This design comes from an exercise in tuning for small area and a short achievable clock period on the open sky130 flow, not from production work. RTL that was checked went through simulation tests only; none was proved equivalent to the original. Some runs may be left out. An edit can pass the tests and still lose a function that they never use. No functional check of the RTL was part of runs 2 to 15. Power and IR drop assume default switching activity.

Fig. 1: run 1, zoomed window
Region (22, 105) to (62, 145) um. Cells in grey, sequential cells in the stronger grey; small squares are vias.
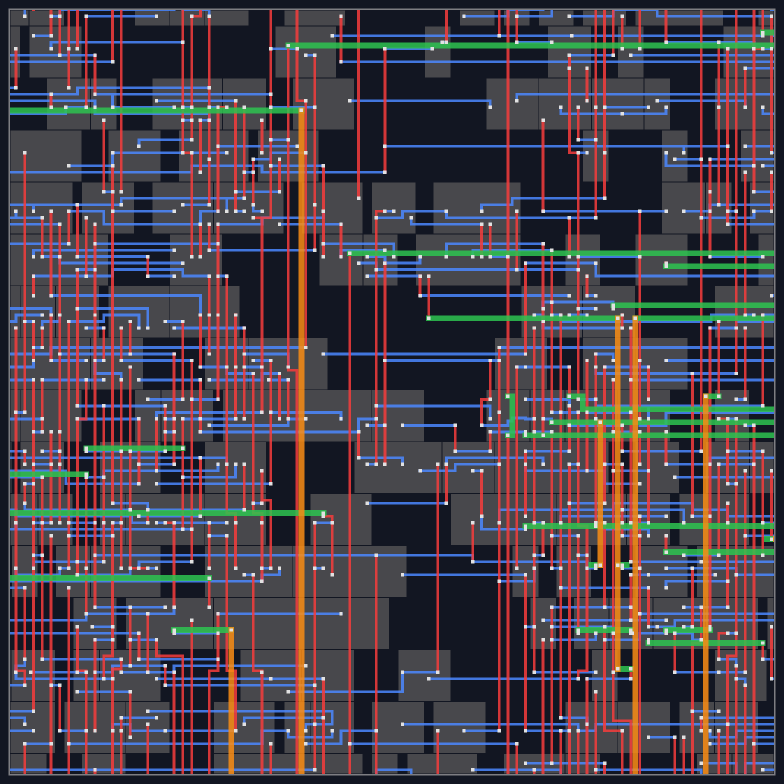
Fig. 2: run 1, metal 1
Scale: 3 px per um.
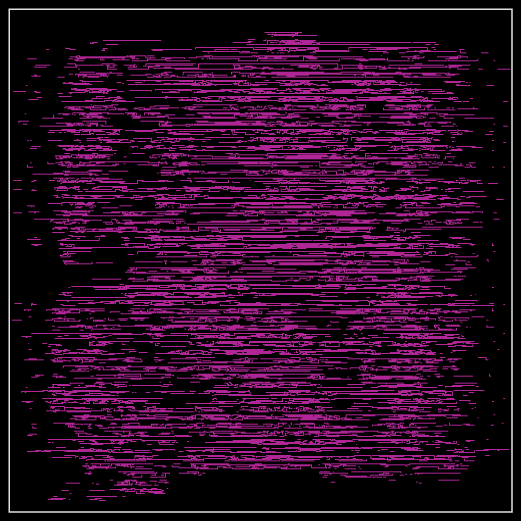
Fig. 3: run 1, critical path on the layout
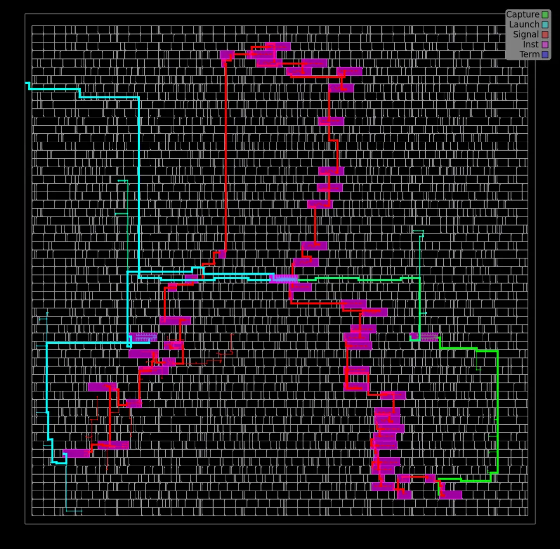
==> design.v <==
`timescale 1ns / 1ps
module top(
            input clk,input [15:0]x,y,
            output [31:0] Q_p
            );
 wire  [15:0]Q_x,Q_y;
 wire [31:0] p;
  RisingEdge_DFlipFlop_16 d_ff_x(x,clk,Q_x); 
  RisingEdge_DFlipFlop_16 d_ff_y(y,clk,Q_y);
  RisingEdge_DFlipFlop_32 d_ff_p(p,clk,Q_p);
 ROBA S_roba( Q_x,Q_y,p);
endmodule
module RisingEdge_DFlipFlop_16(D,clk,Q);
input [15:0]D;  
input clk;  
output reg [15:0]Q;  
always @(posedge clk) 
begin
 Q <= D; 
end 
endmodule 
module RisingEdge_DFlipFlop_32(D,clk,Q);
input [31:0]D;  
input clk;  
output reg [31:0]Q;  
always @(posedge clk) 
begin
 Q <= D; 
end 
endmodule
module ROBA(
    input [15:0] x,
    input [15:0] y,
    output [31:0] p
    );
wire [15:0] x_abs;
wire [15:0] y_abs;
wire x_sign;
wire y_sign;
assign x_sign = x[15];
assign y_sign = y[15];
sec_complement_w16 abs_X
        (
         .data_in(x),
         .sign(x[15]),
         .data_out(x_abs)
         );
sec_complement_w16 abs_Y
        (
         .data_in(y),
         .sign(y[15]),
         .data_out(y_abs)
         ); 
wire [15:0] x_round;
rounding_mod RoundX(x_abs,x_round);
wire [15:0] y_round;
rounding_mod RoundY(y_abs,y_round);
wire [3:0] x_enc;
PriorityEncoder_16 EncX(x_round,x_enc);
wire [3:0] y_enc;
PriorityEncoder_16 EncY(y_round,y_enc);
wire [31:0] xr_Y;
Barrel32L XRtimesY( y_abs, x_enc, xr_Y);
wire [31:0] yr_X;
Barrel32L YRtimesX( x_abs, y_enc, yr_X);
wire [31:0] yr_yx;
Barrel32L YRtimesXR( x_round, y_enc, yr_yx);
wire [31:0] P;
wire carry_out;
cpu_wb_cla_adder CLA(xr_Y, yr_X, 1'b0, P, carry_out);
wire [31:0] prod_abs;
wire [31:0] Z;
assign Z = yr_yx;
wire [31:0] tmp;
wire [31:0] tmp1;
wire [31:0] tmp2;
assign tmp = (P ^ Z);
assign tmp1 = (Z << 1);
assign tmp2 = (P & Z) << 1;
assign prod_abs = tmp & ((tmp1 ^ tmp) | tmp2);
wire prod_sign;
assign prod_sign = x_sign ^ y_sign;
wire zero_op;
assign zero_op = ~(|x) | ~(|y);
assign p =  zero_op ? 32'd0 : ((prod_sign ==1) ?  (~prod_abs) : prod_abs) ;
endmodule
module rounding_mod(
    input [15:0] data_in,
    output [15:0] data_out
);
    wire [15:0] tmp;
    genvar i;
    generate
    for (i=3; i<14; i=i+1) 
      begin
        assign tmp[i] = &(~data_in[15:i+1]);
        assign data_out[i] = ((~(data_in[i]) & data_in[i-1] & data_in[i-2]) | (data_in[i] & ~data_in[i-1])) & tmp[i];
      end
    endgenerate
    assign data_out[15] = (~data_in[15] & data_in[14] & data_in[13]) | (data_in[15] & ~data_in[14]);
    assign data_out[14] = ((~data_in[14] & data_in[13] & data_in[12]) | (data_in[14] & ~data_in[13])) & ~data_in[15];
    assign data_out[2] = data_in[2] & ~data_in[1] & (&(~data_in[15:3]));
    assign data_out[1] = data_in[1] & (&(~data_in[15:2]));
    assign data_out[0] = data_in[0] & (&(~data_in[15:1]));
endmodule
module PriorityEncoder_16(
    input [15:0] data_i,
    output reg [3:0] code_o
    );
	always @*
		case (data_i)
	 16'b0000000000000001 : code_o = 4'b0000;
         16'b0000000000000010 : code_o = 4'b0001;
         16'b0000000000000100 : code_o = 4'b0010;
         16'b0000000000001000 : code_o = 4'b0011;
         16'b0000000000010000 : code_o = 4'b0100;
         16'b0000000000100000 : code_o = 4'b0101;
         16'b0000000001000000 : code_o = 4'b0110;
         16'b0000000010000000 : code_o = 4'b0111;
         16'b0000000100000000 : code_o = 4'b1000;
         16'b0000001000000000 : code_o = 4'b1001;
         16'b0000010000000000 : code_o = 4'b1010;
         16'b0000100000000000 : code_o = 4'b1011;
         16'b0001000000000000 : code_o = 4'b1100;
         16'b0010000000000000 : code_o = 4'b1101;
         16'b0100000000000000 : code_o = 4'b1110;
         16'b1000000000000000 : code_o = 4'b1111;
	 default     : code_o = 4'b0000;
	        endcase
endmodule
module Barrel32L(
    input [15:0] data_i,
    input [3:0] shift_i,
    output reg [31:0] data_o
    );
   always @*
      case (shift_i)
         4'b0000: data_o = data_i;
         4'b0001: data_o = data_i << 1;
         4'b0010: data_o = data_i << 2;
         4'b0011: data_o = data_i << 3;
         4'b0100: data_o = data_i << 4;
         4'b0101: data_o = data_i << 5;
         4'b0110: data_o = data_i << 6;
         4'b0111: data_o = data_i << 7;
         4'b1000: data_o = data_i << 8;
         4'b1001: data_o = data_i << 9;
         4'b1010: data_o = data_i << 10;
         4'b1011: data_o = data_i << 11;
         4'b1100: data_o = data_i << 12;
         4'b1101: data_o = data_i << 13;
         4'b1110: data_o = data_i << 14;
         default: data_o = data_i << 15;
      endcase
endmodule
module sec_complement_w16 (          
    input [15:0] data_in,
    input sign,
    output [15:0] data_out
);
    wire [15:0] inverted_data;
    wire [15:0] sum;
    wire carry_out;
    assign inverted_data = sign ? ~data_in : data_in;
    assign {carry_out, sum} = inverted_data + sign;
    assign data_out = sum;
endmodule
module cpu_wb_cla_adder (in1, in2, carry_in, sum, carry_out);  
parameter DATA_WID = 32;
input [DATA_WID - 1:0] in1;
input [DATA_WID - 1:0] in2;
input carry_in;
output [DATA_WID - 1:0] sum;
output carry_out;
wire [DATA_WID - 1:0] gen;
wire [DATA_WID - 1:0] pro;
wire [DATA_WID:0] carry_tmp;
genvar j, i;
generate
 assign carry_tmp[0] = carry_in;
 for(j = 0; j < DATA_WID; j = j + 1) begin: carry_generator
 assign gen[j] = in1[j] & in2[j];
 assign pro[j] = in1[j] | in2[j];
 assign carry_tmp[j+1] = gen[j] | pro[j] & carry_tmp[j];
 end
 assign carry_out = carry_tmp[DATA_WID];
 for(i = 0; i < DATA_WID; i = i+1) begin: sum_without_carry
 assign sum[i] = in1[i] ^ in2[i] ^ carry_tmp[i];
 end 
endgenerate 
endmodule
==> run.sh <==
#!/bin/bash
# synth_recipe.tcl (not shown) runs the flow's synth.tcl, then flattens the netlist and writes it again
# the make line also repeats each setting of config.mk as NAME=value (left out here)
make -C /OpenROAD-flow-scripts/flow DESIGN_CONFIG=/design/flow/config.mk WORK_HOME=/design/flow/orfs CLKGATE_MAP_FILE= SYNTH_SCRIPT=/design/flow/synth_recipe.tcl finish
==> config.mk <==
export PLATFORM = sky130hd
export DESIGN_NAME = top
export DESIGN_NICKNAME = top
export VERILOG_FILES = /design/flow/design.v
export SDC_FILE = /design/flow/constraint.sdc
export NUM_CORES = 8
export LEC_CHECK = 0
export CAP_MARGIN = 20
export CORE_MARGIN = 2
export CORE_UTILIZATION = 40
export SLEW_MARGIN = 20
==> constraint.sdc <==
create_clock -name core_clock -period 14.0 [get_ports {clk}]
set_input_delay 2.8000 -clock core_clock [delete_from_list [all_inputs] [get_ports {clk}]]
set_output_delay 2.8000 -clock core_clock [all_outputs]
set_load 0.01 [all_outputs]
==> qor.txt, run 1 <==
OUTCOME
--------------------------------------------------------------------------------
Status                                          no timing/DRC/antenna violations

CRITICAL PATH
--------------------------------------------------------------------------------
Cell type with the highest occurrence count on the critical path    sky130_fd_sc_hd__fa_2
CP Class                                                              reg -> reg
Crit Reg-Reg Endpoint                                               d_ff_p.Q[30]
Critical Path Start Type                                                register
Critical path endpoint category                                         register
Capturing instance or port of the critical path                     d_ff_p.Q[30]
Worst setup slack for register-to-register paths                          470 ps
Data required time of the critical path                                 14230 ps

STA
--------------------------------------------------------------------------------
Actual slew at the worst max-slew pin                                    1090 ps
Number of hold violations in the final report                                  0
Setup repair after global routing missed its margin                           no

ROUTING
--------------------------------------------------------------------------------
Drt drc                                                                        0
Post-detailed-routing wire length                                        52.2 mm
Uppermost signal routing layer after detailed routing                       met4
Average vias per placed instance                                            7.48

DIE
--------------------------------------------------------------------------------
Die X-Extent                                                              167 um
Number of cell rows                                                           59
Die area                                                               27900 um2
Chip Height                                                               167 um

LAYOUT
--------------------------------------------------------------------------------
Share of cells above drive strength 1                                      19.5%
Area occupied by multi-input gates                                      8780 um2
Net count of the finished layout                                            1562
Fillers                                                                     2578

SYNTHESIS
--------------------------------------------------------------------------------
Yosys top cell area share                                                  12.0%
Number of different library cells in the post-synthesis netlist              104
Number of synthesized register bits                                           64
Mux cell area share after synthesis                                        2.46%
Synth area leaders                                                  sky130_fd_sc_hd__dfxtp_1, sky130_fd_sc_hd__o22ai_1, sky130_fd_sc_hd__fa_1
Combinational family with the most area after synthesis             compound AO/OA/AOI/OAI gates
Adder-Cell Fraction of Synth Area                                          10.1%
Number of nets produced by synthesis                                        1532
Top post-synthesis cells by count                                   sky130_fd_sc_hd__o22ai_1, sky130_fd_sc_hd__clkbuf_1, sky130_fd_sc_hd__nor2_1, sky130_fd_sc_hd__a21oi_1, sky130_fd_sc_hd__dfxtp_1
Total number of yosys warnings                                                 4
Post-synthesis compound-gate area fraction                                 39.4%

CLOCKING
--------------------------------------------------------------------------------
Number of buffers added to fix hold violations after cts                       0
Clock-pin slew on the worst setup and hold paths                           60 ps
TritonCTS clock tree                                                       built

POWER
--------------------------------------------------------------------------------
Net switching power                                                     0.502 mW
Sequential logic power                                                  0.247 mW
Switching share of total power                                             43.6%
Clk pwr                                                                 0.209 mW
Final Total Pwr                                                          1.15 mW

GRT
--------------------------------------------------------------------------------
GRT Max-Usage Layer                                                         met2
Largest net degree at the start of global routing                             38
Met1 Usage GRT                                                             45.7%
Global-route wire length before repair                                   78.2 mm
Routing usage on met2                                                      54.9%
Number of antenna violations at the first check in global routing              1

PLACE
--------------------------------------------------------------------------------
Final weighted congestion of routability-driven global placement            1.03
Cell area after placement                                              12000 um2
Port-buffer cells                                                             64

About Fig. 1:
legend:
  red:
    layer: M2
  green:
    layer: M3
  blue:
    layer: M1
  orange:
    layer: M4
most frequent: buf_4 (15), nand2_1 (8)
sequential cells in the window: 0
cells with their middle in the window: 116

About Fig. 2:
longest straight run: 67.6 um
main direction: horizontal
nets with wire on the layer: 1452
share of all routed wire: 38%
wire length on this layer: 19700 um

About Fig. 3:
post-layout worst setup margin: 470 ps
Total Negative Setup Slacks: 0 ps
Post-Layout Cell Count: 1799
crit path time final: 13530 ps
Final Util: 48.4%

[run 1: state kept, by name, summed over array words and instances (netlist names)]
| register | cells |
|---|---|
| d_ff_x.Q | 16 |
| d_ff_y.Q | 16 |
| d_ff_p.Q | 32 |
[run 1: repair_timing]
action,4_1_cts,5_1_grt
buffers inserted,0,6
endpoints found under the setup margin,0,2
resized for setup,0,56
[run 1: worst max-delay path: cells and delay by family (launching register included)]
family	cells	cell delay (ps)
adder cells (fa/ha/maj)	33	9780
AO/OA/AOI/OAI	7	1320
AND/OR/NAND/NOR	5	970
buffers and inverters	7	560
flip-flops	1	410
XOR/XNOR	2	320
[run 1: layout make-up]
class | count | share of cell area [%]
Clock inverter | 1 | 0.0397
Inverter | 53 | 1.61
Clock buffer | 12 | 2.03
Sequential cell | 64 | 10.3
Multi-Input combinational cell | 1136 | 69.6
Tap cell | 335 | 3.32
Timing Repair Buffer | 197 | 13.1
Antenna cell | 1 | 0.0198
[run 1: through the flow]
stage               instances  hold slack, ps  utilization (%)
floorplan                1431             675                -
global placement         1779             869             46.1
detailed placement       1779             850             46.1
CTS                      1792             863             47.1
global route             1798             953             48.4
finish                   1799             877             48.4
Fig. 4: run 1, supply network
Scale: 3 px per um. Pins as bars on the die edge. Tap cells in grey.
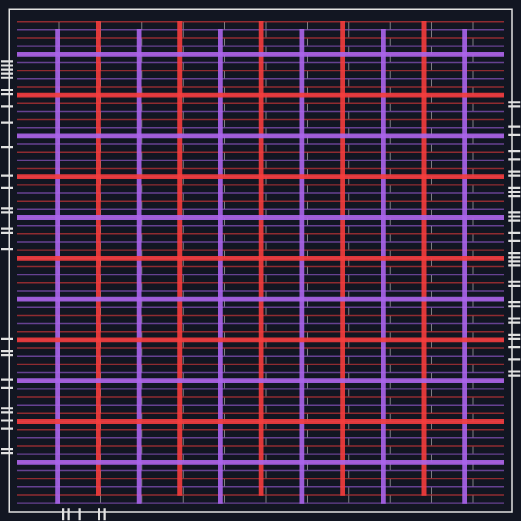

==> run 1 -> run 2 <==
==> design.v (replaced) <==
`timescale 1ns / 1ps
module top (
    input         clk,
    input  [15:0] x,
    input  [15:0] y,
    output reg [31:0] Q_p
);
  wire        nzx = |x;
  wire        nzy = |y;
  wire [15:0] ax  = x[15] ? (~x + 16'd1) : x;
  wire [15:0] ay  = y[15] ? (~y + 16'd1) : y;
  reg  [15:0] ax_r, ay_r;
  reg         s_r;
  always @(posedge clk) begin
    ax_r <= nzy ? ax : 16'd0;
    ay_r <= nzx ? ay : 16'd0;
    s_r  <= (x[15] ^ y[15]) & nzx & nzy;
  end
  wire [3:0]  ex, ey;
  wire [15:0] dx;
  roba_round rx (.a(ax_r), .e(ex), .d(dx));
  roba_round ry (.a(ay_r), .e(ey), .d());
  wire [31:0] A = {16'd0, ay_r} << ex;
  wire [31:0] B = {{16{dx[15]}}, dx} << ey;
  wire [31:0] P = A + B;
  always @(posedge clk)
    Q_p <= P ^ {32{s_r}};
endmodule
module roba_round (
    input      [15:0] a,
    output reg [3:0]  e,
    output     [15:0] d
);
  wire [15:0] m;
  assign m[15] = 1'b0;
  genvar j;
  generate
    for (j = 0; j < 15; j = j + 1) begin : g_m
      assign m[j] = |a[15:j+1];
    end
  endgenerate
  wire [15:0] oh = a & ~m;            
  wire up = |(oh[15:2] & a[14:1]);    
  assign d = (a & m) | ({16{up}} & ~m);
  integer i;
  always @* begin
    e = 4'd0;
    for (i = 0; i < 16; i = i + 1)
      if (oh[i]) e = i;
    e = e + up;
  end
endmodule
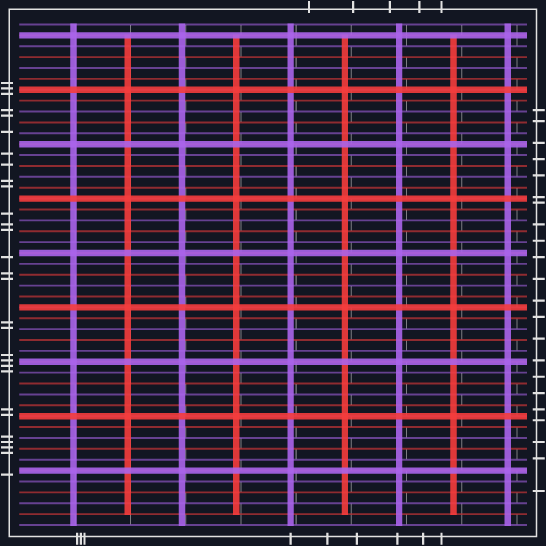
Fig. 5. Supply network (run 2).
Scale: 4 px per um. Pins as bars on the die edge. Tap cells in grey.
legend:
  red:
    net: VDD
  purple:
    net: VSS
met5 straps: 9
rows: 46

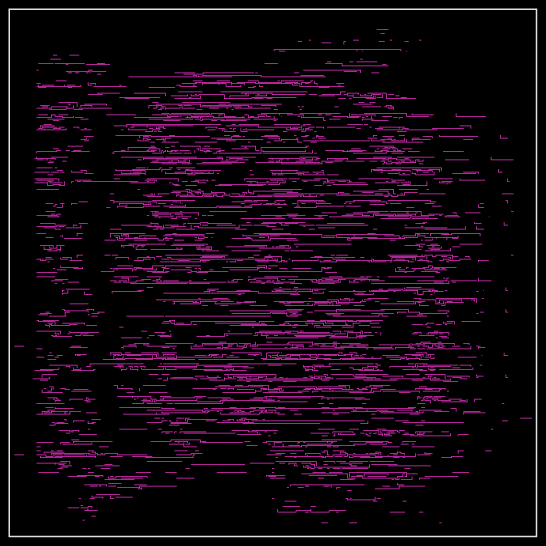
Fig. 6. Metal 1 (run 2).
Scale: 4 px per um.
wire length on this layer: 7940 um
longest straight run: 31.7 um
nets with wire on the layer: 872
main direction: horizontal

==> qor.txt, run 2 <==
LAYOUT
--------------------------------------------------------------------------------
Net count of the finished layout                                             951   was 1562
Final Util                                                                 47.7%   was 48.4%
Fraction of cell area in non-clock buffers                                 8.94%   was 13.1%
Largest register FFs                                                          32   unchanged
Share of the final layout cell area in multi-input gates                   65.4%   was 69.6%
Signal inverters                                                              23   was 53
Post-Layout Cell Count                                                      1101   was 1799
Layout multi-input combinational cell count                                  712   was 1136
Share of the final layout cell area in sequential cells                    17.2%   was 10.3%
Antenna diodes                                                                 0   was 1
Area occupied by multi-input gates                                      4960 um2   was 8780 um2
# clk buffers                                                                 13   was 12
Fraction of area in clock buffers and inverters                            3.83%   was 2.07%
Largest regs                                                        Q_p: 32 flops, ax_r: 16 flops, ay_r: 16 flops   was d_ff_p.Q: 32 flops, d_ff_x.Q: 16 flops, d_ff_y.Q: 16 flops

POWER
--------------------------------------------------------------------------------
Final Total Pwr                                                          1.40 mW   was 1.15 mW
Switching share of total power                                             42.3%   was 43.6%
Clk pwr                                                                 0.221 mW   was 0.209 mW
Sequential logic power                                                  0.275 mW   was 0.247 mW
Net switching power                                                     0.591 mW   was 0.502 mW

DIE
--------------------------------------------------------------------------------
Tapcell count                                                                216   was 335
Die X-Extent                                                              131 um   was 167 um
Number of cell rows                                                           46   was 59

GRT
--------------------------------------------------------------------------------
Number of antenna violations at the first check in global routing              0   was 1
GRT Max-Usage Layer                                                         met2   unchanged
Largest net degree at the start of global routing                             33   was 38
Met1 Usage GRT                                                             26.3%   was 45.7%
Routing usage on met2                                                      30.5%   was 54.9%

SYNTHESIS
--------------------------------------------------------------------------------
Number of nets produced by synthesis                                         914   was 1532
Number of synthesized register bits                                           65   was 64
Synth area leaders                                                  sky130_fd_sc_hd__dfxtp_1, sky130_fd_sc_hd__ha_1, sky130_fd_sc_hd__xnor2_1   was sky130_fd_sc_hd__dfxtp_1, sky130_fd_sc_hd__o22ai_1, sky130_fd_sc_hd__fa_1
Top post-synthesis cells by count                                   sky130_fd_sc_hd__nor2_1, sky130_fd_sc_hd__a21oi_1, sky130_fd_sc_hd__dfxtp_1, sky130_fd_sc_hd__nand2_1, sky130_fd_sc_hd__xnor2_1   was sky130_fd_sc_hd__o22ai_1, sky130_fd_sc_hd__clkbuf_1, sky130_fd_sc_hd__nor2_1, sky130_fd_sc_hd__a21oi_1, sky130_fd_sc_hd__dfxtp_1

CRITICAL PATH
--------------------------------------------------------------------------------
Cell family with most CP delay                                      simple AND/OR/NAND/NOR gates   was adder cells
Cell type with the highest occurrence count on the critical path    sky130_fd_sc_hd__ha_1   was sky130_fd_sc_hd__fa_2
Critical path endpoint category                                         register   unchanged
Critical Path Start Type                                                register   unchanged
Critical path buffer and inverter count                                        2   was 7
CP Class                                                              reg -> reg   unchanged

ROUTING
--------------------------------------------------------------------------------
Drt drc                                                                        0   unchanged

STA
--------------------------------------------------------------------------------
Total Negative Setup Slacks                                                 0 ps   unchanged
Post-layout worst setup margin                                           7340 ps   was 470 ps

CLOCKING
--------------------------------------------------------------------------------
TritonCTS clock tree                                                       built   unchanged
Gates resized, CTS repair                                                      0   unchanged

PLACE
--------------------------------------------------------------------------------
Port-buffer cells                                                             64   unchanged
Final weighted congestion of routability-driven global placement           0.939   was 1.03
Cell area after placement                                               7290 um2   was 12000 um2

OUTCOME
--------------------------------------------------------------------------------
Status                                          no timing/DRC/antenna violations   unchanged

## run 2: changes by cell type in the layout (fill, tap and decap cells not counted), sizes merged, moves of 26 or more
cell,change
a211oi,-26
buf,-128
o221ai,-52
fa,-29
inv,-28
a221oi,-30
xnor2,+33
o22ai,-186
## run 2: logic make-up (layout without fill, tap and decap cells)
| kind of cell | count (synthesis) | in the layout | synth area share [%] |
|---|---|---|---|
| fa+ha+maj | 38 | 38 | 7.43 |
| flops | 65 | 65 | 20.0 |
| compound gates | 231 | 231 | 23.6 |
| xor+xnor | 93 | 93 | 12.6 |
| buf+inv | 66 | 108 | 3.89 |
| simple gates | 297 | 297 | 22.8 |
| mux | 53 | 53 | 9.66 |
## run 2: path summary, 6_finish.rpt
path / startpoint / endpoint / slack, ps / cells past startpoint
max: ax_r[13] / Q_p[31] / 7340 / 22
min: s_r / Q_p[0] / 930 / 1
max reg2reg: ax_r[13] / Q_p[31] / 7340 / 22
min reg2reg: s_r / Q_p[0] / 930 / 1
## run 2: metal layers
layer  part of all wire [%]  wire, um  vias up
li1                       -         -     3167
met5                      0         0        -
met1                     48      7940     2735
met3                    4.9       824       24
met4                    2.4       393        0
met2                     45      7530      172
Fig. 7: run 2, zoomed window
Region (13, 79) to (53, 119) um. Cells in grey, sequential cells in the stronger grey; small squares are vias.
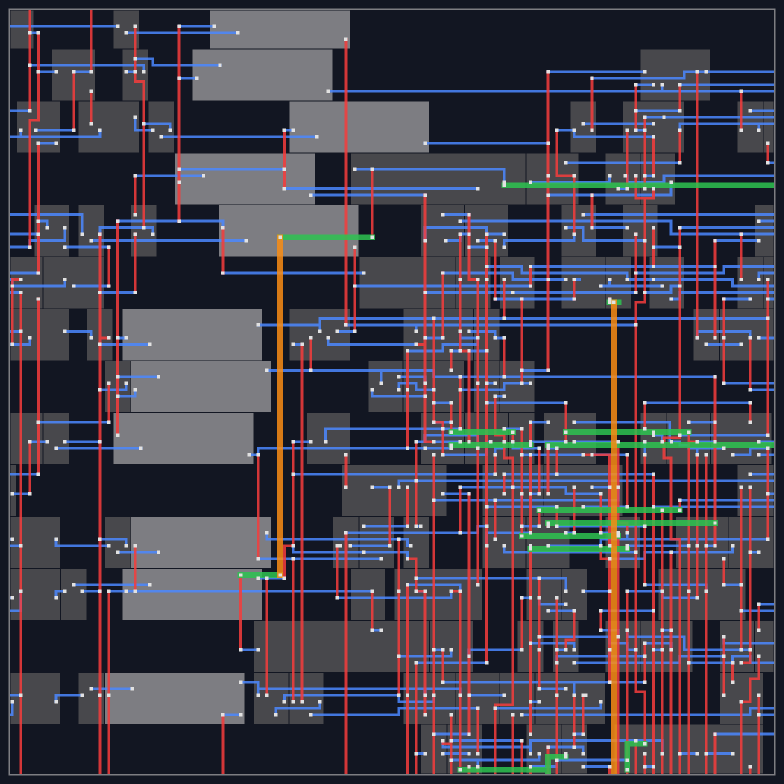

==> run 2 -> run 3 <==
--- a/design.v
+++ b/design.v
@@ -7,6 +7,6 @@
 );
-  wire        nzx = |x;
-  wire        nzy = |y;
-  wire [15:0] ax  = x[15] ? (~x + 16'd1) : x;
-  wire [15:0] ay  = y[15] ? (~y + 16'd1) : y;
+  wire [15:0] ax, ay;
+  wire        nzx, nzy;
+  roba_abs absx (.v(x), .a(ax), .nz(nzx));
+  roba_abs absy (.v(y), .a(ay), .nz(nzy));
   reg  [15:0] ax_r, ay_r;
@@ -14,4 +14,4 @@
   always @(posedge clk) begin
-    ax_r <= nzy ? ax : 16'd0;
-    ay_r <= nzx ? ay : 16'd0;
+    ax_r <= ax & {16{nzy}};
+    ay_r <= ay & {16{nzx}};
     s_r  <= (x[15] ^ y[15]) & nzx & nzy;
@@ -28,6 +28,22 @@
 endmodule
+module roba_abs (
+    input  [15:0] v,
+    output [15:0] a,
+    output        nz
+);
+  wire [15:0] c;
+  assign c[0] = 1'b0;
+  genvar j;
+  generate
+    for (j = 1; j < 16; j = j + 1) begin : g_c
+      assign c[j] = |v[j-1:0];
+    end
+  endgenerate
+  assign a  = v ^ (c & {16{v[15]}});
+  assign nz = c[15] | v[15];
+endmodule
 module roba_round (
-    input      [15:0] a,
-    output reg [3:0]  e,
-    output     [15:0] d
+    input  [15:0] a,
+    output [3:0]  e,
+    output [15:0] d
 );
@@ -44,9 +60,18 @@
   assign d = (a & m) | ({16{up}} & ~m);
-  integer i;
-  always @* begin
-    e = 4'd0;
-    for (i = 0; i < 16; i = i + 1)
-      if (oh[i]) e = i;
-    e = e + up;
-  end
+  wire [15:0] r;
+  assign r[0] = oh[0];
+  assign r[1] = oh[1] | oh[0] & 1'b0;
+  generate
+    for (j = 2; j < 16; j = j + 1) begin : g_r
+      if (j == 2) begin : g2
+        assign r[j] = oh[j] & ~a[j-1] | oh[j-1] & 1'b0;
+      end else begin : gn
+        assign r[j] = oh[j] & ~a[j-1] | oh[j-1] & a[j-2];
+      end
+    end
+  endgenerate
+  assign e[0] = r[1] | r[3] | r[5] | r[7] | r[9] | r[11] | r[13] | r[15];
+  assign e[1] = r[2] | r[3] | r[6] | r[7] | r[10] | r[11] | r[14] | r[15];
+  assign e[2] = r[4] | r[5] | r[6] | r[7] | r[12] | r[13] | r[14] | r[15];
+  assign e[3] = |r[15:8];
 endmodule
==> flow/run.sh (new file) <==
#!/bin/bash
# Own layout flow: the standard ORFS flow with a different ABC mapping script for synthesis,
# smaller port buffers and timing repair aimed below the clock period (a setup margin).
# Every tool's output goes to a log file in the work folder (and ORFS's own logs under orfs/logs).
set -euo pipefail
WORK=$(pwd)
FLOWDIR=$WORK/flow
source $FLOWDIR/settings.sh

cp config.mk my_config.mk
cat >> my_config.mk <<EOC
export SETUP_SLACK_MARGIN = ${SETUP_MARGIN}
export TNS_END_PERCENT = 100
export BUFFER_PORTS_ARGS = -buffer_cell ${PORT_BUF}
EOC
[ -n "${EXTRA_MK:-}" ] && printf '%s\n' "$EXTRA_MK" >> my_config.mk

# synthesis script: the standard flow's, with abc's script replaced
{
  echo "proc abc {args} {"
  echo "  set i [lsearch -exact \$args -script]"
  echo "  if {\$i >= 0} { lset args [expr {\$i + 1}] $FLOWDIR/${ABC_SCRIPT} }"
  echo "  yosys abc {*}\$args"
  echo "}"
  cat synth_recipe.tcl
} > my_synth.tcl

make -C "$FLOW_HOME" DESIGN_CONFIG=$WORK/my_config.mk WORK_HOME=$WORK/orfs CLKGATE_MAP_FILE= \
  SYNTH_SCRIPT=$WORK/my_synth.tcl finish > $WORK/make_finish.log 2>&1

RES=$WORK/orfs/results/$FLOW_PLATFORM/top/base
: # left out here: write the final layout as DEF
==> flow/area.abc (new file) <==
strash; dch -f; map -D 3000; topo; stime -p
==> flow/settings.sh (new file) <==
SETUP_MARGIN=9
PORT_BUF=sky130_fd_sc_hd__buf_1
ABC_SCRIPT=area.abc
==> standard.sh (new file) <==
#!/bin/bash
# synth_recipe.tcl (not shown) runs the flow's synth.tcl, then flattens the netlist and writes it again
# the make line also repeats each setting of config.mk as NAME=value (left out here)
make -C /OpenROAD-flow-scripts/flow DESIGN_CONFIG=/design/flow/config.mk WORK_HOME=/design/flow/orfs CLKGATE_MAP_FILE= SYNTH_SCRIPT=/design/flow/synth_recipe.tcl "${@:-finish}"
removed: run.sh
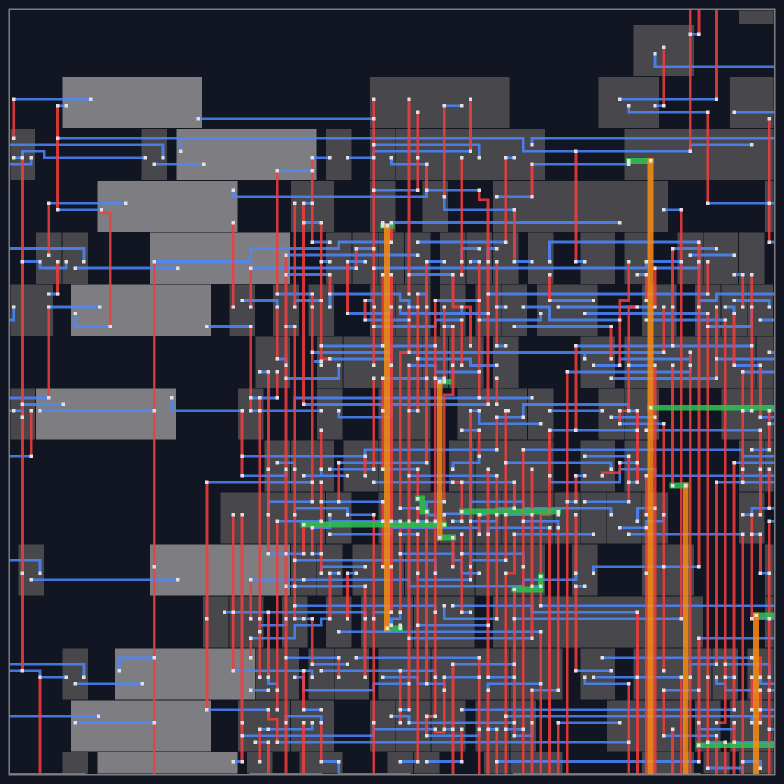
Fig. 8. Zoomed window (run 3).
Region (12, 75) to (52, 115) um. Cells in grey, sequential cells in the stronger grey; small squares are vias.
legend:
  green:
    layer: M3
  orange:
    layer: M4
  red:
    layer: M2
  blue:
    layer: M1
netlist names of flops here include: ay_r (9)
sequential cells in the window: 9
cells with their middle in the window: 128
most frequent: nand2_1 (23), nor2_1 (23), clkinv_1 (18)

==> qor.txt, run 3 <==
OUTCOME
--------------------------------------------------------------------------------
Status                                          no timing/DRC/antenna violations   unchanged

CRITICAL PATH
--------------------------------------------------------------------------------
Cell count along the critical path                                            35   was 22
Critical path buffer and inverter count                                       11   was 2
Cell type with the highest occurrence count on the critical path    sky130_fd_sc_hd__clkinv_2   was sky130_fd_sc_hd__ha_1
Register-to-Register Path Depth                                               35   was 22
Data required time of the critical path                                 14230 ps   about the same
Critical path endpoint category                                         register   unchanged
Cell family with most CP delay                                      simple AND/OR/NAND/NOR gates   unchanged
Worst setup slack for register-to-register paths                         8800 ps   was 7340 ps
Capturing instance or port of the critical path                          Q_p[30]   was Q_p[31]
Startpoint of the worst setup timing path                               ax_r[15]   was ax_r[13]
CP Class                                                              reg -> reg   unchanged

SYNTHESIS
--------------------------------------------------------------------------------
Area fraction in and, or, nand and nor cells after synthesis               29.7%   was 22.8%
Number of nets produced by synthesis                                        1016   was 914
Mux cell area share after synthesis                                        2.52%   was 9.66%
Top post-synthesis cells by count                                   sky130_fd_sc_hd__nand2_1, sky130_fd_sc_hd__nor2_1, sky130_fd_sc_hd__clkinv_1, sky130_fd_sc_hd__o21ai_0, sky130_fd_sc_hd__dfxtp_1   was sky130_fd_sc_hd__nor2_1, sky130_fd_sc_hd__a21oi_1, sky130_fd_sc_hd__dfxtp_1, sky130_fd_sc_hd__nand2_1, sky130_fd_sc_hd__xnor2_1
Number of synthesized register bits                                           65   unchanged
Post-synthesis compound-gate area fraction                                 18.8%   was 23.6%
Yosys top cell area share                                                  21.8%   was 20.0%
Total number of yosys warnings                                                 1   was 2
XOR/XNOR share of the synthesized area                                     12.9%   was 12.6%
Combinational family with the most area after synthesis             simple AND/OR/NAND/NOR gates   was compound AO/OA/AOI/OAI gates

LAYOUT
--------------------------------------------------------------------------------
Net count of the finished layout                                            1204   was 951
Final Util                                                                 58.5%   was 47.7%
Most flops, register                                                         Q_p   unchanged
Share of cells above drive strength 1                                      26.3%   was 6.33%
Largest register FFs                                                          32   unchanged

ROUTING
--------------------------------------------------------------------------------
Uppermost signal routing layer after detailed routing                       met4   unchanged
Drt drc                                                                        0   unchanged
Met1 wire length                                                         8.31 mm   was 7.94 mm
Average vias per placed instance                                            5.12   was 5.54

POWER
--------------------------------------------------------------------------------
Final Total Pwr                                                          1.48 mW   was 1.40 mW
Switching share of total power                                             45.7%   was 42.3%
Net switching power                                                     0.674 mW   was 0.591 mW
Clk pwr                                                                 0.226 mW   was 0.221 mW

PLACE
--------------------------------------------------------------------------------
Port-buffer cells                                                             64   unchanged
Final weighted congestion of routability-driven global placement           0.968   was 0.939

HOLD PATH
--------------------------------------------------------------------------------
End point of the worst hold path                                          Q_p[0]   unchanged

CLOCKING
--------------------------------------------------------------------------------
TritonCTS clock tree                                                       built   unchanged
Number of buffers added to fix hold violations after cts                       0   unchanged
Clock-pin slew on the worst setup and hold paths                           60 ps   was 50 ps

STA
--------------------------------------------------------------------------------
Number of hold violations in the final report                                  0   unchanged
Setup repair after global routing missed its margin                          yes   was no
Post-layout worst setup margin                                           8800 ps   was 7340 ps

GRT
--------------------------------------------------------------------------------
Routing usage on met2                                                      38.3%   was 30.5%
Number of antenna violations at the first check in global routing              0   unchanged
Largest net degree at the start of global routing                             33   unchanged
GRT Max-Usage Layer                                                         met2   unchanged

DIE
--------------------------------------------------------------------------------
Die area                                                               15900 um2   was 17300 um2

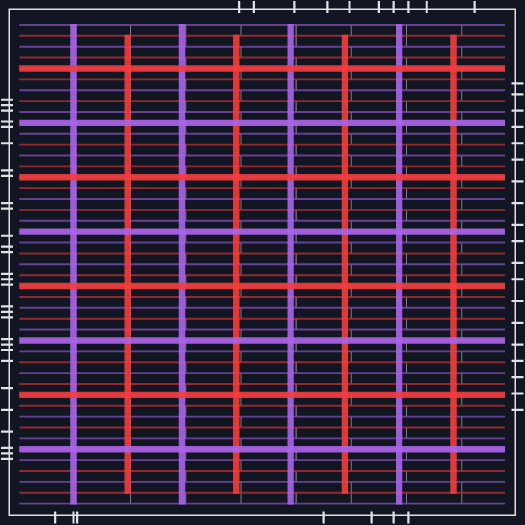
Fig. 9. Supply network (run 3).
Scale: 4 px per um. Pins as bars on the die edge. Tap cells in grey.
area of the core: 14500 um2
Chip Height: 126 um
Die X-Extent: 126 um
peak supply drop: 76.6 uV

run 3: cell count changes after synthesis, moves of 18 or more:
cell                       delta
sky130_fd_sc_hd__xnor2_1     -22
sky130_fd_sc_hd__nand2_1    +136
sky130_fd_sc_hd__inv_1       -22
sky130_fd_sc_hd__mux2i_1     -23
sky130_fd_sc_hd__clkbuf_1    -32
sky130_fd_sc_hd__xor2_1      +18
sky130_fd_sc_hd__clkinv_1   +118
sky130_fd_sc_hd__nor2_1      +37
sky130_fd_sc_hd__o21ai_0     +58
run 3: layout make-up:
class	count	area [um2]
multi-input combinational	774	5060
timing repair inverter	2	10.0
timing repair buffer	169	1100
clock buffer	10	239
clock inverter	4	45.0
tap	184	230
inverter	118	502
antenna	1	2.50
sequential	65	1310
fill	1445	6040
run 3: per-stage QoR:
stage | area [um2] | instances
after floorplan | 6190 | 951
after global placement | 6680 | 1201
after detailed placement | 6680 | 1201
after CTS | 7740 | 1278
after global routing | 8490 | 1326
final | 8500 | 1327
run 3: what timing repair did:
action                                  CTS  global route
setup buffers                            59            44
cloned                                    4             4
endpoints found under the setup margin   57            56
pin swaps                                52            60
endpoints found under the hold margin     0             0
gates resized for setup                 103           113
Fig. 10: run 3, sequential cells coloured by netlist name
Scale: 4 px per um. Other sequential cells in the stronger grey, the rest of the logic in the fainter grey.
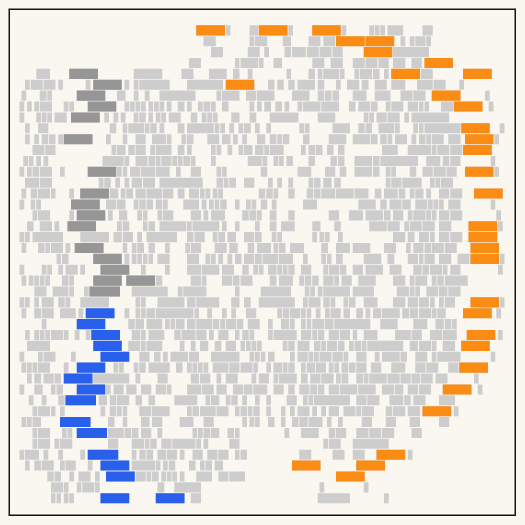

==> run 3 -> run 4 <==
==> flow/s_area.abc (new file) <==
strash; dch -f; map -a; topo; stime -p
==> flow/settings.sh (replaced) <==
SETUP_MARGIN=7
PORT_BUF=sky130_fd_sc_hd__buf_1
ABC_SCRIPT=area.abc
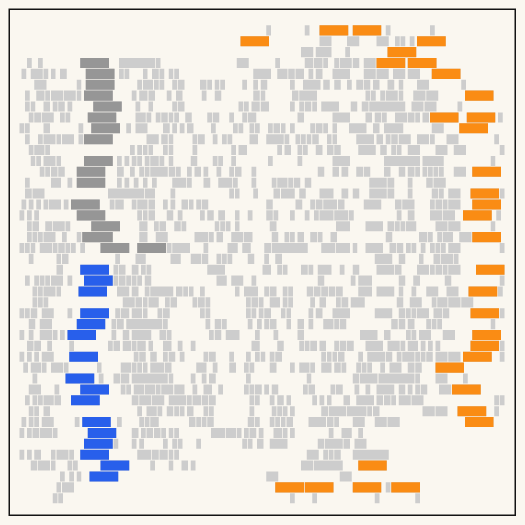
Fig. 11. Sequential cells coloured by netlist name (run 4).
Scale: 4 px per um. Other sequential cells in the stronger grey, the rest of the logic in the fainter grey.
legend:
  orange:
    netlist_name: Q_p
    sequential_cells: 32
  blue:
    netlist_name: ax_r
    sequential_cells: 16
not coloured: 17

==> qor.txt, run 4 <==
OUTCOME
-------------------------------------------------------------------------------
Status                                         no timing/DRC/antenna violations   unchanged

PLACE
-------------------------------------------------------------------------------
Cell area after placement                                              6530 um2   was 6680 um2
Final weighted congestion of routability-driven global placement          0.933   was 0.968

LAYOUT
-------------------------------------------------------------------------------
Largest regs                                                       Q_p: 32 flops, ax_r: 16 flops, ay_r: 16 flops   unchanged
Area occupied by multi-input gates                                     4310 um2   was 5060 um2
Share of cells above drive strength 1                                     5.10%   was 26.3%
Most flops, register                                                        Q_p   unchanged
Fillers                                                                    1580   was 1445

POWER
-------------------------------------------------------------------------------
Net switching power                                                    0.550 mW   was 0.674 mW
Final Total Pwr                                                         1.19 mW   was 1.48 mW

HOLD PATH
-------------------------------------------------------------------------------
End point of the worst hold path                                         Q_p[0]   unchanged

SYNTHESIS
-------------------------------------------------------------------------------
Mux cell area share after synthesis                                       2.52%   unchanged
Area fraction in and, or, nand and nor cells after synthesis              29.7%   unchanged
Combinational family with the most area after synthesis            simple AND/OR/NAND/NOR gates   unchanged
Number of nets produced by synthesis                                       1016   unchanged
Number of synthesized register bits                                          65   unchanged

STA
-------------------------------------------------------------------------------
Total Negative Setup Slacks                                                0 ps   unchanged

DIE
-------------------------------------------------------------------------------
Area of the core                                                      14500 um2   unchanged
Die X-Extent                                                             126 um   unchanged
Die area                                                              15900 um2   unchanged
Chip Height                                                              126 um   unchanged

CRITICAL PATH
-------------------------------------------------------------------------------
Cell count along the critical path                                           43   was 35
Data required time of the critical path                                14270 ps   was 14230 ps
Capturing instance or port of the critical path                         Q_p[30]   unchanged
Critical path endpoint category                                        register   unchanged
Crit Reg-Reg Endpoint                                                   Q_p[30]   unchanged
Cell type with the highest occurrence count on the critical path   sky130_fd_sc_hd__clkinv_1   was sky130_fd_sc_hd__clkinv_2

ROUTING
-------------------------------------------------------------------------------
Length of routed met2 wiring                                            6.87 mm   was 8.93 mm
Uppermost signal routing layer after detailed routing                      met4   unchanged

CLOCKING
-------------------------------------------------------------------------------
Number of setup buffers added after CTS                                       0   was 59

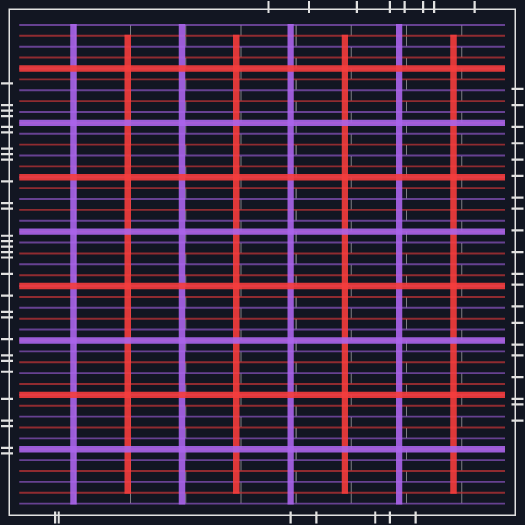
Fig. 12. Supply network (run 4).
Scale: 4 px per um. Pins as bars on the die edge. Tap cells in grey.
legend:
  red:
    net: VDD
  purple:
    net: VSS
tap cells: 184
rows: 44
met1 rails: 45
met5 straps: 8

[run 4: cell count changes in the layout (fill, tap and decap cells not counted), moves of 12 or more]
| cell | before | now |
|---|---|---|
| sky130_fd_sc_hd__a21oi_1 | 38 | 54 |
| sky130_fd_sc_hd__buf_4 | 94 | 11 |
| sky130_fd_sc_hd__nor2_1 | 121 | 143 |
| sky130_fd_sc_hd__nor2_4 | 14 | 0 |
| sky130_fd_sc_hd__nand2_1 | 173 | 188 |
| sky130_fd_sc_hd__clkinv_1 | 86 | 117 |
| sky130_fd_sc_hd__o21ai_2 | 18 | 1 |
| sky130_fd_sc_hd__clkinv_2 | 12 | 0 |
| sky130_fd_sc_hd__nand2_2 | 13 | 0 |
| sky130_fd_sc_hd__o21ai_0 | 52 | 99 |
| sky130_fd_sc_hd__o21ai_1 | 32 | 3 |
| sky130_fd_sc_hd__a21oi_2 | 17 | 4 |
[run 4: cell type report]
cell class / instances / share of cell area (%)
well taps: 184 / 3.35
multi-input cells: 768 / 62.7
inverters: 118 / 6.44
repair buffers: 75 / 4.69
clock buffers: 13 / 3.93
flip-flops and latches: 65 / 18.9
Fig. 13: run 4, the whole layout, all layers
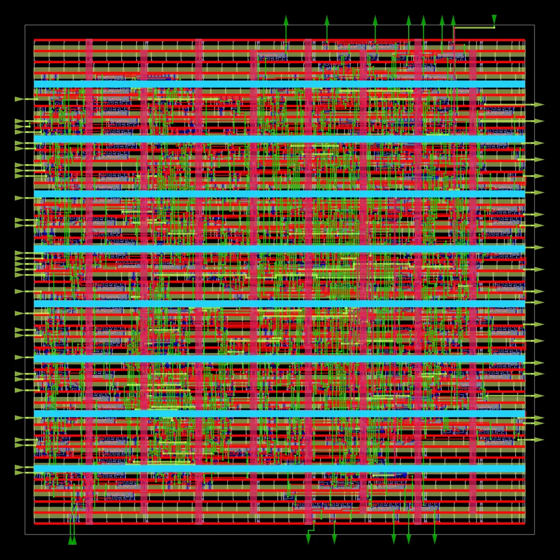

==> run 4 -> run 5 <==
==> flow/settings.sh (replaced) <==
SETUP_MARGIN=6
PORT_BUF=sky130_fd_sc_hd__buf_1
ABC_SCRIPT=s_area.abc
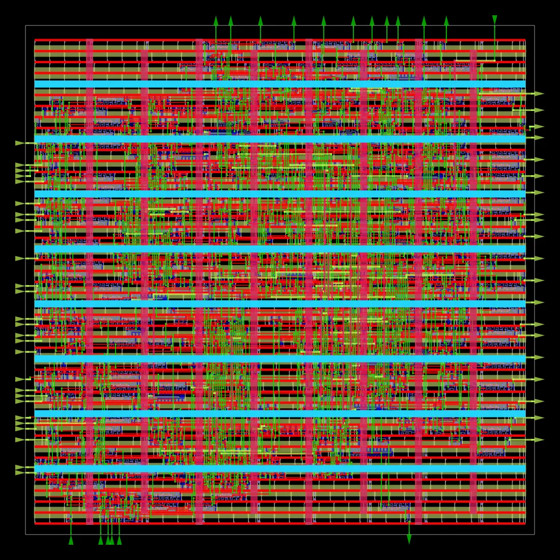
Fig. 14. The whole layout, all layers (run 5).
I/O pin count: 65
Die X-Extent: 126 um
Post-Layout Cell Count: 1216
Final Util: 46.9%
Chip Height: 126 um

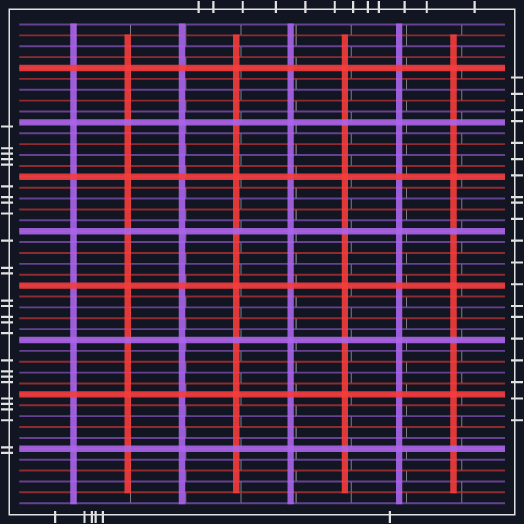
Fig. 15. Supply network (run 5).
Scale: 4 px per um. Pins as bars on the die edge. Tap cells in grey.
legend:
  red:
    net: VDD
  purple:
    net: VSS
rows: 44
met4 straps: 8
signal pins: 65
met1 rails: 45

==> qor.txt, run 5 <==
POWER
--------------------------------------------------------------------------------
Sequential logic power                                                  0.271 mW   was 0.272 mW
Net switching power                                                     0.558 mW   was 0.550 mW
Peak supply drop                                                         68.4 uV   was 73.2 uV
Switching share of total power                                             46.3%   was 46.0%

CRITICAL PATH
--------------------------------------------------------------------------------
Critical path endpoint category                                         register   unchanged
CP Class                                                              reg -> reg   unchanged
Data required time of the critical path                                 14280 ps   was 14270 ps
Critical Path Start Type                                                register   unchanged
Cell type with the highest occurrence count on the critical path    sky130_fd_sc_hd__clkinv_1   unchanged

ROUTING
--------------------------------------------------------------------------------
Post-detailed-routing wire length                                        15.8 mm   was 15.4 mm
Average vias per placed instance                                            5.12   was 5.05
Drt drc                                                                        0   unchanged

STA
--------------------------------------------------------------------------------
Number of hold violations in the final report                                  0   unchanged
Crit path time final                                                     6820 ps   was 6410 ps
Post-layout worst setup margin                                           7180 ps   was 7590 ps
Worst Hold Margin                                                         908 ps   was 909 ps

SYNTHESIS
--------------------------------------------------------------------------------
Number of synthesized register bits                                           65   unchanged
Area fraction in and, or, nand and nor cells after synthesis               29.6%   was 29.7%
Synth area leaders                                                  sky130_fd_sc_hd__dfxtp_1, sky130_fd_sc_hd__nand2_1, sky130_fd_sc_hd__nor2_1   unchanged
Mux cell area share after synthesis                                        2.86%   was 2.52%
Yosys top cell area share                                                  21.8%   about the same
Number of nets produced by synthesis                                        1011   was 1016
Combinational family with the most area after synthesis             simple AND/OR/NAND/NOR gates   unchanged
Number of different library cells in the post-synthesis netlist               36   unchanged
Top post-synthesis cells by count                                   sky130_fd_sc_hd__nand2_1, sky130_fd_sc_hd__nor2_1, sky130_fd_sc_hd__clkinv_1, sky130_fd_sc_hd__o21ai_0, sky130_fd_sc_hd__dfxtp_1   unchanged

LAYOUT
--------------------------------------------------------------------------------
Antenna diodes                                                                 0   unchanged
Largest register FFs                                                          32   unchanged
Share of cells above drive strength 1                                      3.78%   was 5.10%
Fillers                                                                     1578   was 1580
Total non-filler cell area in the finished layout                       6810 um2   was 6880 um2
Area occupied by multi-input gates                                      4260 um2   was 4310 um2
Total area of sequential cells                                          1300 um2   unchanged
Most flops, register                                                         Q_p   unchanged
Net count of the finished layout                                            1092   was 1102

CLOCKING
--------------------------------------------------------------------------------
Number of buffers added to fix hold violations after cts                       0   unchanged

GRT
--------------------------------------------------------------------------------
Number of antenna violations at the first check in global routing              0   unchanged
Global-route wire length before repair                                   26.5 mm   was 26.1 mm
Largest net degree at the start of global routing                             33   unchanged

PLACE
--------------------------------------------------------------------------------
Final weighted congestion of routability-driven global placement           0.938   was 0.933
Port-buffer cells                                                             64   unchanged
Cell area after placement                                               6500 um2   was 6530 um2

DIE
--------------------------------------------------------------------------------
Area of the core                                                       14500 um2   unchanged
Number of cell rows                                                           44   unchanged
Die area                                                               15900 um2   about the same

OUTCOME
--------------------------------------------------------------------------------
Status                                          no timing/DRC/antenna violations   unchanged

==> run 5: worst paths after layout <==
check	end	start	cells past startpoint	slack, ps
min reg2reg	Q_p[1]	s_r	1	910
max	Q_p[30]	ax_r[14]	42	7180
min	Q_p[1]	s_r	1	910
max reg2reg	Q_p[30]	ax_r[14]	42	7180
==> run 5: area by class of cell <==
type,instances,share of cell area [%]
Clock buffer,11,3.56
Multi-Input combinational cell,765,62.5
Tap cell,184,3.38
Timing Repair Buffer,71,4.30
Sequential cell,65,19.1
Inverter,115,6.34
Clock inverter,5,0.808
==> run 5: what timing repair did <==
action / 4_1_cts / 5_1_grt
endpoints found under the setup margin: 0 / 2
gates resized for setup: 0 / 1
endpoints found under the hold margin: 0 / 0
==> run 5: per-layer routing <==
metal / up-vias / wire length (um)
li1: 3349 / -
met1: 2712 / 7780
met2: 127 / 6950
met3: 34 / 611
met4: 0 / 448
met5: - / 0
==> run 5: worst max-delay path: cells and delay by family, from the launching register on <==
kind | cells | cell delay (ps)
and+or+nand+nor | 16 | 2250
xor gates and xnor gates | 1 | 130
AOI/OAI and AO/OA | 10 | 1960
buffers and inverters | 14 | 1720
adders and majority gates | 1 | 350
DFF | 1 | 320
Fig. 16: run 5, critical path on the layout
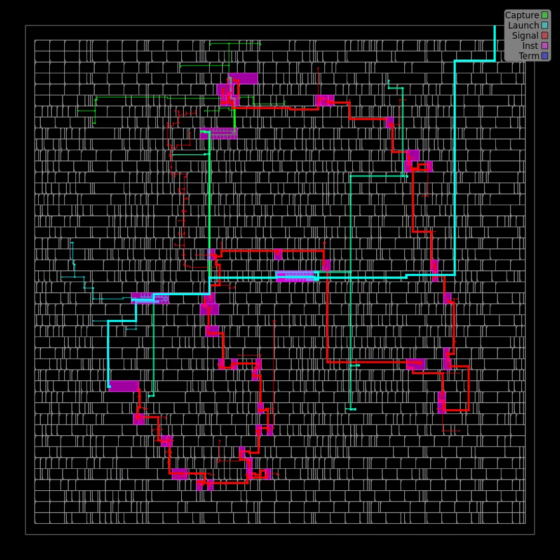

==> run 5 -> run 6 <==
==> flow/settings.sh (replaced) <==
SETUP_MARGIN=0
PORT_BUF=sky130_fd_sc_hd__buf_1
ABC_SCRIPT=s_area.abc
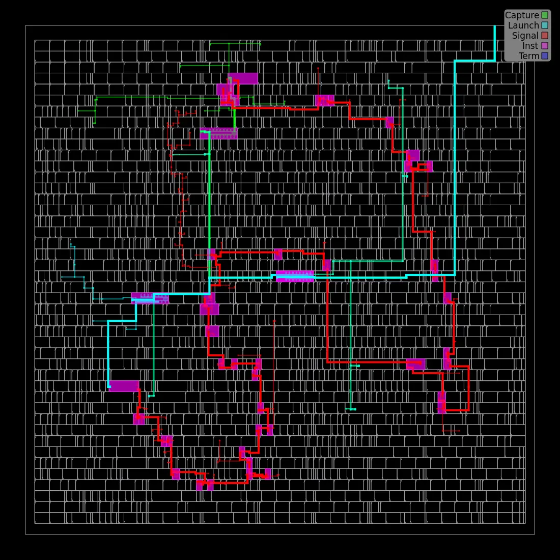
Fig. 17. Critical path on the layout (run 6).
Final Util: 46.8%
crit path time final: 6960 ps
post-layout worst setup margin: 7040 ps

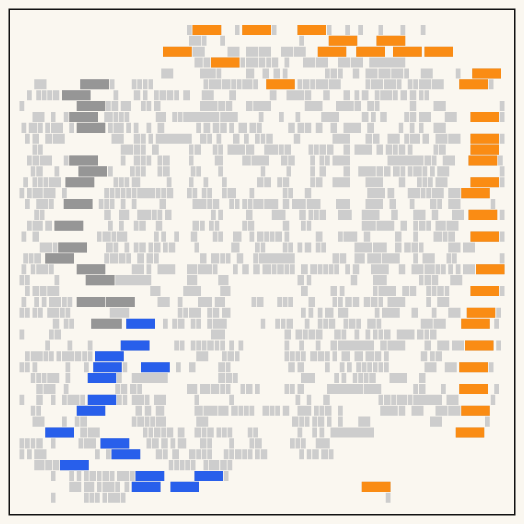
Fig. 18. Sequential cells coloured by netlist name (run 6).
Scale: 4 px per um. Other sequential cells in the stronger grey, the rest of the logic in the fainter grey.
legend:
  orange:
    netlist_name: Q_p
    sequential_cells: 32
  blue:
    netlist_name: ax_r
    sequential_cells: 16
    where: lower left

==> qor.txt, run 6 <==
OUTCOME
--------------------------------------------------------------------------------
Status                                          no timing/DRC/antenna violations   unchanged

HOLD PATH
--------------------------------------------------------------------------------
End point of the worst hold path                                          Q_p[1]   unchanged
Cell count of the worst hold path                                              1   unchanged
Worst min-delay path startpoint                                              s_r   unchanged

LAYOUT
--------------------------------------------------------------------------------
Fillers                                                                     1578   unchanged
Share of cells above drive strength 1                                      3.68%   was 3.78%
Net count of the finished layout                                            1092   unchanged
Largest regs                                                        Q_p: 32 flops, ax_r: 16 flops, ay_r: 16 flops   unchanged
Most flops, register                                                         Q_p   unchanged
Antenna diodes                                                                 0   unchanged
Total area of sequential cells                                          1300 um2   unchanged

DIE
--------------------------------------------------------------------------------
Die X-Extent                                                              126 um   unchanged
Area of the core                                                       14500 um2   unchanged
I/O pin count                                                                 65   unchanged
Die area                                                               15900 um2   unchanged
Chip Height                                                               126 um   unchanged
Number of cell rows                                                           44   unchanged

SYNTHESIS
--------------------------------------------------------------------------------
XOR/XNOR share of the synthesized area                                     12.9%   unchanged
Number of different library cells in the post-synthesis netlist               36   unchanged
Yosys top cell area share                                                  21.8%   unchanged
Adder-Cell Fraction of Synth Area                                          6.85%   unchanged
Area fraction in and, or, nand and nor cells after synthesis               29.6%   unchanged
Number of synthesized register bits                                           65   unchanged
Top post-synthesis cells by count                                   sky130_fd_sc_hd__nand2_1, sky130_fd_sc_hd__nor2_1, sky130_fd_sc_hd__clkinv_1, sky130_fd_sc_hd__o21ai_0, sky130_fd_sc_hd__dfxtp_1   unchanged

PLACE
--------------------------------------------------------------------------------
Port-buffer cells                                                             64   unchanged

CRITICAL PATH
--------------------------------------------------------------------------------
Origin of the critical flop-to-flop path                                ax_r[14]   unchanged
Critical Path Start Type                                                register   unchanged
Data required time of the critical path                                 14280 ps   about the same
Startpoint of the worst setup timing path                               ax_r[14]   unchanged
Capturing instance or port of the critical path                          Q_p[30]   unchanged
Worst setup slack for register-to-register paths                         7040 ps   was 7180 ps

CLOCKING
--------------------------------------------------------------------------------
TritonCTS clock tree                                                       built   unchanged
Clock-pin slew on the worst setup and hold paths                           60 ps   about the same

POWER
--------------------------------------------------------------------------------
Net switching power                                                     0.558 mW   about the same
Peak supply drop                                                         68.3 uV   was 68.4 uV

STA
--------------------------------------------------------------------------------
Actual slew at the worst max-slew pin                                    1030 ps   was 1010 ps
Number of hold violations in the final report                                  0   unchanged

ROUTING
--------------------------------------------------------------------------------
Post-detailed-routing wire length                                        15.8 mm   about the same
Average vias per placed instance                                            5.12   about the same

GRT
--------------------------------------------------------------------------------
Number of antenna violations at the first check in global routing              0   unchanged
Global-route wire length before repair                                   26.5 mm   unchanged

[run 6: cell counts after synthesis]
Identical to the previous run, type by type.
[run 6: metrics by stage]
step / power (mW) / std cells / instance area, um2 / hold WS [ps]
global placement: 0.975 / 1200 / 6500 / 929
global route: 1.31 / 1216 / 6810 / 949
finish: 1.20 / 1216 / 6810 / 910
floorplan: 0.801 / 946 / 5960 / 822
detailed placement: 0.974 / 1200 / 6500 / 929
CTS: 1.21 / 1216 / 6800 / 926
[run 6: per-layer routing]
layer  track usage (%)  vias up  share of wire [%]  wire (um)
li1                  -     3347                  -          -
met1              27.5     2689                 49       7720
met4              8.79        0                2.8        447
met2              32.4      161                 44       6950
met3              2.59       34                4.2        657
met5                 0        -                  0          0
[run 6: critical path: cells and delay by family (launching register included)]
family                   cells  cell delay [ps]
AO/OA/AOI/OAI               10             1960
AND/OR/NAND/NOR             16             2390
adder cells (fa/ha/maj)      1              350
flip-flops                   1              320
XOR/XNOR                     1              130
buffers and inverters       14             1740
[run 6: cell type report]
type	instances	share of cell area, %
Multi-Input combinational cell	765	62.5
Tap cell	184	3.38
Timing Repair Buffer	71	4.30
Clock inverter	5	0.809
Inverter	115	6.34
Clock buffer	11	3.57
Sequential cell	65	19.1
Fig. 19: run 6, zoomed window
Region (12, 75) to (52, 115) um. Cells in grey, sequential cells in the stronger grey; small squares are vias.
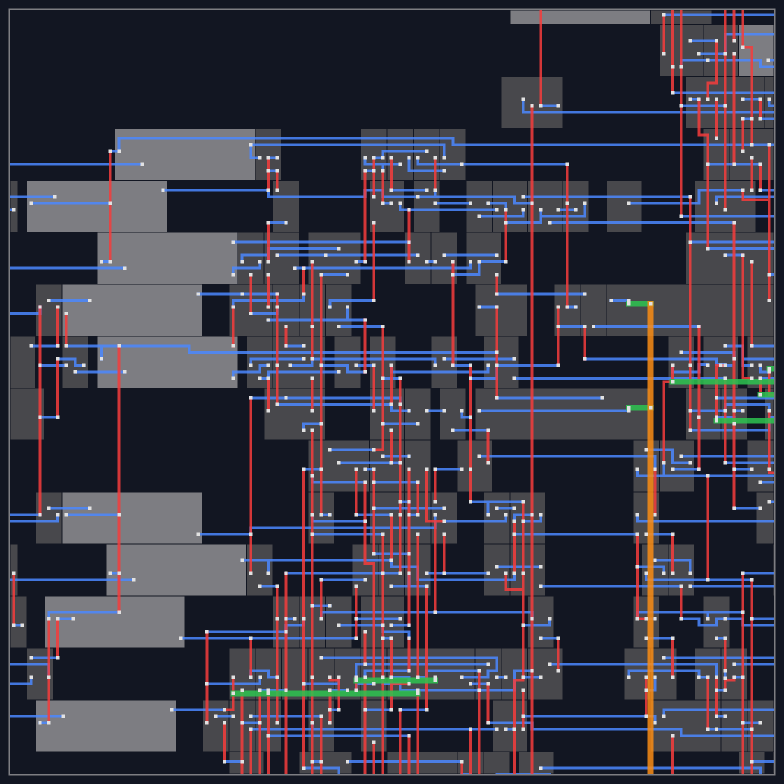

==> run 6 -> run 7 <==
==> design.v (replaced) <==
`timescale 1ns / 1ps
module top (
    input             clk,
    input      [15:0] x,
    input      [15:0] y,
    output reg [31:0] Q_p
);
  wire [15:0] ax, ay;
  wire        nzx, nzy;
  roba_abs absx (.v(x), .a(ax), .nz(nzx));
  roba_abs absy (.v(y), .a(ay), .nz(nzy));
  reg  [15:0] ax_r, ay_r;
  reg         s_r;
  always @(posedge clk) begin
    ax_r <= ax & {16{nzy}};
    ay_r <= ay & {16{nzx}};
    s_r  <= (x[15] ^ y[15]) & nzx & nzy;
  end
  wire [3:0]  ex, ey;
  wire [13:0] dx;
  roba_exp rx (.a(ax_r), .e(ex), .d(dx));
  roba_exp ry (.a(ay_r), .e(ey), .d());
  wire [30:0] a0 = {15'd0, ay_r};
  wire [30:0] a1 = ex[3] ? {a0[22:0], 8'd0} : a0;
  wire [30:0] a2 = ex[2] ? {a1[26:0], 4'd0} : a1;
  wire [30:0] a3 = ex[1] ? {a2[28:0], 2'd0} : a2;
  wire [30:0] A  = ex[0] ? {a3[29:0], 1'd0} : a3;
  wire [30:0] b0 = {{17{dx[13]}}, dx};
  wire [30:0] b1 = ey[3] ? {b0[22:0], 8'd0} : b0;
  wire [30:0] b2 = ey[2] ? {b1[26:0], 4'd0} : b1;
  wire [30:0] b3 = ey[1] ? {b2[28:0], 2'd0} : b2;
  wire [30:0] B  = ey[0] ? {b3[29:0], 1'd0} : b3;
  wire [30:0] P = A + B;
  always @(posedge clk)
    Q_p <= {s_r, P ^ {31{s_r}}};
endmodule
module roba_abs (
    input  [15:0] v,
    output [15:0] a,
    output        nz
);
  wire [15:0] c;
  assign c[0] = 1'b0;
  genvar j;
  generate
    for (j = 1; j < 16; j = j + 1) begin : g_c
      assign c[j] = |v[j-1:0];
    end
  endgenerate
  assign a  = v ^ (c & {16{v[15]}});
  assign nz = c[15] | v[15];
endmodule
module roba_exp (
    input  [15:0] a,
    output [3:0]  e,
    output [13:0] d
);
  wire [15:0] m;
  assign m[15] = 1'b0;
  genvar j;
  generate
    for (j = 0; j < 15; j = j + 1) begin : g_m
      assign m[j] = |a[15:j+1];
    end
  endgenerate
  wire [16:1] ge;
  assign ge[1]  = m[0];
  assign ge[2]  = m[1];
  generate
    for (j = 3; j < 16; j = j + 1) begin : g_ge
      assign ge[j] = m[j-1] | (a[j-1] & a[j-2]);
    end
  endgenerate
  assign ge[16] = 1'b0;
  assign e[3] = ge[8];
  assign e[2] = ge[4] & ~ge[8] | ge[12];
  assign e[1] = ge[2] & ~ge[4] | ge[6] & ~ge[8] | ge[10] & ~ge[12] | ge[14];
  assign e[0] = ge[1] & ~ge[2] | ge[3] & ~ge[4] | ge[5] & ~ge[6] | ge[7] & ~ge[8]
              | ge[9] & ~ge[10] | ge[11] & ~ge[12] | ge[13] & ~ge[14] | ge[15];
  wire [15:3] upt;
  generate
    for (j = 3; j < 16; j = j + 1) begin : g_up
      assign upt[j] = a[j-1] & a[j-2] & ~m[j-1];
    end
  endgenerate
  wire up = |upt;
  generate
    for (j = 0; j < 14; j = j + 1) begin : g_d
      assign d[j] = m[j] ? a[j] : up;
    end
  endgenerate
endmodule
==> flow/settings.sh (replaced) <==
SETUP_MARGIN=8
PORT_BUF=sky130_fd_sc_hd__buf_1
ABC_SCRIPT=area.abc
removed: flow/s_area.abc
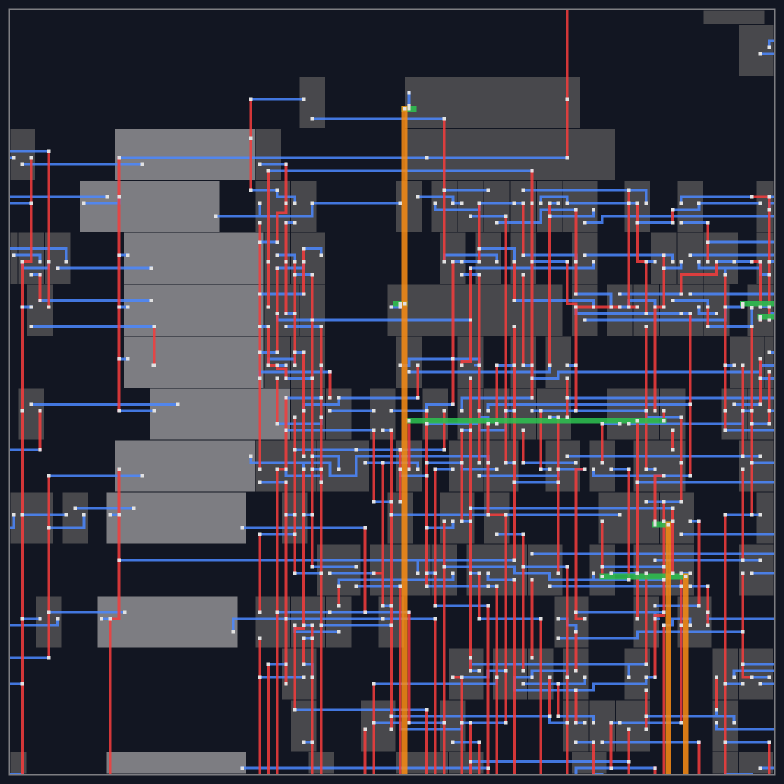
Fig. 20. Zoomed window (run 7).
Region (12, 75) to (52, 115) um. Cells in grey, sequential cells in the stronger grey; small squares are vias.
legend:
  orange:
    layer: M4
  blue:
    layer: M1
  red:
    layer: M2
  green:
    layer: M3
cells with their middle in the window: 118
most frequent: nand2_1 (31), nor2_1 (24), o21ai_0 (18)
netlist names of flops here include: ay_r (9)
sequential cells in the window: 9

==> qor.txt, run 7 <==
GRT
--------------------------------------------------------------------------------
Number of antenna violations at the first check in global routing              0   unchanged
GRT Max-Usage Layer                                                         met2   unchanged
Largest net degree at the start of global routing                             33   unchanged
Global-route wire length before repair                                   28.0 mm   was 26.5 mm
Met1 Usage GRT                                                             28.1%   was 27.5%

CRITICAL PATH
--------------------------------------------------------------------------------
Critical path buffer and inverter count                                        8   was 14
CP Class                                                              reg -> reg   unchanged
Critical Path Start Type                                                register   unchanged
Cell type with the highest occurrence count on the critical path    sky130_fd_sc_hd__nand2_1   was sky130_fd_sc_hd__clkinv_1
Data required time of the critical path                                 14230 ps   was 14280 ps

DIE
--------------------------------------------------------------------------------
Area of the core                                                       14600 um2   was 14500 um2
Chip Height                                                               127 um   was 126 um
I/O pin count                                                                 65   unchanged

ROUTING
--------------------------------------------------------------------------------
Average vias per placed instance                                            5.17   was 5.12
Met1 wire length                                                         7.97 mm   was 7.72 mm
Total length of routed met3 wires                                         588 um   was 657 um
Uppermost signal routing layer after detailed routing                       met4   unchanged
Post-detailed-routing wire length                                        16.6 mm   was 15.8 mm
Drt drc                                                                        0   unchanged

SYNTHESIS
--------------------------------------------------------------------------------
Post-synthesis compound-gate area fraction                                 22.0%   was 18.6%
Area fraction in and, or, nand and nor cells after synthesis               26.9%   was 29.6%
Number of synthesized register bits                                           65   unchanged
Total number of yosys warnings                                                 1   unchanged
Mux cell area share after synthesis                                        5.29%   was 2.86%
XOR/XNOR share of the synthesized area                                     12.4%   was 12.9%

POWER
--------------------------------------------------------------------------------
Sequential logic power                                                  0.261 mW   was 0.271 mW
Clk pwr                                                                 0.231 mW   was 0.230 mW
Peak supply drop                                                         70.6 uV   was 68.3 uV

PLACE
--------------------------------------------------------------------------------
Final weighted congestion of routability-driven global placement           0.941   was 0.938
Cell area after placement                                               6600 um2   was 6500 um2

LAYOUT
--------------------------------------------------------------------------------
Total non-filler cell area in the finished layout                       7100 um2   was 6810 um2
Net count of the finished layout                                            1106   was 1092
Antenna diodes                                                                 0   unchanged
Largest regs                                                        Q_p: 32 flops, ax_r: 16 flops, ay_r: 16 flops   unchanged
Most flops, register                                                         Q_p   unchanged

CLOCKING
--------------------------------------------------------------------------------
Clock-pin slew on the worst setup and hold paths                           60 ps   about the same

OUTCOME
--------------------------------------------------------------------------------
Status                                          no timing/DRC/antenna violations   unchanged

STA
--------------------------------------------------------------------------------
Total Negative Setup Slacks                                                 0 ps   unchanged

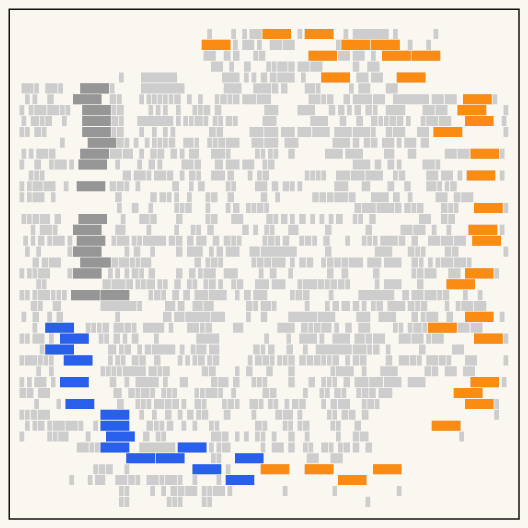
Fig. 21. Sequential cells coloured by netlist name (run 7).
Scale: 4 px per um. Other sequential cells in the stronger grey, the rest of the logic in the fainter grey.
legend:
  orange:
    netlist_name: Q_p
    sequential_cells: 32
  blue:
    netlist_name: ax_r
    sequential_cells: 16
    where: lower left
not coloured: 17

[run 7: cell types whose count changed after synthesis, sizes merged, moves of 5 or more]
| cell | delta |
|---|---|
| a21oi | +29 |
| nor2 | -12 |
| mux2i | +15 |
| nor4 | -5 |
| nand4 | -6 |
| nand2 | +11 |
| clkinv | -28 |
| o21ai | +28 |
| nor3 | -15 |
| a31oi | -7 |
[run 7: layout make-up]
class / instances / area [um2]
sequential: 65 / 1300
multi-input combinational: 805 / 4590
clock buffer: 12 / 256
tap: 184 / 230
fill: 1559 / 7550
inverter: 87 / 352
timing repair buffer: 74 / 315
clock inverter: 4 / 51.3
[run 7: timing repair]
| item | 4_1_cts | 5_1_grt |
|---|---|---|
| hold buffers | 0 | 0 |
| gates cloned | 4 | 0 |
| pin swaps | 4 | 2 |
| setup endpoints to repair | 16 | 20 |
| resized for setup | 13 | 26 |
| setup buffers | 6 | 1 |
[run 7: worst paths after layout]
path,start,cells after the start,end
hold reg to reg,s_r,0,Q_p[31]
hold / removal,s_r,0,Q_p[31]
setup / recovery,ax_r[14],36,Q_p[28]
setup reg to reg,ax_r[14],36,Q_p[28]
Fig. 22: run 7, the whole layout, all layers
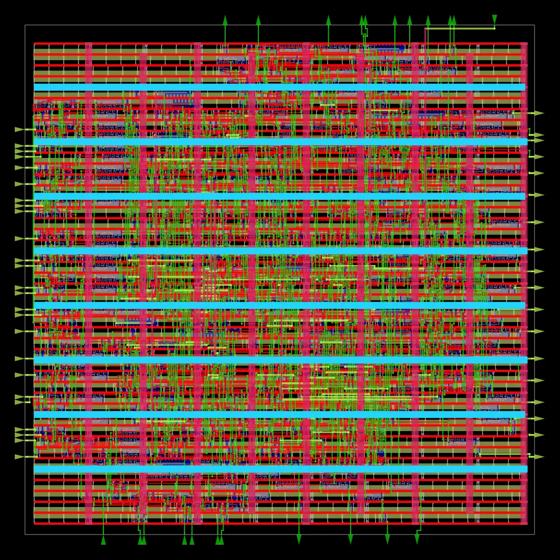

==> run 7 -> run 8 <==
==> flow/settings.sh (replaced) <==
SETUP_MARGIN=10
PORT_BUF=sky130_fd_sc_hd__buf_1
ABC_SCRIPT=area.abc
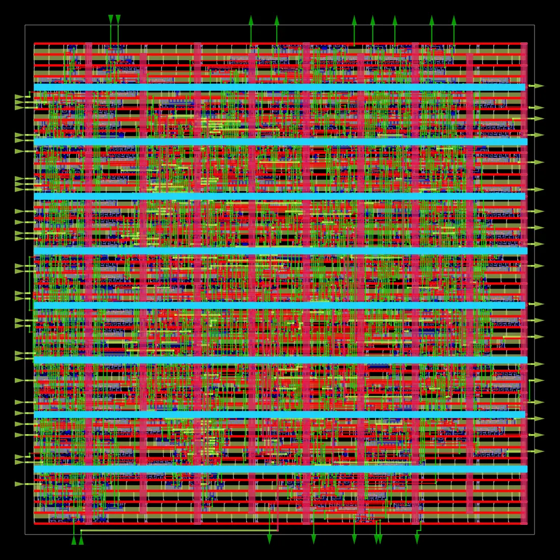
Fig. 23. The whole layout, all layers (run 8).
Die X-Extent: 127 um
total non-filler cell area in the finished layout: 9270 um2

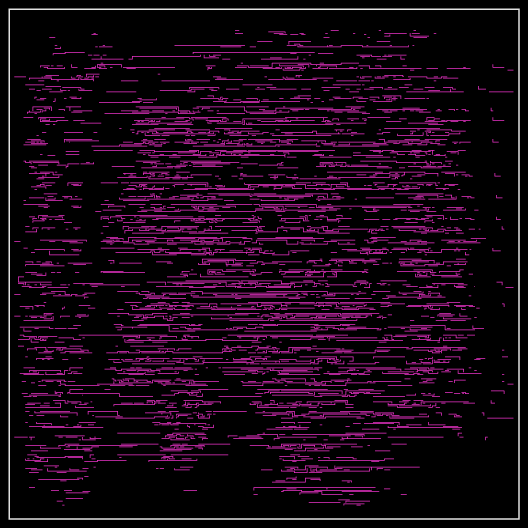
Fig. 24. Metal 1 (run 8).
Scale: 4 px per um.
share of all routed wire: 45%
longest straight run: 30.4 um
nets with wire on the layer: 1161
main direction: horizontal

==> qor.txt, run 8 <==
PLACE
-------------------------------------------------------------------------------
Final weighted congestion of routability-driven global placement          0.891   was 0.941

CRITICAL PATH
-------------------------------------------------------------------------------
Capturing instance or port of the critical path                         Q_p[14]   was Q_p[28]
CP Class                                                             reg -> reg   unchanged
Crit Reg-Reg Endpoint                                                   Q_p[14]   was Q_p[28]
Cell family with most CP delay                                     buffers and inverters   was simple AND/OR/NAND/NOR gates
Critical path buffer and inverter count                                      20   was 8
Cell count along the critical path                                           39   was 36
Register-to-Register Path Depth                                              39   was 36

GRT
-------------------------------------------------------------------------------
Global-route wire length before repair                                  30.7 mm   was 28.0 mm
Largest net degree at the start of global routing                            33   unchanged

SYNTHESIS
-------------------------------------------------------------------------------
Top post-synthesis cells by count                                  sky130_fd_sc_hd__nand2_1, sky130_fd_sc_hd__nor2_1, sky130_fd_sc_hd__o21ai_0, sky130_fd_sc_hd__a21oi_1, sky130_fd_sc_hd__clkinv_1   unchanged
Number of different library cells in the post-synthesis netlist              31   unchanged
Yosys top cell area share                                                 21.5%   unchanged
Post-synthesis compound-gate area fraction                                22.0%   unchanged

LAYOUT
-------------------------------------------------------------------------------
Share of cells above drive strength 1                                     28.9%   was 6.78%

CLOCKING
-------------------------------------------------------------------------------
Clock-pin slew on the worst setup and hold paths                          50 ps   was 60 ps
Number of buffers added to fix hold violations after cts                      0   unchanged

POWER
-------------------------------------------------------------------------------
Clk pwr                                                                0.226 mW   was 0.231 mW
Final Total Pwr                                                         1.12 mW   was 1.00 mW
Peak supply drop                                                        68.5 uV   was 70.6 uV

HOLD PATH
-------------------------------------------------------------------------------
Cell count of the worst hold path                                             0   unchanged
Worst min-delay path startpoint                                             s_r   unchanged

STA
-------------------------------------------------------------------------------
Actual slew at the worst max-slew pin                                   1030 ps   about the same
Crit path time final                                                    5040 ps   was 5470 ps

ROUTING
-------------------------------------------------------------------------------
Average vias per placed instance                                           5.27   was 5.17
Post-detailed-routing wire length                                       19.4 mm   was 16.6 mm

DIE
-------------------------------------------------------------------------------
Number of cell rows                                                          44   unchanged

OUTCOME
-------------------------------------------------------------------------------
Status                                         no timing/DRC/antenna violations   unchanged

run 8: cell counts after synthesis:
No cell type changed its count.
run 8: what timing repair did:
| action | 4_1_cts | 5_1_grt |
|---|---|---|
| gates resized for setup | 124 | 107 |
| gates cloned | 8 | 0 |
| setup endpoints to repair | 63 | 60 |
| buffers inserted | 99 | 43 |
| pin swaps | 59 | 50 |
run 8: per-layer routing:
metal,track usage (%),share of wire [%],vias up
li1,-,-,3690
met1,30.8,45,3223
met2,38.1,47,245
met3,3.10,4.2,52
met4,11.8,3.9,0
met5,0,0,-
run 8: final cells by class:
type	instances	area [um2]	area share [%]
Clock inverter	3	40.0	0.432
Inverter	87	422	4.55
Sequential cell	65	1310	14.1
Timing Repair inverter	1	5.00	0.0540
Timing Repair Buffer	212	1710	18.4
Tap cell	184	230	2.48
Clock buffer	12	256	2.77
Multi-Input combinational cell	805	5310	57.2
run 8: cell families (layout without fill, tap and decap cells):
| group | count (synthesis) | in the layout |
|---|---|---|
| adders and majority gates | 31 | 31 |
| AOI/OAI and AO/OA | 249 | 251 |
| and+or+nand+nor | 403 | 405 |
| muxes | 32 | 32 |
| xor gates and xnor gates | 86 | 86 |
| buffers and inverters | 87 | 315 |
| DFF | 65 | 65 |
Fig. 25: run 8, critical path on the layout
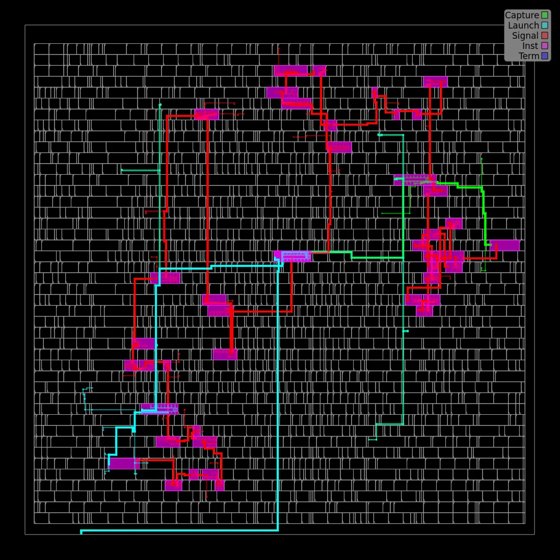

==> run 8 -> run 9 <==
--- a/design.v
+++ b/design.v
@@ -32,5 +32,6 @@
   wire [30:0] B  = ey[0] ? {b3[29:0], 1'd0} : b3;
-  wire [30:0] P = A + B;
+  wire [30:0] Pn;
+  roba_add #(.N(31)) add (.a(A), .b(B), .inv(s_r), .s(Pn));
   always @(posedge clk)
-    Q_p <= {s_r, P ^ {31{s_r}}};
+    Q_p <= {s_r, Pn};
 endmodule
@@ -42,9 +43,5 @@
   wire [15:0] c;
-  assign c[0] = 1'b0;
-  genvar j;
-  generate
-    for (j = 1; j < 16; j = j + 1) begin : g_c
-      assign c[j] = |v[j-1:0];
-    end
-  endgenerate
+  wire [15:0] o;    
+  roba_por #(.N(16)) por (.i(v), .o(o));
+  assign c = {o[14:0], 1'b0};
   assign a  = v ^ (c & {16{v[15]}});
@@ -58,9 +55,11 @@
   wire [15:0] m;
-  assign m[15] = 1'b0;
+  wire [15:0] ar, orr;    
   genvar j;
   generate
-    for (j = 0; j < 15; j = j + 1) begin : g_m
-      assign m[j] = |a[15:j+1];
+    for (j = 0; j < 16; j = j + 1) begin : g_r
+      assign ar[j] = a[15-j];
+      assign m[15-j] = (j == 0) ? 1'b0 : orr[j-1];
     end
   endgenerate
+  roba_por #(.N(16)) por (.i(ar), .o(orr));
   wire [16:1] ge;
@@ -92 +91,49 @@
 endmodule
+module roba_por #(parameter N = 16) (
+    input  [N-1:0] i,
+    output [N-1:0] o
+);
+  localparam L = $clog2(N);
+  wire [N-1:0] t [0:L];
+  assign t[0] = i;
+  genvar l, k;
+  generate
+    for (l = 0; l < L; l = l + 1) begin : lv
+      for (k = 0; k < N; k = k + 1) begin : bt
+        if ((k >> l) & 1) begin : op
+          assign t[l+1][k] = t[l][k] | t[l][((k >> l) << l) - 1];
+        end else begin : pass
+          assign t[l+1][k] = t[l][k];
+        end
+      end
+    end
+  endgenerate
+  assign o = t[L];
+endmodule
+module roba_add #(parameter N = 31) (
+    input  [N-1:0] a,
+    input  [N-1:0] b,
+    input          inv,
+    output [N-1:0] s
+);
+  localparam L = $clog2(N);
+  wire [N-1:0] G [0:L];
+  wire [N-1:0] P [0:L];
+  assign G[0] = a & b;
+  assign P[0] = a ^ b;
+  genvar l, i;
+  generate
+    for (l = 0; l < L; l = l + 1) begin : lv
+      for (i = 0; i < N; i = i + 1) begin : bt
+        if ((i >> l) & 1) begin : op
+          assign G[l+1][i] = G[l][i] | (P[l][i] & G[l][((i >> l) << l) - 1]);
+          assign P[l+1][i] = P[l][i] & P[l][((i >> l) << l) - 1];
+        end else begin : pass
+          assign G[l+1][i] = G[l][i];
+          assign P[l+1][i] = P[l][i];
+        end
+      end
+    end
+  endgenerate
+  assign s = (P[0] ^ {N{inv}}) ^ {G[L][N-2:0], 1'b0};
+endmodule
==> flow/p2.abc (new file) <==
strash; map -a
==> flow/settings.sh (replaced) <==
SETUP_MARGIN=8.5
PORT_BUF=sky130_fd_sc_hd__buf_1
ABC_SCRIPT=area.abc
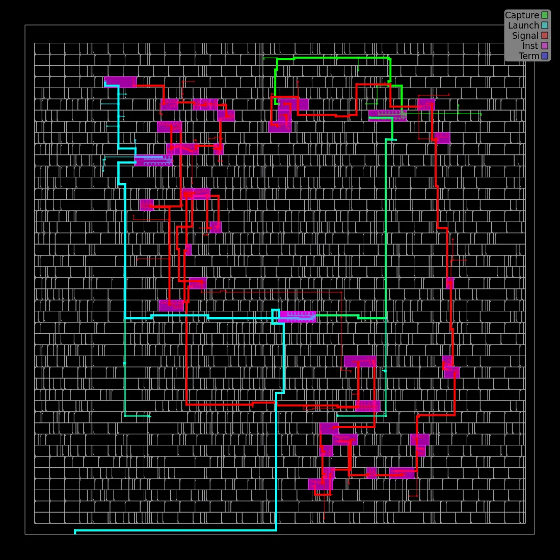
Fig. 26. Critical path on the layout (run 9).
Final Util: 52.3%
post-layout worst setup margin: 8620 ps
Post-Layout Cell Count: 1194
crit path time final: 5380 ps

==> qor.txt, run 9 <==
OUTCOME
----------------------------------------------------------------------
Status                                no timing/DRC/antenna violations   unchanged

LAYOUT
----------------------------------------------------------------------
Share of cells above drive strength 1                            14.1%   was 28.9%
Fraction of area in clock buffers and inverters                  3.76%   was 3.20%
Share of the final layout cell area in sequential cells          17.8%   was 14.1%
# clk buffers                                                       13   was 12
Largest regs                                              Q_p: 32 flops, ax_r: 16 flops, ay_r: 16 flops   unchanged
Total non-filler cell area in the finished layout             7320 um2   was 9270 um2
Antenna diodes                                                       0   unchanged

HOLD PATH
----------------------------------------------------------------------
Cell count of the worst hold path                                    0   unchanged
Worst min-delay path startpoint                                    s_r   unchanged
End point of the worst hold path                               Q_p[31]   unchanged

CRITICAL PATH
----------------------------------------------------------------------
Register-to-Register Path Depth                                     35   was 39
Origin of the critical flop-to-flop path                      ax_r[14]   was ax_r[15]
Crit Reg-Reg Endpoint                                          Q_p[30]   was Q_p[14]
Capturing instance or port of the critical path                Q_p[30]   was Q_p[14]
Cell count along the critical path                                  35   was 39
CP Class                                                    reg -> reg   unchanged
Data required time of the critical path                       14270 ps   was 14220 ps

CLOCKING
----------------------------------------------------------------------
Gates resized, CTS repair                                           16   was 124
Clock-pin slew on the worst setup and hold paths                 50 ps   about the same

DIE
----------------------------------------------------------------------
Number of cell rows                                                 43   was 44
Die X-Extent                                                    124 um   was 127 um
Area of the core                                             14000 um2   was 14600 um2

SYNTHESIS
----------------------------------------------------------------------
Total number of yosys warnings                                       3   was 1
Yosys top cell area share                                        22.6%   was 21.5%
Number of synthesized register bits                                 65   unchanged
Top post-synthesis cells by count                         sky130_fd_sc_hd__nand2_1, sky130_fd_sc_hd__nor2_1, sky130_fd_sc_hd__o21ai_0, sky130_fd_sc_hd__clkinv_1, sky130_fd_sc_hd__a21oi_1   was sky130_fd_sc_hd__nand2_1, sky130_fd_sc_hd__nor2_1, sky130_fd_sc_hd__o21ai_0, sky130_fd_sc_hd__a21oi_1, sky130_fd_sc_hd__clkinv_1

STA
----------------------------------------------------------------------
Number of hold violations in the final report                        0   unchanged
Actual slew at the worst max-slew pin                          1030 ps   about the same
Worst Hold Margin                                               836 ps   was 888 ps

ROUTING
----------------------------------------------------------------------
Average vias per placed instance                                  5.12   was 5.27
Total length of routed met3 wires                               786 um   was 812 um
Drt drc                                                              0   unchanged
Length of routed met2 wiring                                   7.02 mm   was 9.14 mm

GRT
----------------------------------------------------------------------
Met3 track demand over resource                                  3.21%   was 3.10%
Largest net degree at the start of global routing                   33   unchanged

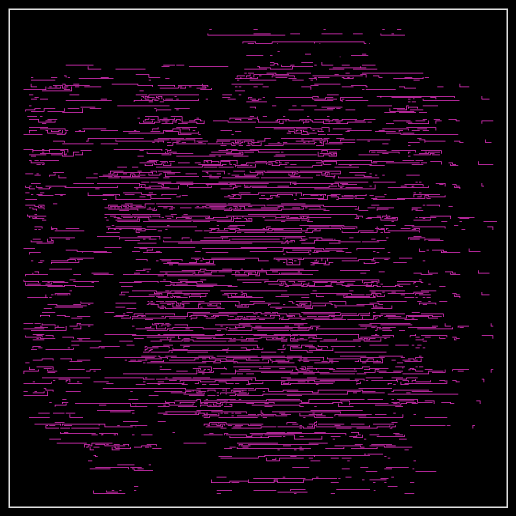
Fig. 27. Metal 1 (run 9).
Scale: 4 px per um.
met1 Usage GRT: 29.2%
post-detailed-routing wire length: 15.9 mm
DR vias: 6116

[run 9: cell count changes after synthesis, moves of 4 or more]
cell	before	now
sky130_fd_sc_hd__nand2_1	193	158
sky130_fd_sc_hd__o21ai_0	130	109
sky130_fd_sc_hd__nor2_1	138	124
sky130_fd_sc_hd__clkinv_1	87	96
sky130_fd_sc_hd__nand3_1	30	21
sky130_fd_sc_hd__mux2i_1	32	40
sky130_fd_sc_hd__a211oi_1	0	5
sky130_fd_sc_hd__a21oi_1	88	93
sky130_fd_sc_hd__xnor2_1	27	32
sky130_fd_sc_hd__o31ai_1	7	3
[run 9: kinds of logic (layout without fill, tap and decap cells)]
kind of cell / Yosys count / count (layout) / share of synthesized area, %
and+or+nand+nor: 338 / 343 / 23.5
DFF: 65 / 65 / 22.6
adders and majority gates: 30 / 30 / 6.51
xor gates and xnor gates: 88 / 88 / 13.4
AOI/OAI and AO/OA: 228 / 229 / 20.9
muxes: 40 / 40 / 6.94
buffers and inverters: 96 / 219 / 6.25
Fig. 28: run 9, sequential cells coloured by netlist name
Scale: 4 px per um. Other sequential cells in the stronger grey, the rest of the logic in the fainter grey.
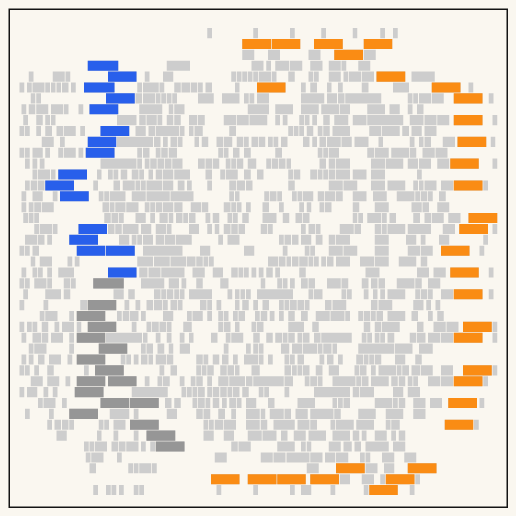

==> run 9 -> run 10 <==
==> flow/settings.sh (replaced) <==
SETUP_MARGIN=7
PORT_BUF=sky130_fd_sc_hd__buf_1
ABC_SCRIPT=p2.abc
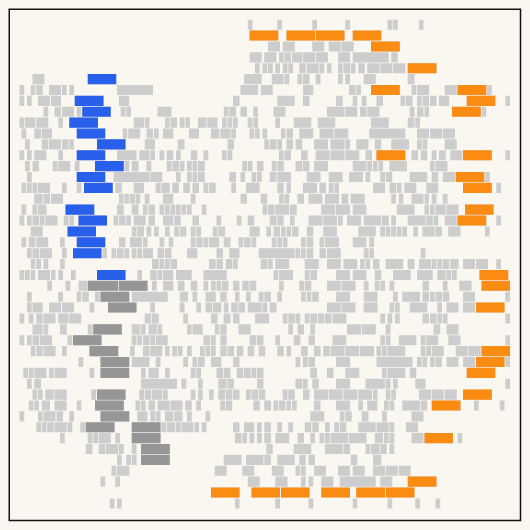
Fig. 29. Sequential cells coloured by netlist name (run 10).
Scale: 4 px per um. Other sequential cells in the stronger grey, the rest of the logic in the fainter grey.
share of the final layout cell area in sequential cells: 18.6%
total area of sequential cells: 1300 um2
sequential logic power: 0.272 mW

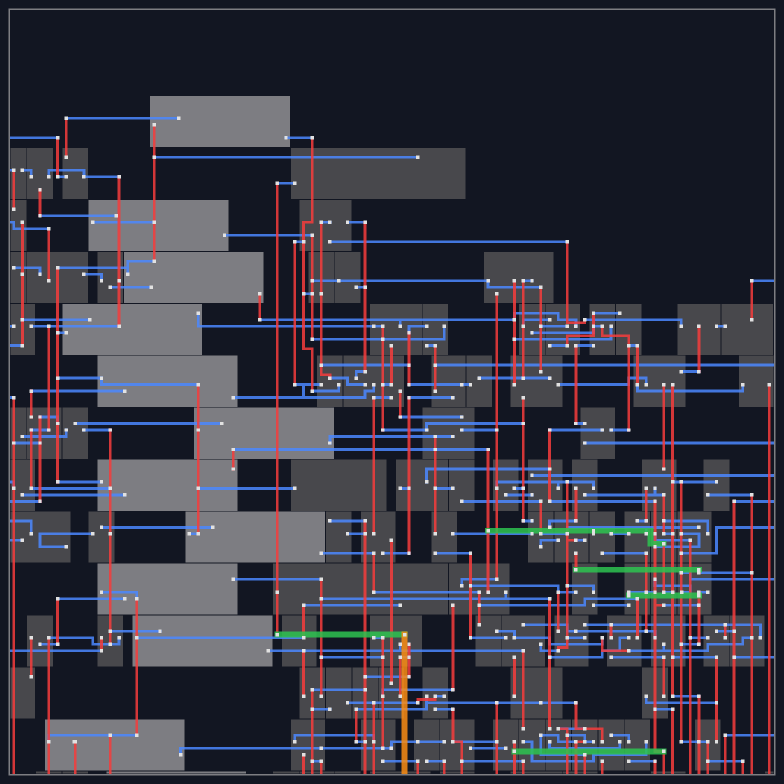
Fig. 30. Zoomed window (run 10).
Region (12, 76) to (52, 116) um. Cells in grey, sequential cells in the stronger grey; small squares are vias.
legend:
  orange:
    layer: M4
  blue:
    layer: M1
  red:
    layer: M2
  green:
    layer: M3
netlist names of flops here include: ax_r (11)
cells with their middle in the window: 95
sequential cells in the window: 11
most frequent: nor2_1 (25), clkinv_1 (16), dfxtp_1 (11)

==> qor.txt, run 10 <==
PLACE
-------------------------------------------------------------------------------
Cell count after placement                                                 1167   was 1132
Final weighted congestion of routability-driven global placement          0.937   was 0.908
Port-buffer cells                                                            64   unchanged

LAYOUT
-------------------------------------------------------------------------------
Antenna diodes                                                                0   unchanged
Share of cells above drive strength 1                                     4.09%   was 14.1%
Buffers, non-clock                                                           75   was 107
Area occupied by multi-input gates                                     4440 um2   was 4530 um2
Fraction of area in clock buffers and inverters                           3.93%   was 3.76%
Largest register FFs                                                         32   unchanged
Fillers                                                                    1628   was 1455
Largest regs                                                       Q_p: 32 flops, ax_r: 16 flops, ay_r: 16 flops   unchanged
Layout multi-input combinational cell count                                 736   was 730
Count of sequential standard cells                                           65   unchanged
# clk buffers                                                                13   unchanged
Net count of the finished layout                                           1060   was 1072

SYNTHESIS
-------------------------------------------------------------------------------
Number of nets produced by synthesis                                        971   was 948
Synth area leaders                                                 sky130_fd_sc_hd__dfxtp_1, sky130_fd_sc_hd__nor2_1, sky130_fd_sc_hd__mux2i_1   was sky130_fd_sc_hd__dfxtp_1, sky130_fd_sc_hd__nand2_1, sky130_fd_sc_hd__o21ai_0
Number of different library cells in the post-synthesis netlist              30   was 28
Yosys top cell area share                                                 21.4%   was 22.6%
Number of synthesized register bits                                          65   unchanged

CRITICAL PATH
-------------------------------------------------------------------------------
CP Class                                                             reg -> reg   unchanged
Cell family with most CP delay                                     compound AO/OA/AOI/OAI gates   was simple AND/OR/NAND/NOR gates
Critical path endpoint category                                        register   unchanged
Critical path buffer and inverter count                                       8   was 12
Critical Path Start Type                                               register   unchanged
Register-to-Register Path Depth                                              27   was 35

STA
-------------------------------------------------------------------------------
Setup repair after global routing missed its margin                          no   was yes
Crit path time final                                                    6250 ps   was 5380 ps
Total Negative Setup Slacks                                                0 ps   unchanged
Actual slew at the worst max-slew pin                                   1030 ps   about the same

DIE
-------------------------------------------------------------------------------
Die area                                                              16200 um2   was 15400 um2
Die X-Extent                                                             127 um   was 124 um
Chip Height                                                              127 um   was 124 um

CLOCKING
-------------------------------------------------------------------------------
Gates resized, CTS repair                                                     4   was 16
Number of setup buffers added after CTS                                       0   was 15
TritonCTS clock tree                                                      built   unchanged
Number of buffers added to fix hold violations after cts                      0   unchanged

ROUTING
-------------------------------------------------------------------------------
Uppermost signal routing layer after detailed routing                      met4   unchanged
Length of routed met2 wiring                                            6.41 mm   was 7.02 mm
Met1 wire length                                                        7.83 mm   was 7.68 mm

OUTCOME
-------------------------------------------------------------------------------
Status                                         no timing/DRC/antenna violations   unchanged

GRT
-------------------------------------------------------------------------------
Global-route wire length before repair                                  26.2 mm   was 25.7 mm
Met1 Usage GRT                                                            27.2%   was 29.2%

HOLD PATH
-------------------------------------------------------------------------------
Cell count of the worst hold path                                             0   unchanged

POWER
-------------------------------------------------------------------------------
Peak supply drop                                                        61.0 uV   was 61.9 uV

[run 10: path summary, 6_finish.rpt]
path / from / end / slack (ps)
setup / recovery: ax_r[14] / Q_p[29] / 7750
setup reg to reg: ax_r[14] / Q_p[29] / 7750
hold reg to reg: s_r / Q_p[31] / 870
hold / removal: s_r / Q_p[31] / 870
[run 10: power breakdown]
group	internal (mW)	total, mW	switching, mW
clock network	0.128	0.207	0.0783
registers	0.248	0.272	0.0241
logic	0.230	0.588	0.357
total	0.606	1.07	0.459
[run 10: through the flow]
step | instance area (um2) | worst slack, ps | total power [mW] | hold slack (ps)
2_1_floorplan | 6100 | 7130 | 0.726 | 834
3_3_place_gp | 6640 | 5940 | 0.854 | 873
3_5_place_dp | 6640 | 5710 | 0.857 | 886
4_1_cts | 6940 | 7110 | 1.07 | 888
5_1_grt | 7000 | 7010 | 1.17 | 919
6_report | 7000 | 7750 | 1.07 | 871
[run 10: cell families after synthesis]
kind of cell | share of synthesized area, %
simple gates | 21.4
fa+ha+maj | 6.16
mux | 10.3
buf+inv | 6.71
compound gates | 21.1
xor+xnor | 12.9
flops | 21.4
Fig. 31: run 10, metal 1
Scale: 4 px per um.
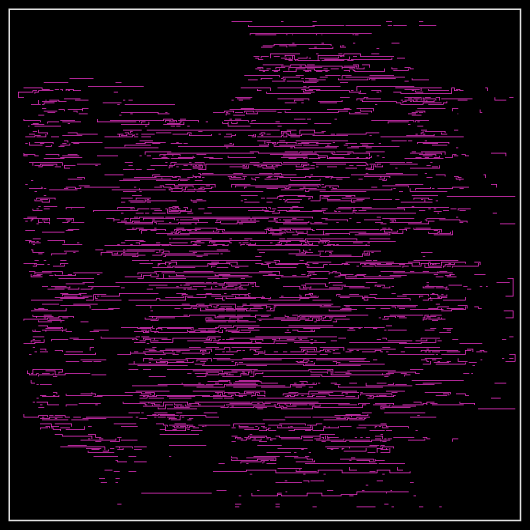

==> run 10 -> run 11 <==
==> flow/settings.sh (replaced) <==
SETUP_MARGIN=8.5
PORT_BUF=sky130_fd_sc_hd__buf_1
ABC_SCRIPT=p2.abc
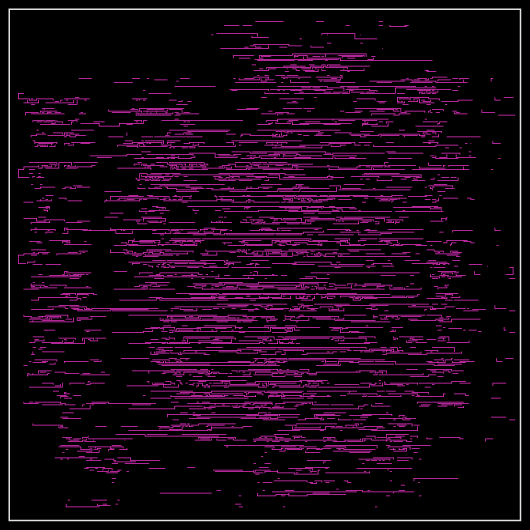
Fig. 32. Metal 1 (run 11).
Scale: 4 px per um.
post-detailed-routing wire length: 16.6 mm
DR vias: 6226

==> qor.txt, run 11 <==
CLOCKING
--------------------------------------------------------------------------------
Gates resized, CTS repair                                                     17   was 4
TritonCTS clock tree                                                       built   unchanged
Number of setup buffers added after CTS                                       11   was 0
Clock-pin slew on the worst setup and hold paths                           60 ps   was 50 ps

SYNTHESIS
--------------------------------------------------------------------------------
Total number of yosys warnings                                                 3   unchanged
Adder-Cell Fraction of Synth Area                                          6.16%   unchanged
Area fraction in and, or, nand and nor cells after synthesis               21.4%   unchanged
Number of synthesized register bits                                           65   unchanged
XOR/XNOR share of the synthesized area                                     12.9%   unchanged
Number of different library cells in the post-synthesis netlist               30   unchanged
Mux cell area share after synthesis                                        10.3%   unchanged
Top post-synthesis cells by count                                   sky130_fd_sc_hd__nor2_1, sky130_fd_sc_hd__clkinv_1, sky130_fd_sc_hd__o21ai_0, sky130_fd_sc_hd__a21oi_1, sky130_fd_sc_hd__nand2_1   unchanged
Post-synthesis compound-gate area fraction                                 21.1%   unchanged

DIE
--------------------------------------------------------------------------------
Die area                                                               16200 um2   unchanged
Chip Height                                                               127 um   unchanged
Area of the core                                                       15000 um2   unchanged

PLACE
--------------------------------------------------------------------------------
Minimum setup slack after placement                                      7260 ps   was 5710 ps
Cell count after placement                                                  1163   was 1167

LAYOUT
--------------------------------------------------------------------------------
Count of sequential standard cells                                            65   unchanged
Most flops, register                                                         Q_p   unchanged
Total area of sequential cells                                          1300 um2   unchanged
Top class by area                                                   multi-input gates   unchanged
Layout multi-input combinational cell count                                  738   was 736
Largest register FFs                                                          32   unchanged
Share of cells above drive strength 1                                      8.05%   was 4.09%
Area occupied by multi-input gates                                      4610 um2   was 4440 um2
Fraction of area in clock buffers and inverters                            4.48%   was 3.93%
Signal inverters                                                             109   was 110
Share of the final layout cell area in sequential cells                    17.7%   was 18.6%

STA
--------------------------------------------------------------------------------
Crit path time final                                                     5100 ps   was 6250 ps
Post-layout worst setup margin                                           8900 ps   was 7750 ps
Actual slew at the worst max-slew pin                                    1020 ps   was 1030 ps
Worst Hold Margin                                                         867 ps   was 871 ps

ROUTING
--------------------------------------------------------------------------------
Average vias per placed instance                                            5.16   was 5.07

CRITICAL PATH
--------------------------------------------------------------------------------
Data required time of the critical path                                 14220 ps   was 14230 ps
Critical path endpoint category                                         register   unchanged
Critical Path Start Type                                                register   unchanged
Critical path buffer and inverter count                                        5   was 8
Cell family with most CP delay                                      simple AND/OR/NAND/NOR gates   was compound AO/OA/AOI/OAI gates
CP Class                                                              reg -> reg   unchanged

GRT
--------------------------------------------------------------------------------
Number of antenna violations at the first check in global routing              0   unchanged
Global-route wire length before repair                                   27.0 mm   was 26.2 mm

POWER
--------------------------------------------------------------------------------
Fraction of power consumed by sequential logic                             23.5%   was 25.5%
Power drawn by the combinational cells                                  0.640 mW   was 0.588 mW
Cell internal power dissipation                                         0.672 mW   was 0.606 mW
Power group with the largest share                                  combinational cells   unchanged
Peak supply drop                                                         67.3 uV   was 61.0 uV
Final Total Pwr                                                          1.16 mW   was 1.07 mW
Sequential logic power                                                  0.273 mW   was 0.272 mW

OUTCOME
--------------------------------------------------------------------------------
Status                                          no timing/DRC/antenna violations   unchanged

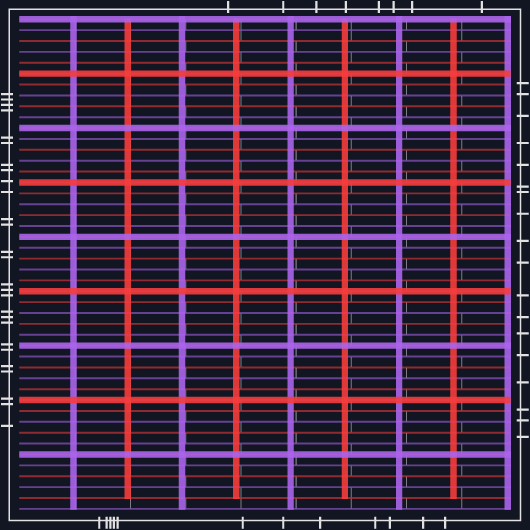
Fig. 33. Supply network (run 11).
Scale: 4 px per um. Pins as bars on the die edge. Tap cells in grey.
legend:
  red:
    net: VDD
  purple:
    net: VSS
rows: 45
tap cells: 188

==> run 11: cell types whose count changed in the layout (fill, tap and decap cells not counted), moves of 3 or more <==
cell                       previous run  this run
sky130_fd_sc_hd__a221oi_1             5         2
sky130_fd_sc_hd__nor2_4               2         6
sky130_fd_sc_hd__buf_4               11        25
sky130_fd_sc_hd__a21oi_4              0         3
sky130_fd_sc_hd__nor3_1              25        22
sky130_fd_sc_hd__a21oi_1             86        81
sky130_fd_sc_hd__clkinv_1           107       100
==> run 11: through the flow <==
stage	utilization, %	instance area [um2]
after floorplan	-	6150
after CTS	47.6	7160
final	49.1	7370
after detailed placement	44.3	6650
after global placement	44.3	6650
after global routing	49.1	7370
==> run 11: per-layer routing <==
metal	track usage [%]	part of all wire, %	vias to the layer above
met5	0	0	-
met1	28.9	50	2705
met4	7.11	1.9	0
li1	-	-	3347
met3	2.81	3.8	22
met2	32.0	44	152
==> run 11: worst paths after layout <==
check        startpoint      end  slack (ps)  cells after the start
max            ay_r[14]  Q_p[27]        8900                     20
min                 s_r  Q_p[31]         870                      0
max reg2reg    ay_r[14]  Q_p[27]        8900                     20
min reg2reg         s_r  Q_p[31]         870                      0
Fig. 34: run 11, critical path on the layout
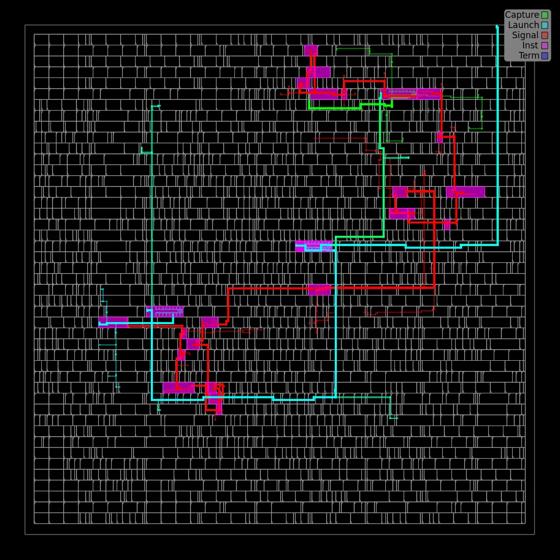

==> run 11 -> run 12 <==
==> flow/settings.sh (replaced) <==
SETUP_MARGIN=7
PORT_BUF=sky130_fd_sc_hd__buf_1
ABC_SCRIPT=area.abc
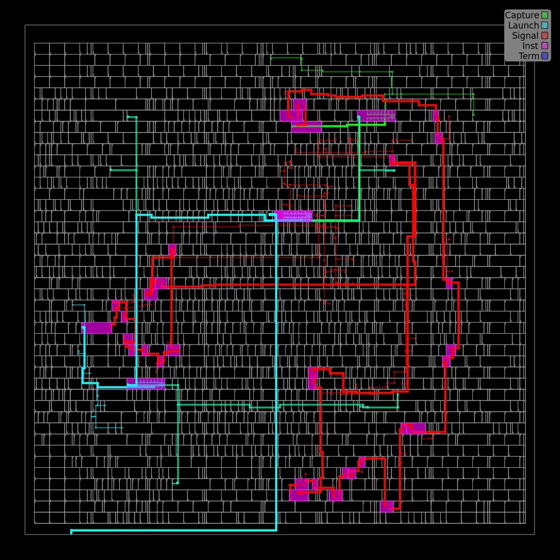
Fig. 35. Critical path on the layout (run 12).
Post-Layout Cell Count: 1153
Final Util: 48.0%
crit path time final: 6350 ps
post-layout worst setup margin: 7650 ps

==> qor.txt, run 12 <==
DIE
--------------------------------------------------------------------------------
Die X-Extent                                                              124 um   was 127 um
Area of the core                                                       14000 um2   was 15000 um2
Tapcell count                                                                180   was 188
Number of cell rows                                                           43   was 45

CRITICAL PATH
--------------------------------------------------------------------------------
Critical path endpoint category                                         register   unchanged
Critical path buffer and inverter count                                        9   was 5
Worst setup slack for register-to-register paths                         7650 ps   was 8900 ps
Cell family with most CP delay                                      compound AO/OA/AOI/OAI gates   was simple AND/OR/NAND/NOR gates
Critical Path Start Type                                                register   unchanged
Cell count along the critical path                                            31   was 20
Crit Reg-Reg Endpoint                                                    Q_p[30]   was Q_p[27]
Cell type with the highest occurrence count on the critical path    sky130_fd_sc_hd__clkinv_1   unchanged

HOLD PATH
--------------------------------------------------------------------------------
End point of the worst hold path                                         Q_p[31]   unchanged
Cell count of the worst hold path                                              0   unchanged
Worst min-delay path startpoint                                              s_r   unchanged

PLACE
--------------------------------------------------------------------------------
Minimum setup slack after placement                                      6010 ps   was 7260 ps
Cell count after placement                                                  1134   was 1163
Port-buffer cells                                                             64   unchanged
Final weighted congestion of routability-driven global placement           0.902   was 0.925
Cell area after placement                                               6300 um2   was 6650 um2

LAYOUT
--------------------------------------------------------------------------------
Count of sequential standard cells                                            65   unchanged
Layout multi-input combinational cell count                                  726   was 738
Signal inverters                                                              96   was 109
# clk buffers                                                                 13   unchanged
Most flops, register                                                         Q_p   unchanged
Fraction of cell area in non-clock buffers                                 4.75%   was 6.38%
Total non-filler cell area in the finished layout                       6720 um2   was 7370 um2
Total area of sequential cells                                          1300 um2   unchanged
Top class by area                                                   multi-input gates   unchanged
Largest regs                                                        Q_p: 32 flops, ax_r: 16 flops, ay_r: 16 flops   unchanged
Most common cell after layout, fill and taps aside                  sky130_fd_sc_hd__nand2_1   was sky130_fd_sc_hd__nor2_1
Fillers                                                                     1534   was 1586
Share of the final layout cell area in multi-input gates                   62.9%   was 62.5%
Share of cells above drive strength 1                                      5.65%   was 8.05%
Buffers, non-clock                                                            73   was 92

GRT
--------------------------------------------------------------------------------
Number of antenna violations at the first check in global routing              0   unchanged
Largest net degree at the start of global routing                             48   was 33

SYNTHESIS
--------------------------------------------------------------------------------
Yosys top cell area share                                                  22.6%   was 21.4%
Number of standard cells after synthesis                                     885   was 908
Synth area leaders                                                  sky130_fd_sc_hd__dfxtp_1, sky130_fd_sc_hd__nand2_1, sky130_fd_sc_hd__o21ai_0   was sky130_fd_sc_hd__dfxtp_1, sky130_fd_sc_hd__nor2_1, sky130_fd_sc_hd__mux2i_1
Number of synthesized register bits                                           65   unchanged
Top post-synthesis cells by count                                   sky130_fd_sc_hd__nand2_1, sky130_fd_sc_hd__nor2_1, sky130_fd_sc_hd__o21ai_0, sky130_fd_sc_hd__clkinv_1, sky130_fd_sc_hd__a21oi_1   was sky130_fd_sc_hd__nor2_1, sky130_fd_sc_hd__clkinv_1, sky130_fd_sc_hd__o21ai_0, sky130_fd_sc_hd__a21oi_1, sky130_fd_sc_hd__nand2_1
Total number of yosys warnings                                                 3   unchanged

STA
--------------------------------------------------------------------------------
Worst Hold Margin                                                         845 ps   was 867 ps
Total Negative Setup Slacks                                                 0 ps   unchanged
Actual slew at the worst max-slew pin                                     980 ps   was 1020 ps
Setup repair after global routing missed its margin                           no   unchanged
Number of hold violations in the final report                                  0   unchanged

OUTCOME
--------------------------------------------------------------------------------
Status                                          no timing/DRC/antenna violations   unchanged

CLOCKING
--------------------------------------------------------------------------------
Number of buffers added to fix hold violations after cts                       0   unchanged
TritonCTS clock tree                                                       built   unchanged
Gates resized, CTS repair                                                     11   was 17

ROUTING
--------------------------------------------------------------------------------
Drt drc                                                                        0   unchanged
Post-detailed-routing wire length                                        14.3 mm   was 16.6 mm
Average vias per placed instance                                            4.99   was 5.16
DR vias                                                                     5756   was 6226

RUN
--------------------------------------------------------------------------------
Max-cap violation count                                                        0   unchanged

POWER
--------------------------------------------------------------------------------
Peak supply drop                                                         65.4 uV   was 67.3 uV

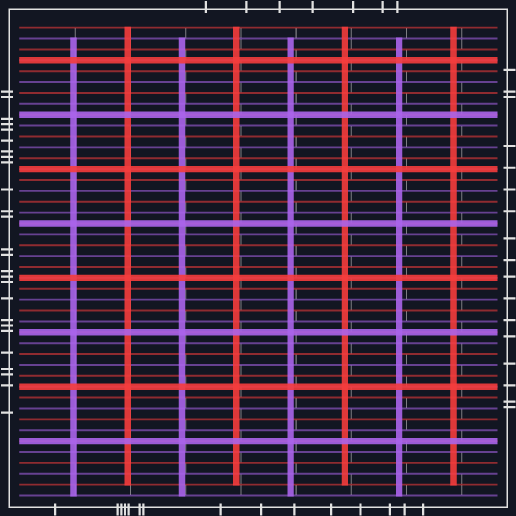
Fig. 36. Supply network (run 12).
Scale: 4 px per um. Pins as bars on the die edge. Tap cells in grey.
legend:
  purple:
    net: VSS
  red:
    net: VDD
rows: 43
met1 rails: 44

-- run 12: cell count changes after synthesis, sizes merged, moves of 5 or more --
cell	previous run	this run
nor2	192	124
xor2	70	56
nand4	7	2
mux2i	63	40
clkinv	109	96
nand3	15	21
a221oi	5	0
xnor2	20	32
a21oi	86	93
o21ai	94	109
nand2	74	158
-- run 12: power by group --
group          total [mW]  leakage, nW  switching (mW)  internal, mW
clock               0.205        0.134          0.0739         0.131
combinational       0.472         2.02           0.285         0.187
sequential          0.262        0.548          0.0235         0.239
-- run 12: routing by layer --
layer | track usage (%) | part of all wire (%) | up-vias | routed length, um
met4 | 7.30 | 2.2 | 0 | 318
met2 | 30.7 | 44 | 114 | 6290
met5 | 0 | 0 | - | 0
li1 | - | - | 3154 | -
met3 | 4.30 | 4.9 | 24 | 707
met1 | 26.4 | 49 | 2464 | 6970
-- run 12: cells by family (layout without fill, tap and decap cells) --
logic type               count (synthesis)  in the layout  synth area share [%]
buffers and inverters                   96            182                  6.25
XOR/XNOR                                88             88                  13.4
flip-flops                              65             65                  22.6
AO/OA/AOI/OAI                          228            228                  20.9
AND/OR/NAND/NOR                        338            340                  23.5
adder cells (fa/ha/maj)                 30             30                  6.51
multiplexers                            40             40                  6.94
Fig. 37: run 12, metal 1
Scale: 4 px per um.
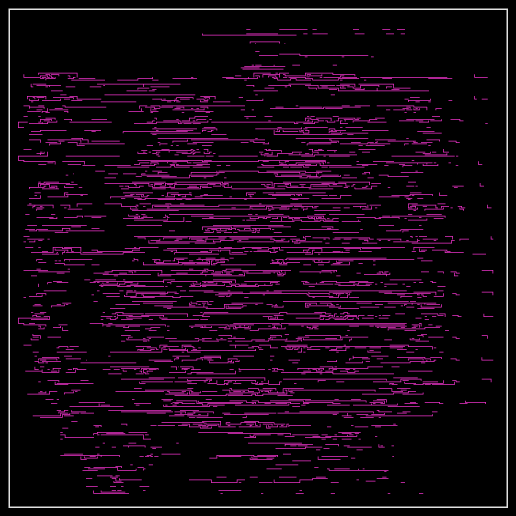

==> run 12 -> run 13 <==
==> flow/amap.abc (new file) <==
strash; dch -f; amap
==> flow/settings.sh (replaced) <==
SETUP_MARGIN=8.5
PORT_BUF=sky130_fd_sc_hd__buf_1
ABC_SCRIPT=amap.abc
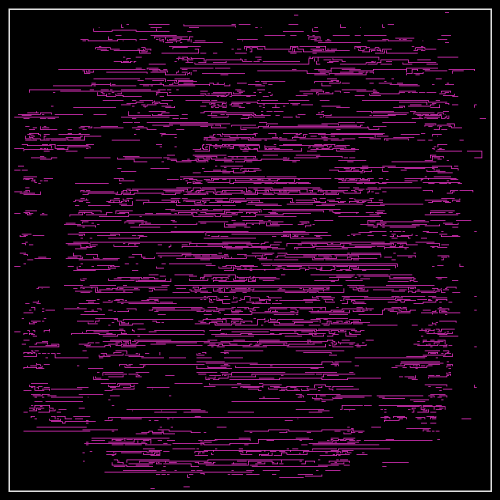
Fig. 38. Metal 1 (run 13).
Scale: 4 px per um.
nets with wire on the layer: 944
main direction: horizontal
longest straight run: 56.1 um

==> qor.txt, run 13 <==
LAYOUT
-----------------------------------------------------------------------
Share of the final layout cell area in multi-input gates          60.2%   was 62.9%
Share of the final layout cell area in sequential cells           17.7%   was 19.4%
# clk buffers                                                        13   unchanged
Net count of the finished layout                                   1004   was 1034
Top class by area                                          multi-input gates   unchanged
Fraction of cell area in non-clock buffers                        10.4%   was 4.75%

GRT
-----------------------------------------------------------------------
Routing usage on met2                                             43.5%   was 30.7%
Largest net degree at the start of global routing                    35   was 48
Global-route wire length before repair                          30.0 mm   was 23.8 mm
GRT Max-Usage Layer                                                met2   unchanged

POWER
-----------------------------------------------------------------------
Power drawn by the combinational cells                         0.423 mW   was 0.472 mW
Sequential logic power                                         0.242 mW   was 0.262 mW
Portion of total power attributed to combinational logic          48.2%   was 50.2%
Power group with the largest share                         combinational cells   unchanged

DIE
-----------------------------------------------------------------------
Chip Height                                                      120 um   was 124 um
Area of the core                                              13200 um2   was 14000 um2
Tapcell count                                                       176   was 180

CLOCKING
-----------------------------------------------------------------------
TritonCTS clock tree                                              built   unchanged
Clock-pin slew on the worst setup and hold paths                  60 ps   was 50 ps

STA
-----------------------------------------------------------------------
Number of hold violations in the final report                         0   unchanged
Actual slew at the worst max-slew pin                           1020 ps   was 980 ps
Setup repair after global routing missed its margin                 yes   was no

SYNTHESIS
-----------------------------------------------------------------------
Synth area leaders                                         sky130_fd_sc_hd__dfxtp_1, sky130_fd_sc_hd__o22ai_1, sky130_fd_sc_hd__nor2_1   was sky130_fd_sc_hd__dfxtp_1, sky130_fd_sc_hd__nand2_1, sky130_fd_sc_hd__o21ai_0

CRITICAL PATH
-----------------------------------------------------------------------
Critical path endpoint category                                register   unchanged
Register-to-Register Path Depth                                      39   was 31
Data required time of the critical path                        14280 ps   was 14270 ps

OUTCOME
-----------------------------------------------------------------------
Status                                 no timing/DRC/antenna violations   unchanged

HOLD PATH
-----------------------------------------------------------------------
Cell count of the worst hold path                                     1   was 0

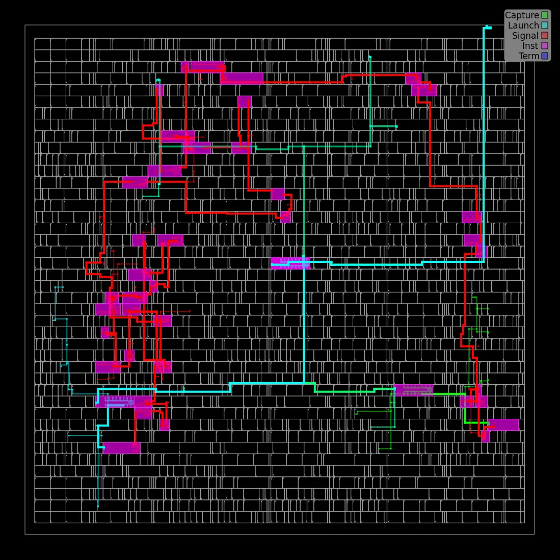
Fig. 39. Critical path on the layout (run 13).
Post-Layout Cell Count: 1122
crit path time final: 5780 ps
Final Util: 56.0%

## run 13: cell count changes in the layout (fill, tap and decap cells not counted), sizes merged, moves of 27 or more
cell / delta
nand2: -102
o22ai: +93
o22a: +61
buf: +56
xor2: -56
o21ai: -53
mux2i: -40
xnor2: -32
nor2: +27
## run 13: kinds of logic (layout without fill, tap and decap cells)
logic type / count (synthesis) / after routing / share of synthesized area (%)
buffers and inverters: 77 / 226 / 5.36
adder cells (fa/ha/maj): 30 / 30 / 6.96
flip-flops: 65 / 65 / 24.1
AO/OA/AOI/OAI: 342 / 347 / 41.9
AND/OR/NAND/NOR: 276 / 278 / 21.7
## run 13: worst max-delay path by stage
stage / start / endpoint / cells after the start
after floorplan: ax_r[14] / Q_p[30] / 40
after global placement: ax_r[14] / Q_p[30] / 35
after detailed placement: ax_r[14] / Q_p[30] / 35
after CTS: ax_r[14] / Q_p[30] / 41
after global routing: ax_r[14] / Q_p[27] / 38
final: ax_r[14] / Q_p[28] / 39
## run 13: critical path: cells and delay by family (launching register included)
family                     cells  cell delay, ps
buffers and inverters         13            1420
AOI/OAI and AO/OA             11            1870
adders and majority gates      1             210
DFF                            1             340
and+or+nand+nor               14            1820
Fig. 40: run 13, the whole layout, all layers
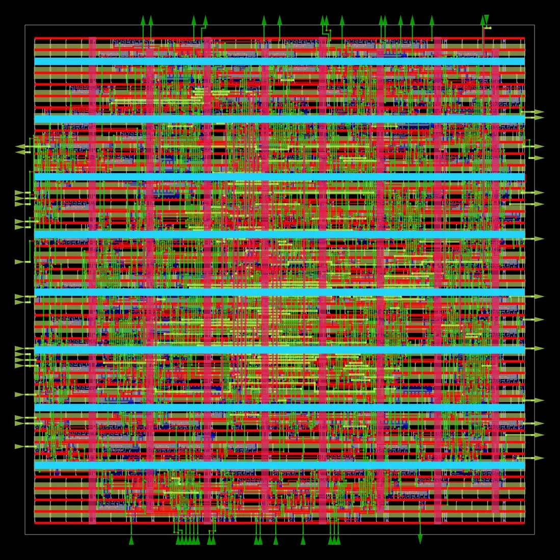

==> run 13 -> run 14 <==
==> flow/settings.sh (replaced) <==
SETUP_MARGIN=7
PORT_BUF=sky130_fd_sc_hd__buf_1
ABC_SCRIPT=amap.abc
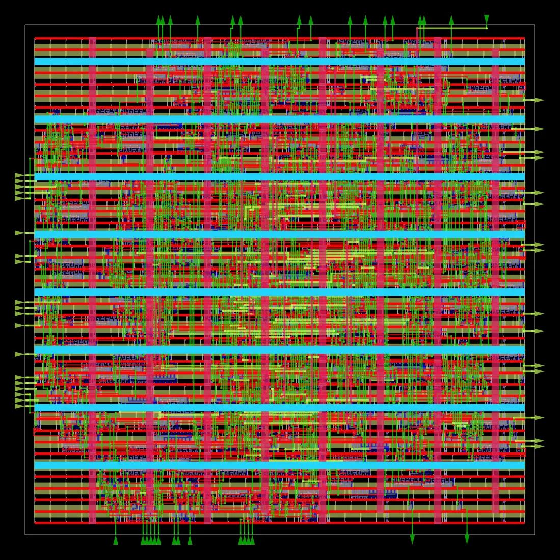
Fig. 41. The whole layout, all layers (run 14).
die area: 14400 um2
Die X-Extent: 120 um

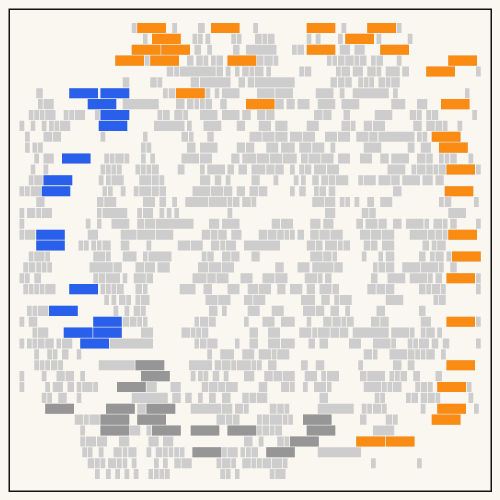
Fig. 42. Sequential cells coloured by netlist name (run 14).
Scale: 4 px per um. Other sequential cells in the stronger grey, the rest of the logic in the fainter grey.
legend:
  orange:
    netlist_name: Q_p
    sequential_cells: 32
    where: all over the die
  blue:
    netlist_name: ax_r
    sequential_cells: 16
not coloured: 17

==> qor.txt, run 14 <==
OUTCOME
-------------------------------------------------------------------------------
Status                                         no timing/DRC/antenna violations   unchanged

ROUTING
-------------------------------------------------------------------------------
DR vias                                                                    6258   was 6757
Average vias per placed instance                                           5.86   was 6.02
Met1 wire length                                                        7.56 mm   was 8.17 mm
Post-detailed-routing wire length                                       16.8 mm   was 19.2 mm
Total length of routed met3 wires                                        994 um   was 1.32 mm

CRITICAL PATH
-------------------------------------------------------------------------------
Cell type with the highest occurrence count on the critical path   sky130_fd_sc_hd__nor2_1   was sky130_fd_sc_hd__clkinv_2
Critical path endpoint category                                        register   unchanged
Data required time of the critical path                                14280 ps   about the same
Critical Path Start Type                                               register   unchanged
Worst setup slack for register-to-register paths                        7520 ps   was 8220 ps
CP Class                                                             reg -> reg   unchanged

DIE
-------------------------------------------------------------------------------
Tapcell count                                                               176   unchanged
Number of cell rows                                                          42   unchanged
Area of the core                                                      13200 um2   unchanged

LAYOUT
-------------------------------------------------------------------------------
Fraction of cell area in non-clock buffers                                5.61%   was 10.4%
Share of the final layout cell area in sequential cells                   19.6%   was 17.7%
Fraction of area in clock buffers and inverters                           4.83%   was 3.73%
Buffers, non-clock                                                           81   was 129
Antenna diodes                                                                0   unchanged
Share of cells above drive strength 1                                     9.08%   was 19.7%
Most flops, register                                                        Q_p   unchanged
Signal inverters                                                             78   was 81
# clk buffers                                                                 9   was 13
Final Util                                                                50.2%   was 56.0%
Most common cell after layout, fill and taps aside                 sky130_fd_sc_hd__nor2_1   unchanged
Largest register FFs                                                         32   unchanged
Area occupied by multi-input gates                                     4080 um2   was 4450 um2

POWER
-------------------------------------------------------------------------------
Net switching power                                                    0.326 mW   was 0.359 mW
Power drawn by the combinational cells                                 0.353 mW   was 0.423 mW
Cell internal power dissipation                                        0.511 mW   was 0.517 mW
Power group with the largest share                                 combinational cells   unchanged
Portion of total power attributed to combinational logic                  42.2%   was 48.2%
Power share of the clock group                                            28.9%   was 24.2%
Sequential logic power                                                 0.241 mW   was 0.242 mW
Clk pwr                                                                0.242 mW   was 0.212 mW
Switching share of total power                                            38.9%   was 41.0%

SYNTHESIS
-------------------------------------------------------------------------------
Number of different library cells in the post-synthesis netlist              31   unchanged
Post-synthesis compound-gate area fraction                                41.9%   unchanged
Adder-Cell Fraction of Synth Area                                         6.96%   unchanged
Number of nets produced by synthesis                                        853   unchanged
Mux cell area share after synthesis                                          0%   unchanged
Number of synthesized register bits                                          65   unchanged

STA
-------------------------------------------------------------------------------
Crit path time final                                                    6480 ps   was 5780 ps
Setup repair after global routing missed its margin                          no   was yes
Actual slew at the worst max-slew pin                                    808 ps   was 1020 ps
Total Negative Setup Slacks                                                0 ps   unchanged
Number of hold violations in the final report                                 0   unchanged

CLOCKING
-------------------------------------------------------------------------------
Number of buffers added to fix hold violations after cts                      0   unchanged
Clock-pin slew on the worst setup and hold paths                          60 ps   about the same

GRT
-------------------------------------------------------------------------------
Met3 track demand over resource                                           4.37%   was 5.61%
Met1 Usage GRT                                                            30.2%   was 32.5%
Global-route wire length before repair                                  26.9 mm   was 30.0 mm
Largest net degree at the start of global routing                            35   unchanged
GRT Max-Usage Layer                                                        met2   unchanged

[run 14: cell counts after synthesis]
No cell type changed its count.
[run 14: stage by stage]
| step | std cells | area (um2) | hold slack (ps) | worst slack, ps |
|---|---|---|---|---|
| after floorplan | 790 | 5470 | 703 | 7090 |
| after global placement | 1035 | 5970 | 649 | 6040 |
| after detailed placement | 1035 | 5970 | 645 | 5760 |
| after CTS | 1066 | 6490 | 655 | 7000 |
| after global routing | 1068 | 6630 | 683 | 6960 |
| final | 1068 | 6630 | 663 | 7520 |
[run 14: path summary, 6_finish.rpt]
path | start | endpoint | cells past startpoint
worst max-delay path | ay_r[15] | Q_p[30] | 31
worst min-delay path | s_r | Q_p[31] | 1
worst max register to register | ay_r[15] | Q_p[30] | 31
worst min register to register | s_r | Q_p[31] | 1
[run 14: worst max-delay path: cells and delay by family (launching register included)]
kind | cells | cell delay (ps)
AOI/OAI and AO/OA | 10 | 2270
and+or+nand+nor | 14 | 2040
buffers and inverters | 6 | 1420
DFF | 1 | 370
adders and majority gates | 1 | 310
Fig. 43: run 14, supply network
Scale: 4 px per um. Pins as bars on the die edge. Tap cells in grey.
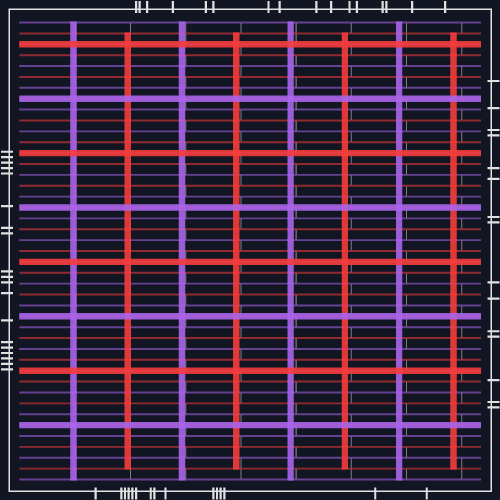

==> run 14 -> run 15 <==
==> flow/settings.sh (replaced) <==
SETUP_MARGIN=8.5
PORT_BUF=sky130_fd_sc_hd__buf_1
ABC_SCRIPT=amap.abc
EXTRA_MK='export ADDER_MAP_FILE ='
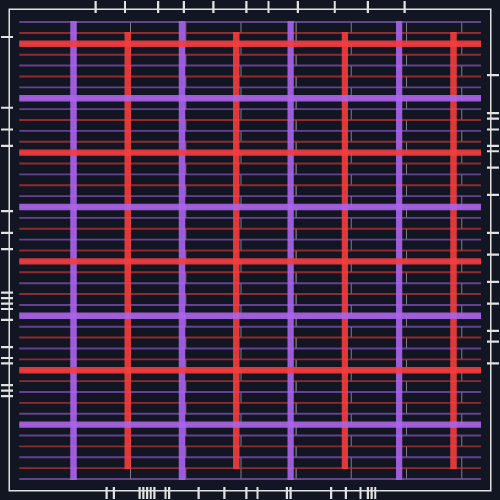
Fig. 44. Supply network (run 15).
Scale: 4 px per um. Pins as bars on the die edge. Tap cells in grey.
legend:
  red:
    net: VDD
  purple:
    net: VSS
signal pins: 65
met5 straps: 8
tap cells: 176
rows: 42

==> qor.txt, run 15 <==
POWER
--------------------------------------------------------------------------------
Fraction of power consumed by sequential logic                             29.9%   was 28.8%
Sequential logic power                                                  0.241 mW   about the same
Final Total Pwr                                                         0.806 mW   was 0.837 mW
Cell internal power dissipation                                         0.482 mW   was 0.511 mW
Peak supply drop                                                         61.7 uV   was 56.9 uV

LAYOUT
--------------------------------------------------------------------------------
Largest register FFs                                                          32   unchanged
Total area of sequential cells                                          1300 um2   unchanged
Total non-filler cell area in the finished layout                       6700 um2   was 6630 um2
Final Util                                                                 50.8%   was 50.2%
Post-Layout Cell Count                                                      1121   was 1068
Most common cell after layout, fill and taps aside                  sky130_fd_sc_hd__nor2_1   unchanged
Signal inverters                                                              68   was 78
Net count of the finished layout                                             973   was 950
Fillers                                                                     1381   was 1325
Share of cells above drive strength 1                                      9.42%   was 9.08%

DIE
--------------------------------------------------------------------------------
I/O pin count                                                                 65   unchanged
Tapcell count                                                                176   unchanged
Number of cell rows                                                           42   unchanged
Area of the core                                                       13200 um2   unchanged
Die area                                                               14400 um2   about the same

SYNTHESIS
--------------------------------------------------------------------------------
Number of standard cells after synthesis                                     843   was 790
Adder-Cell Fraction of Synth Area                                             0%   was 6.96%
Synth area leaders                                                  sky130_fd_sc_hd__dfxtp_1, sky130_fd_sc_hd__nor2_1, sky130_fd_sc_hd__o22ai_1   was sky130_fd_sc_hd__dfxtp_1, sky130_fd_sc_hd__o22ai_1, sky130_fd_sc_hd__nor2_1
Number of synthesized register bits                                           65   unchanged
Top post-synthesis cells by count                                   sky130_fd_sc_hd__nor2_1, sky130_fd_sc_hd__nand2_1, sky130_fd_sc_hd__o21ai_0, sky130_fd_sc_hd__o22ai_1, sky130_fd_sc_hd__clkinv_1   was sky130_fd_sc_hd__nor2_1, sky130_fd_sc_hd__o22ai_1, sky130_fd_sc_hd__clkinv_1, sky130_fd_sc_hd__a21oi_1, sky130_fd_sc_hd__dfxtp_1

CLOCKING
--------------------------------------------------------------------------------
Gates resized, CTS repair                                                     22   was 20
Number of setup buffers added after CTS                                        6   was 12

OUTCOME
--------------------------------------------------------------------------------
Status                                          no timing/DRC/antenna violations   unchanged

STA
--------------------------------------------------------------------------------
Number of hold violations in the final report                                  0   unchanged
Actual slew at the worst max-slew pin                                     975 ps   was 808 ps

GRT
--------------------------------------------------------------------------------
Global-route wire length before repair                                   27.4 mm   was 26.9 mm
Number of antenna violations at the first check in global routing              0   unchanged
GRT Max-Usage Layer                                                         met2   unchanged
Routing usage on met2                                                      35.7%   was 38.1%

CRITICAL PATH
--------------------------------------------------------------------------------
Data required time of the critical path                                 14220 ps   was 14280 ps
Critical Path Start Type                                            primary input   was register
Register-to-Register Path Depth                                               24   was 31
Critical path endpoint category                                         register   unchanged

PLACE
--------------------------------------------------------------------------------
Cell count after placement                                                  1088   was 1035
Final weighted congestion of routability-driven global placement           0.904   was 0.951
Minimum setup slack after placement                                      7060 ps   was 5760 ps
Cell area after placement                                               5980 um2   was 5970 um2

ROUTING
--------------------------------------------------------------------------------
Drt drc                                                                        0   unchanged
Met1 wire length                                                         8.07 mm   was 7.56 mm

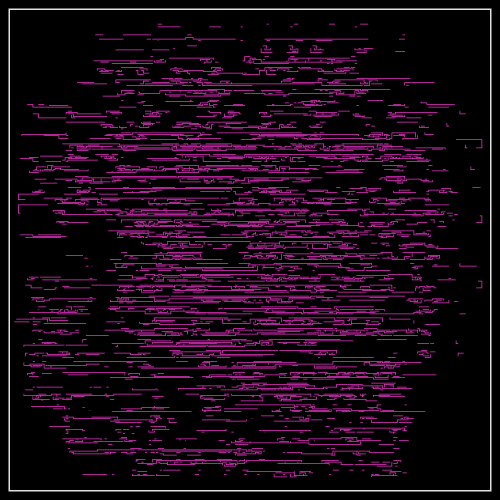
Fig. 45. Metal 1 (run 15).
Scale: 4 px per um.
nets with wire on the layer: 917
wire length on this layer: 8070 um
main direction: horizontal

==> run 15: cell types whose count changed after synthesis, moves of 7 or more <==
cell,delta
sky130_fd_sc_hd__a31oi_1,+7
sky130_fd_sc_hd__ha_1,-30
sky130_fd_sc_hd__o21ai_0,+31
sky130_fd_sc_hd__o22a_1,-8
sky130_fd_sc_hd__clkinv_1,-10
sky130_fd_sc_hd__a22oi_1,+13
sky130_fd_sc_hd__o32a_1,-7
sky130_fd_sc_hd__o22ai_1,-12
sky130_fd_sc_hd__nand2_1,+31
sky130_fd_sc_hd__nor2_1,+33
==> run 15: worst max-delay path by stage <==
stage / from / endpoint / slack [ps] / cells past startpoint
finish: y[1] / ax_r[2] / 8730 / 12
floorplan: ax_r[14] / Q_p[27] / 8490 / 23
CTS: ax_r[14] / Q_p[27] / 8410 / 28
detailed placement: ax_r[15] / Q_p[27] / 7060 / 24
global placement: ax_r[15] / Q_p[27] / 7000 / 27
global route: ax_r[15] / Q_p[27] / 8440 / 28
==> run 15: critical path: cells and delay by family <==
kind / cells / cell delay (ps)
simple gates: 9 / 2360
buf+inv: 2 / 270
compound gates: 1 / 60

separate check: timing with driven ports:
The flow's constraints put no driver on any port. The routed layouts listed below were extracted and timed again, unchanged, in two steps.
Step 1 sets driving cells, clkbuf_16 on the clock port and buf_2 on the other inputs (assumed; they add their load-dependent delay and slew).
Step 2 times the ports against the registers' clock, not the clock port: input delays grow and output delays shrink by t, the midpoint of the rising clock arrivals with the driver on.
Three values: ideal, step 1, step 2; two values: the first two.
run	t, ns	slack for setup (ns)	clock arrival spread, ns
run 1	0.386	0.470 / 0.470 / 0.470	0.010 / 0.011
run 2	0.389	7.340 / 7.340 / 7.340	0.006 / 0.006
run 3	0.392	8.799 / 8.799 / 8.799	0.012 / 0.012
run 4	0.379	7.592 / 7.592 / 7.592	0.004 / 0.004
run 5	0.382	7.182 / 7.182 / 7.182	0.012 / 0.012
run 6	0.382	7.037 / 7.037 / 7.037	0.012 / 0.012
run 7	0.388	8.526 / 8.526 / 8.382	0.009 / 0.009
run 8	0.380	8.959 / 8.959 / 8.959	0.005 / 0.005
run 9	0.372	8.618 / 8.618 / 8.618	0.006 / 0.006
run 10	0.379	7.754 / 7.754 / 7.754	0.007 / 0.008
run 11	0.383	8.899 / 8.899 / 8.747	0.007 / 0.008
run 12	0.380	7.646 / 7.646 / 7.646	0.006 / 0.007
run 13	0.387	8.221 / 8.221 / 8.221	0.009 / 0.010
run 14	0.384	7.518 / 7.518 / 7.518	0.005 / 0.005
run 15	0.386	8.732 / 8.750 / 8.364	0.008 / 0.008
After both steps every run listed still meets setup and hold. For run 15, which loses most, drivers alone change the setup slack by +0.018 ns; drivers and shift together by -0.368 ns.
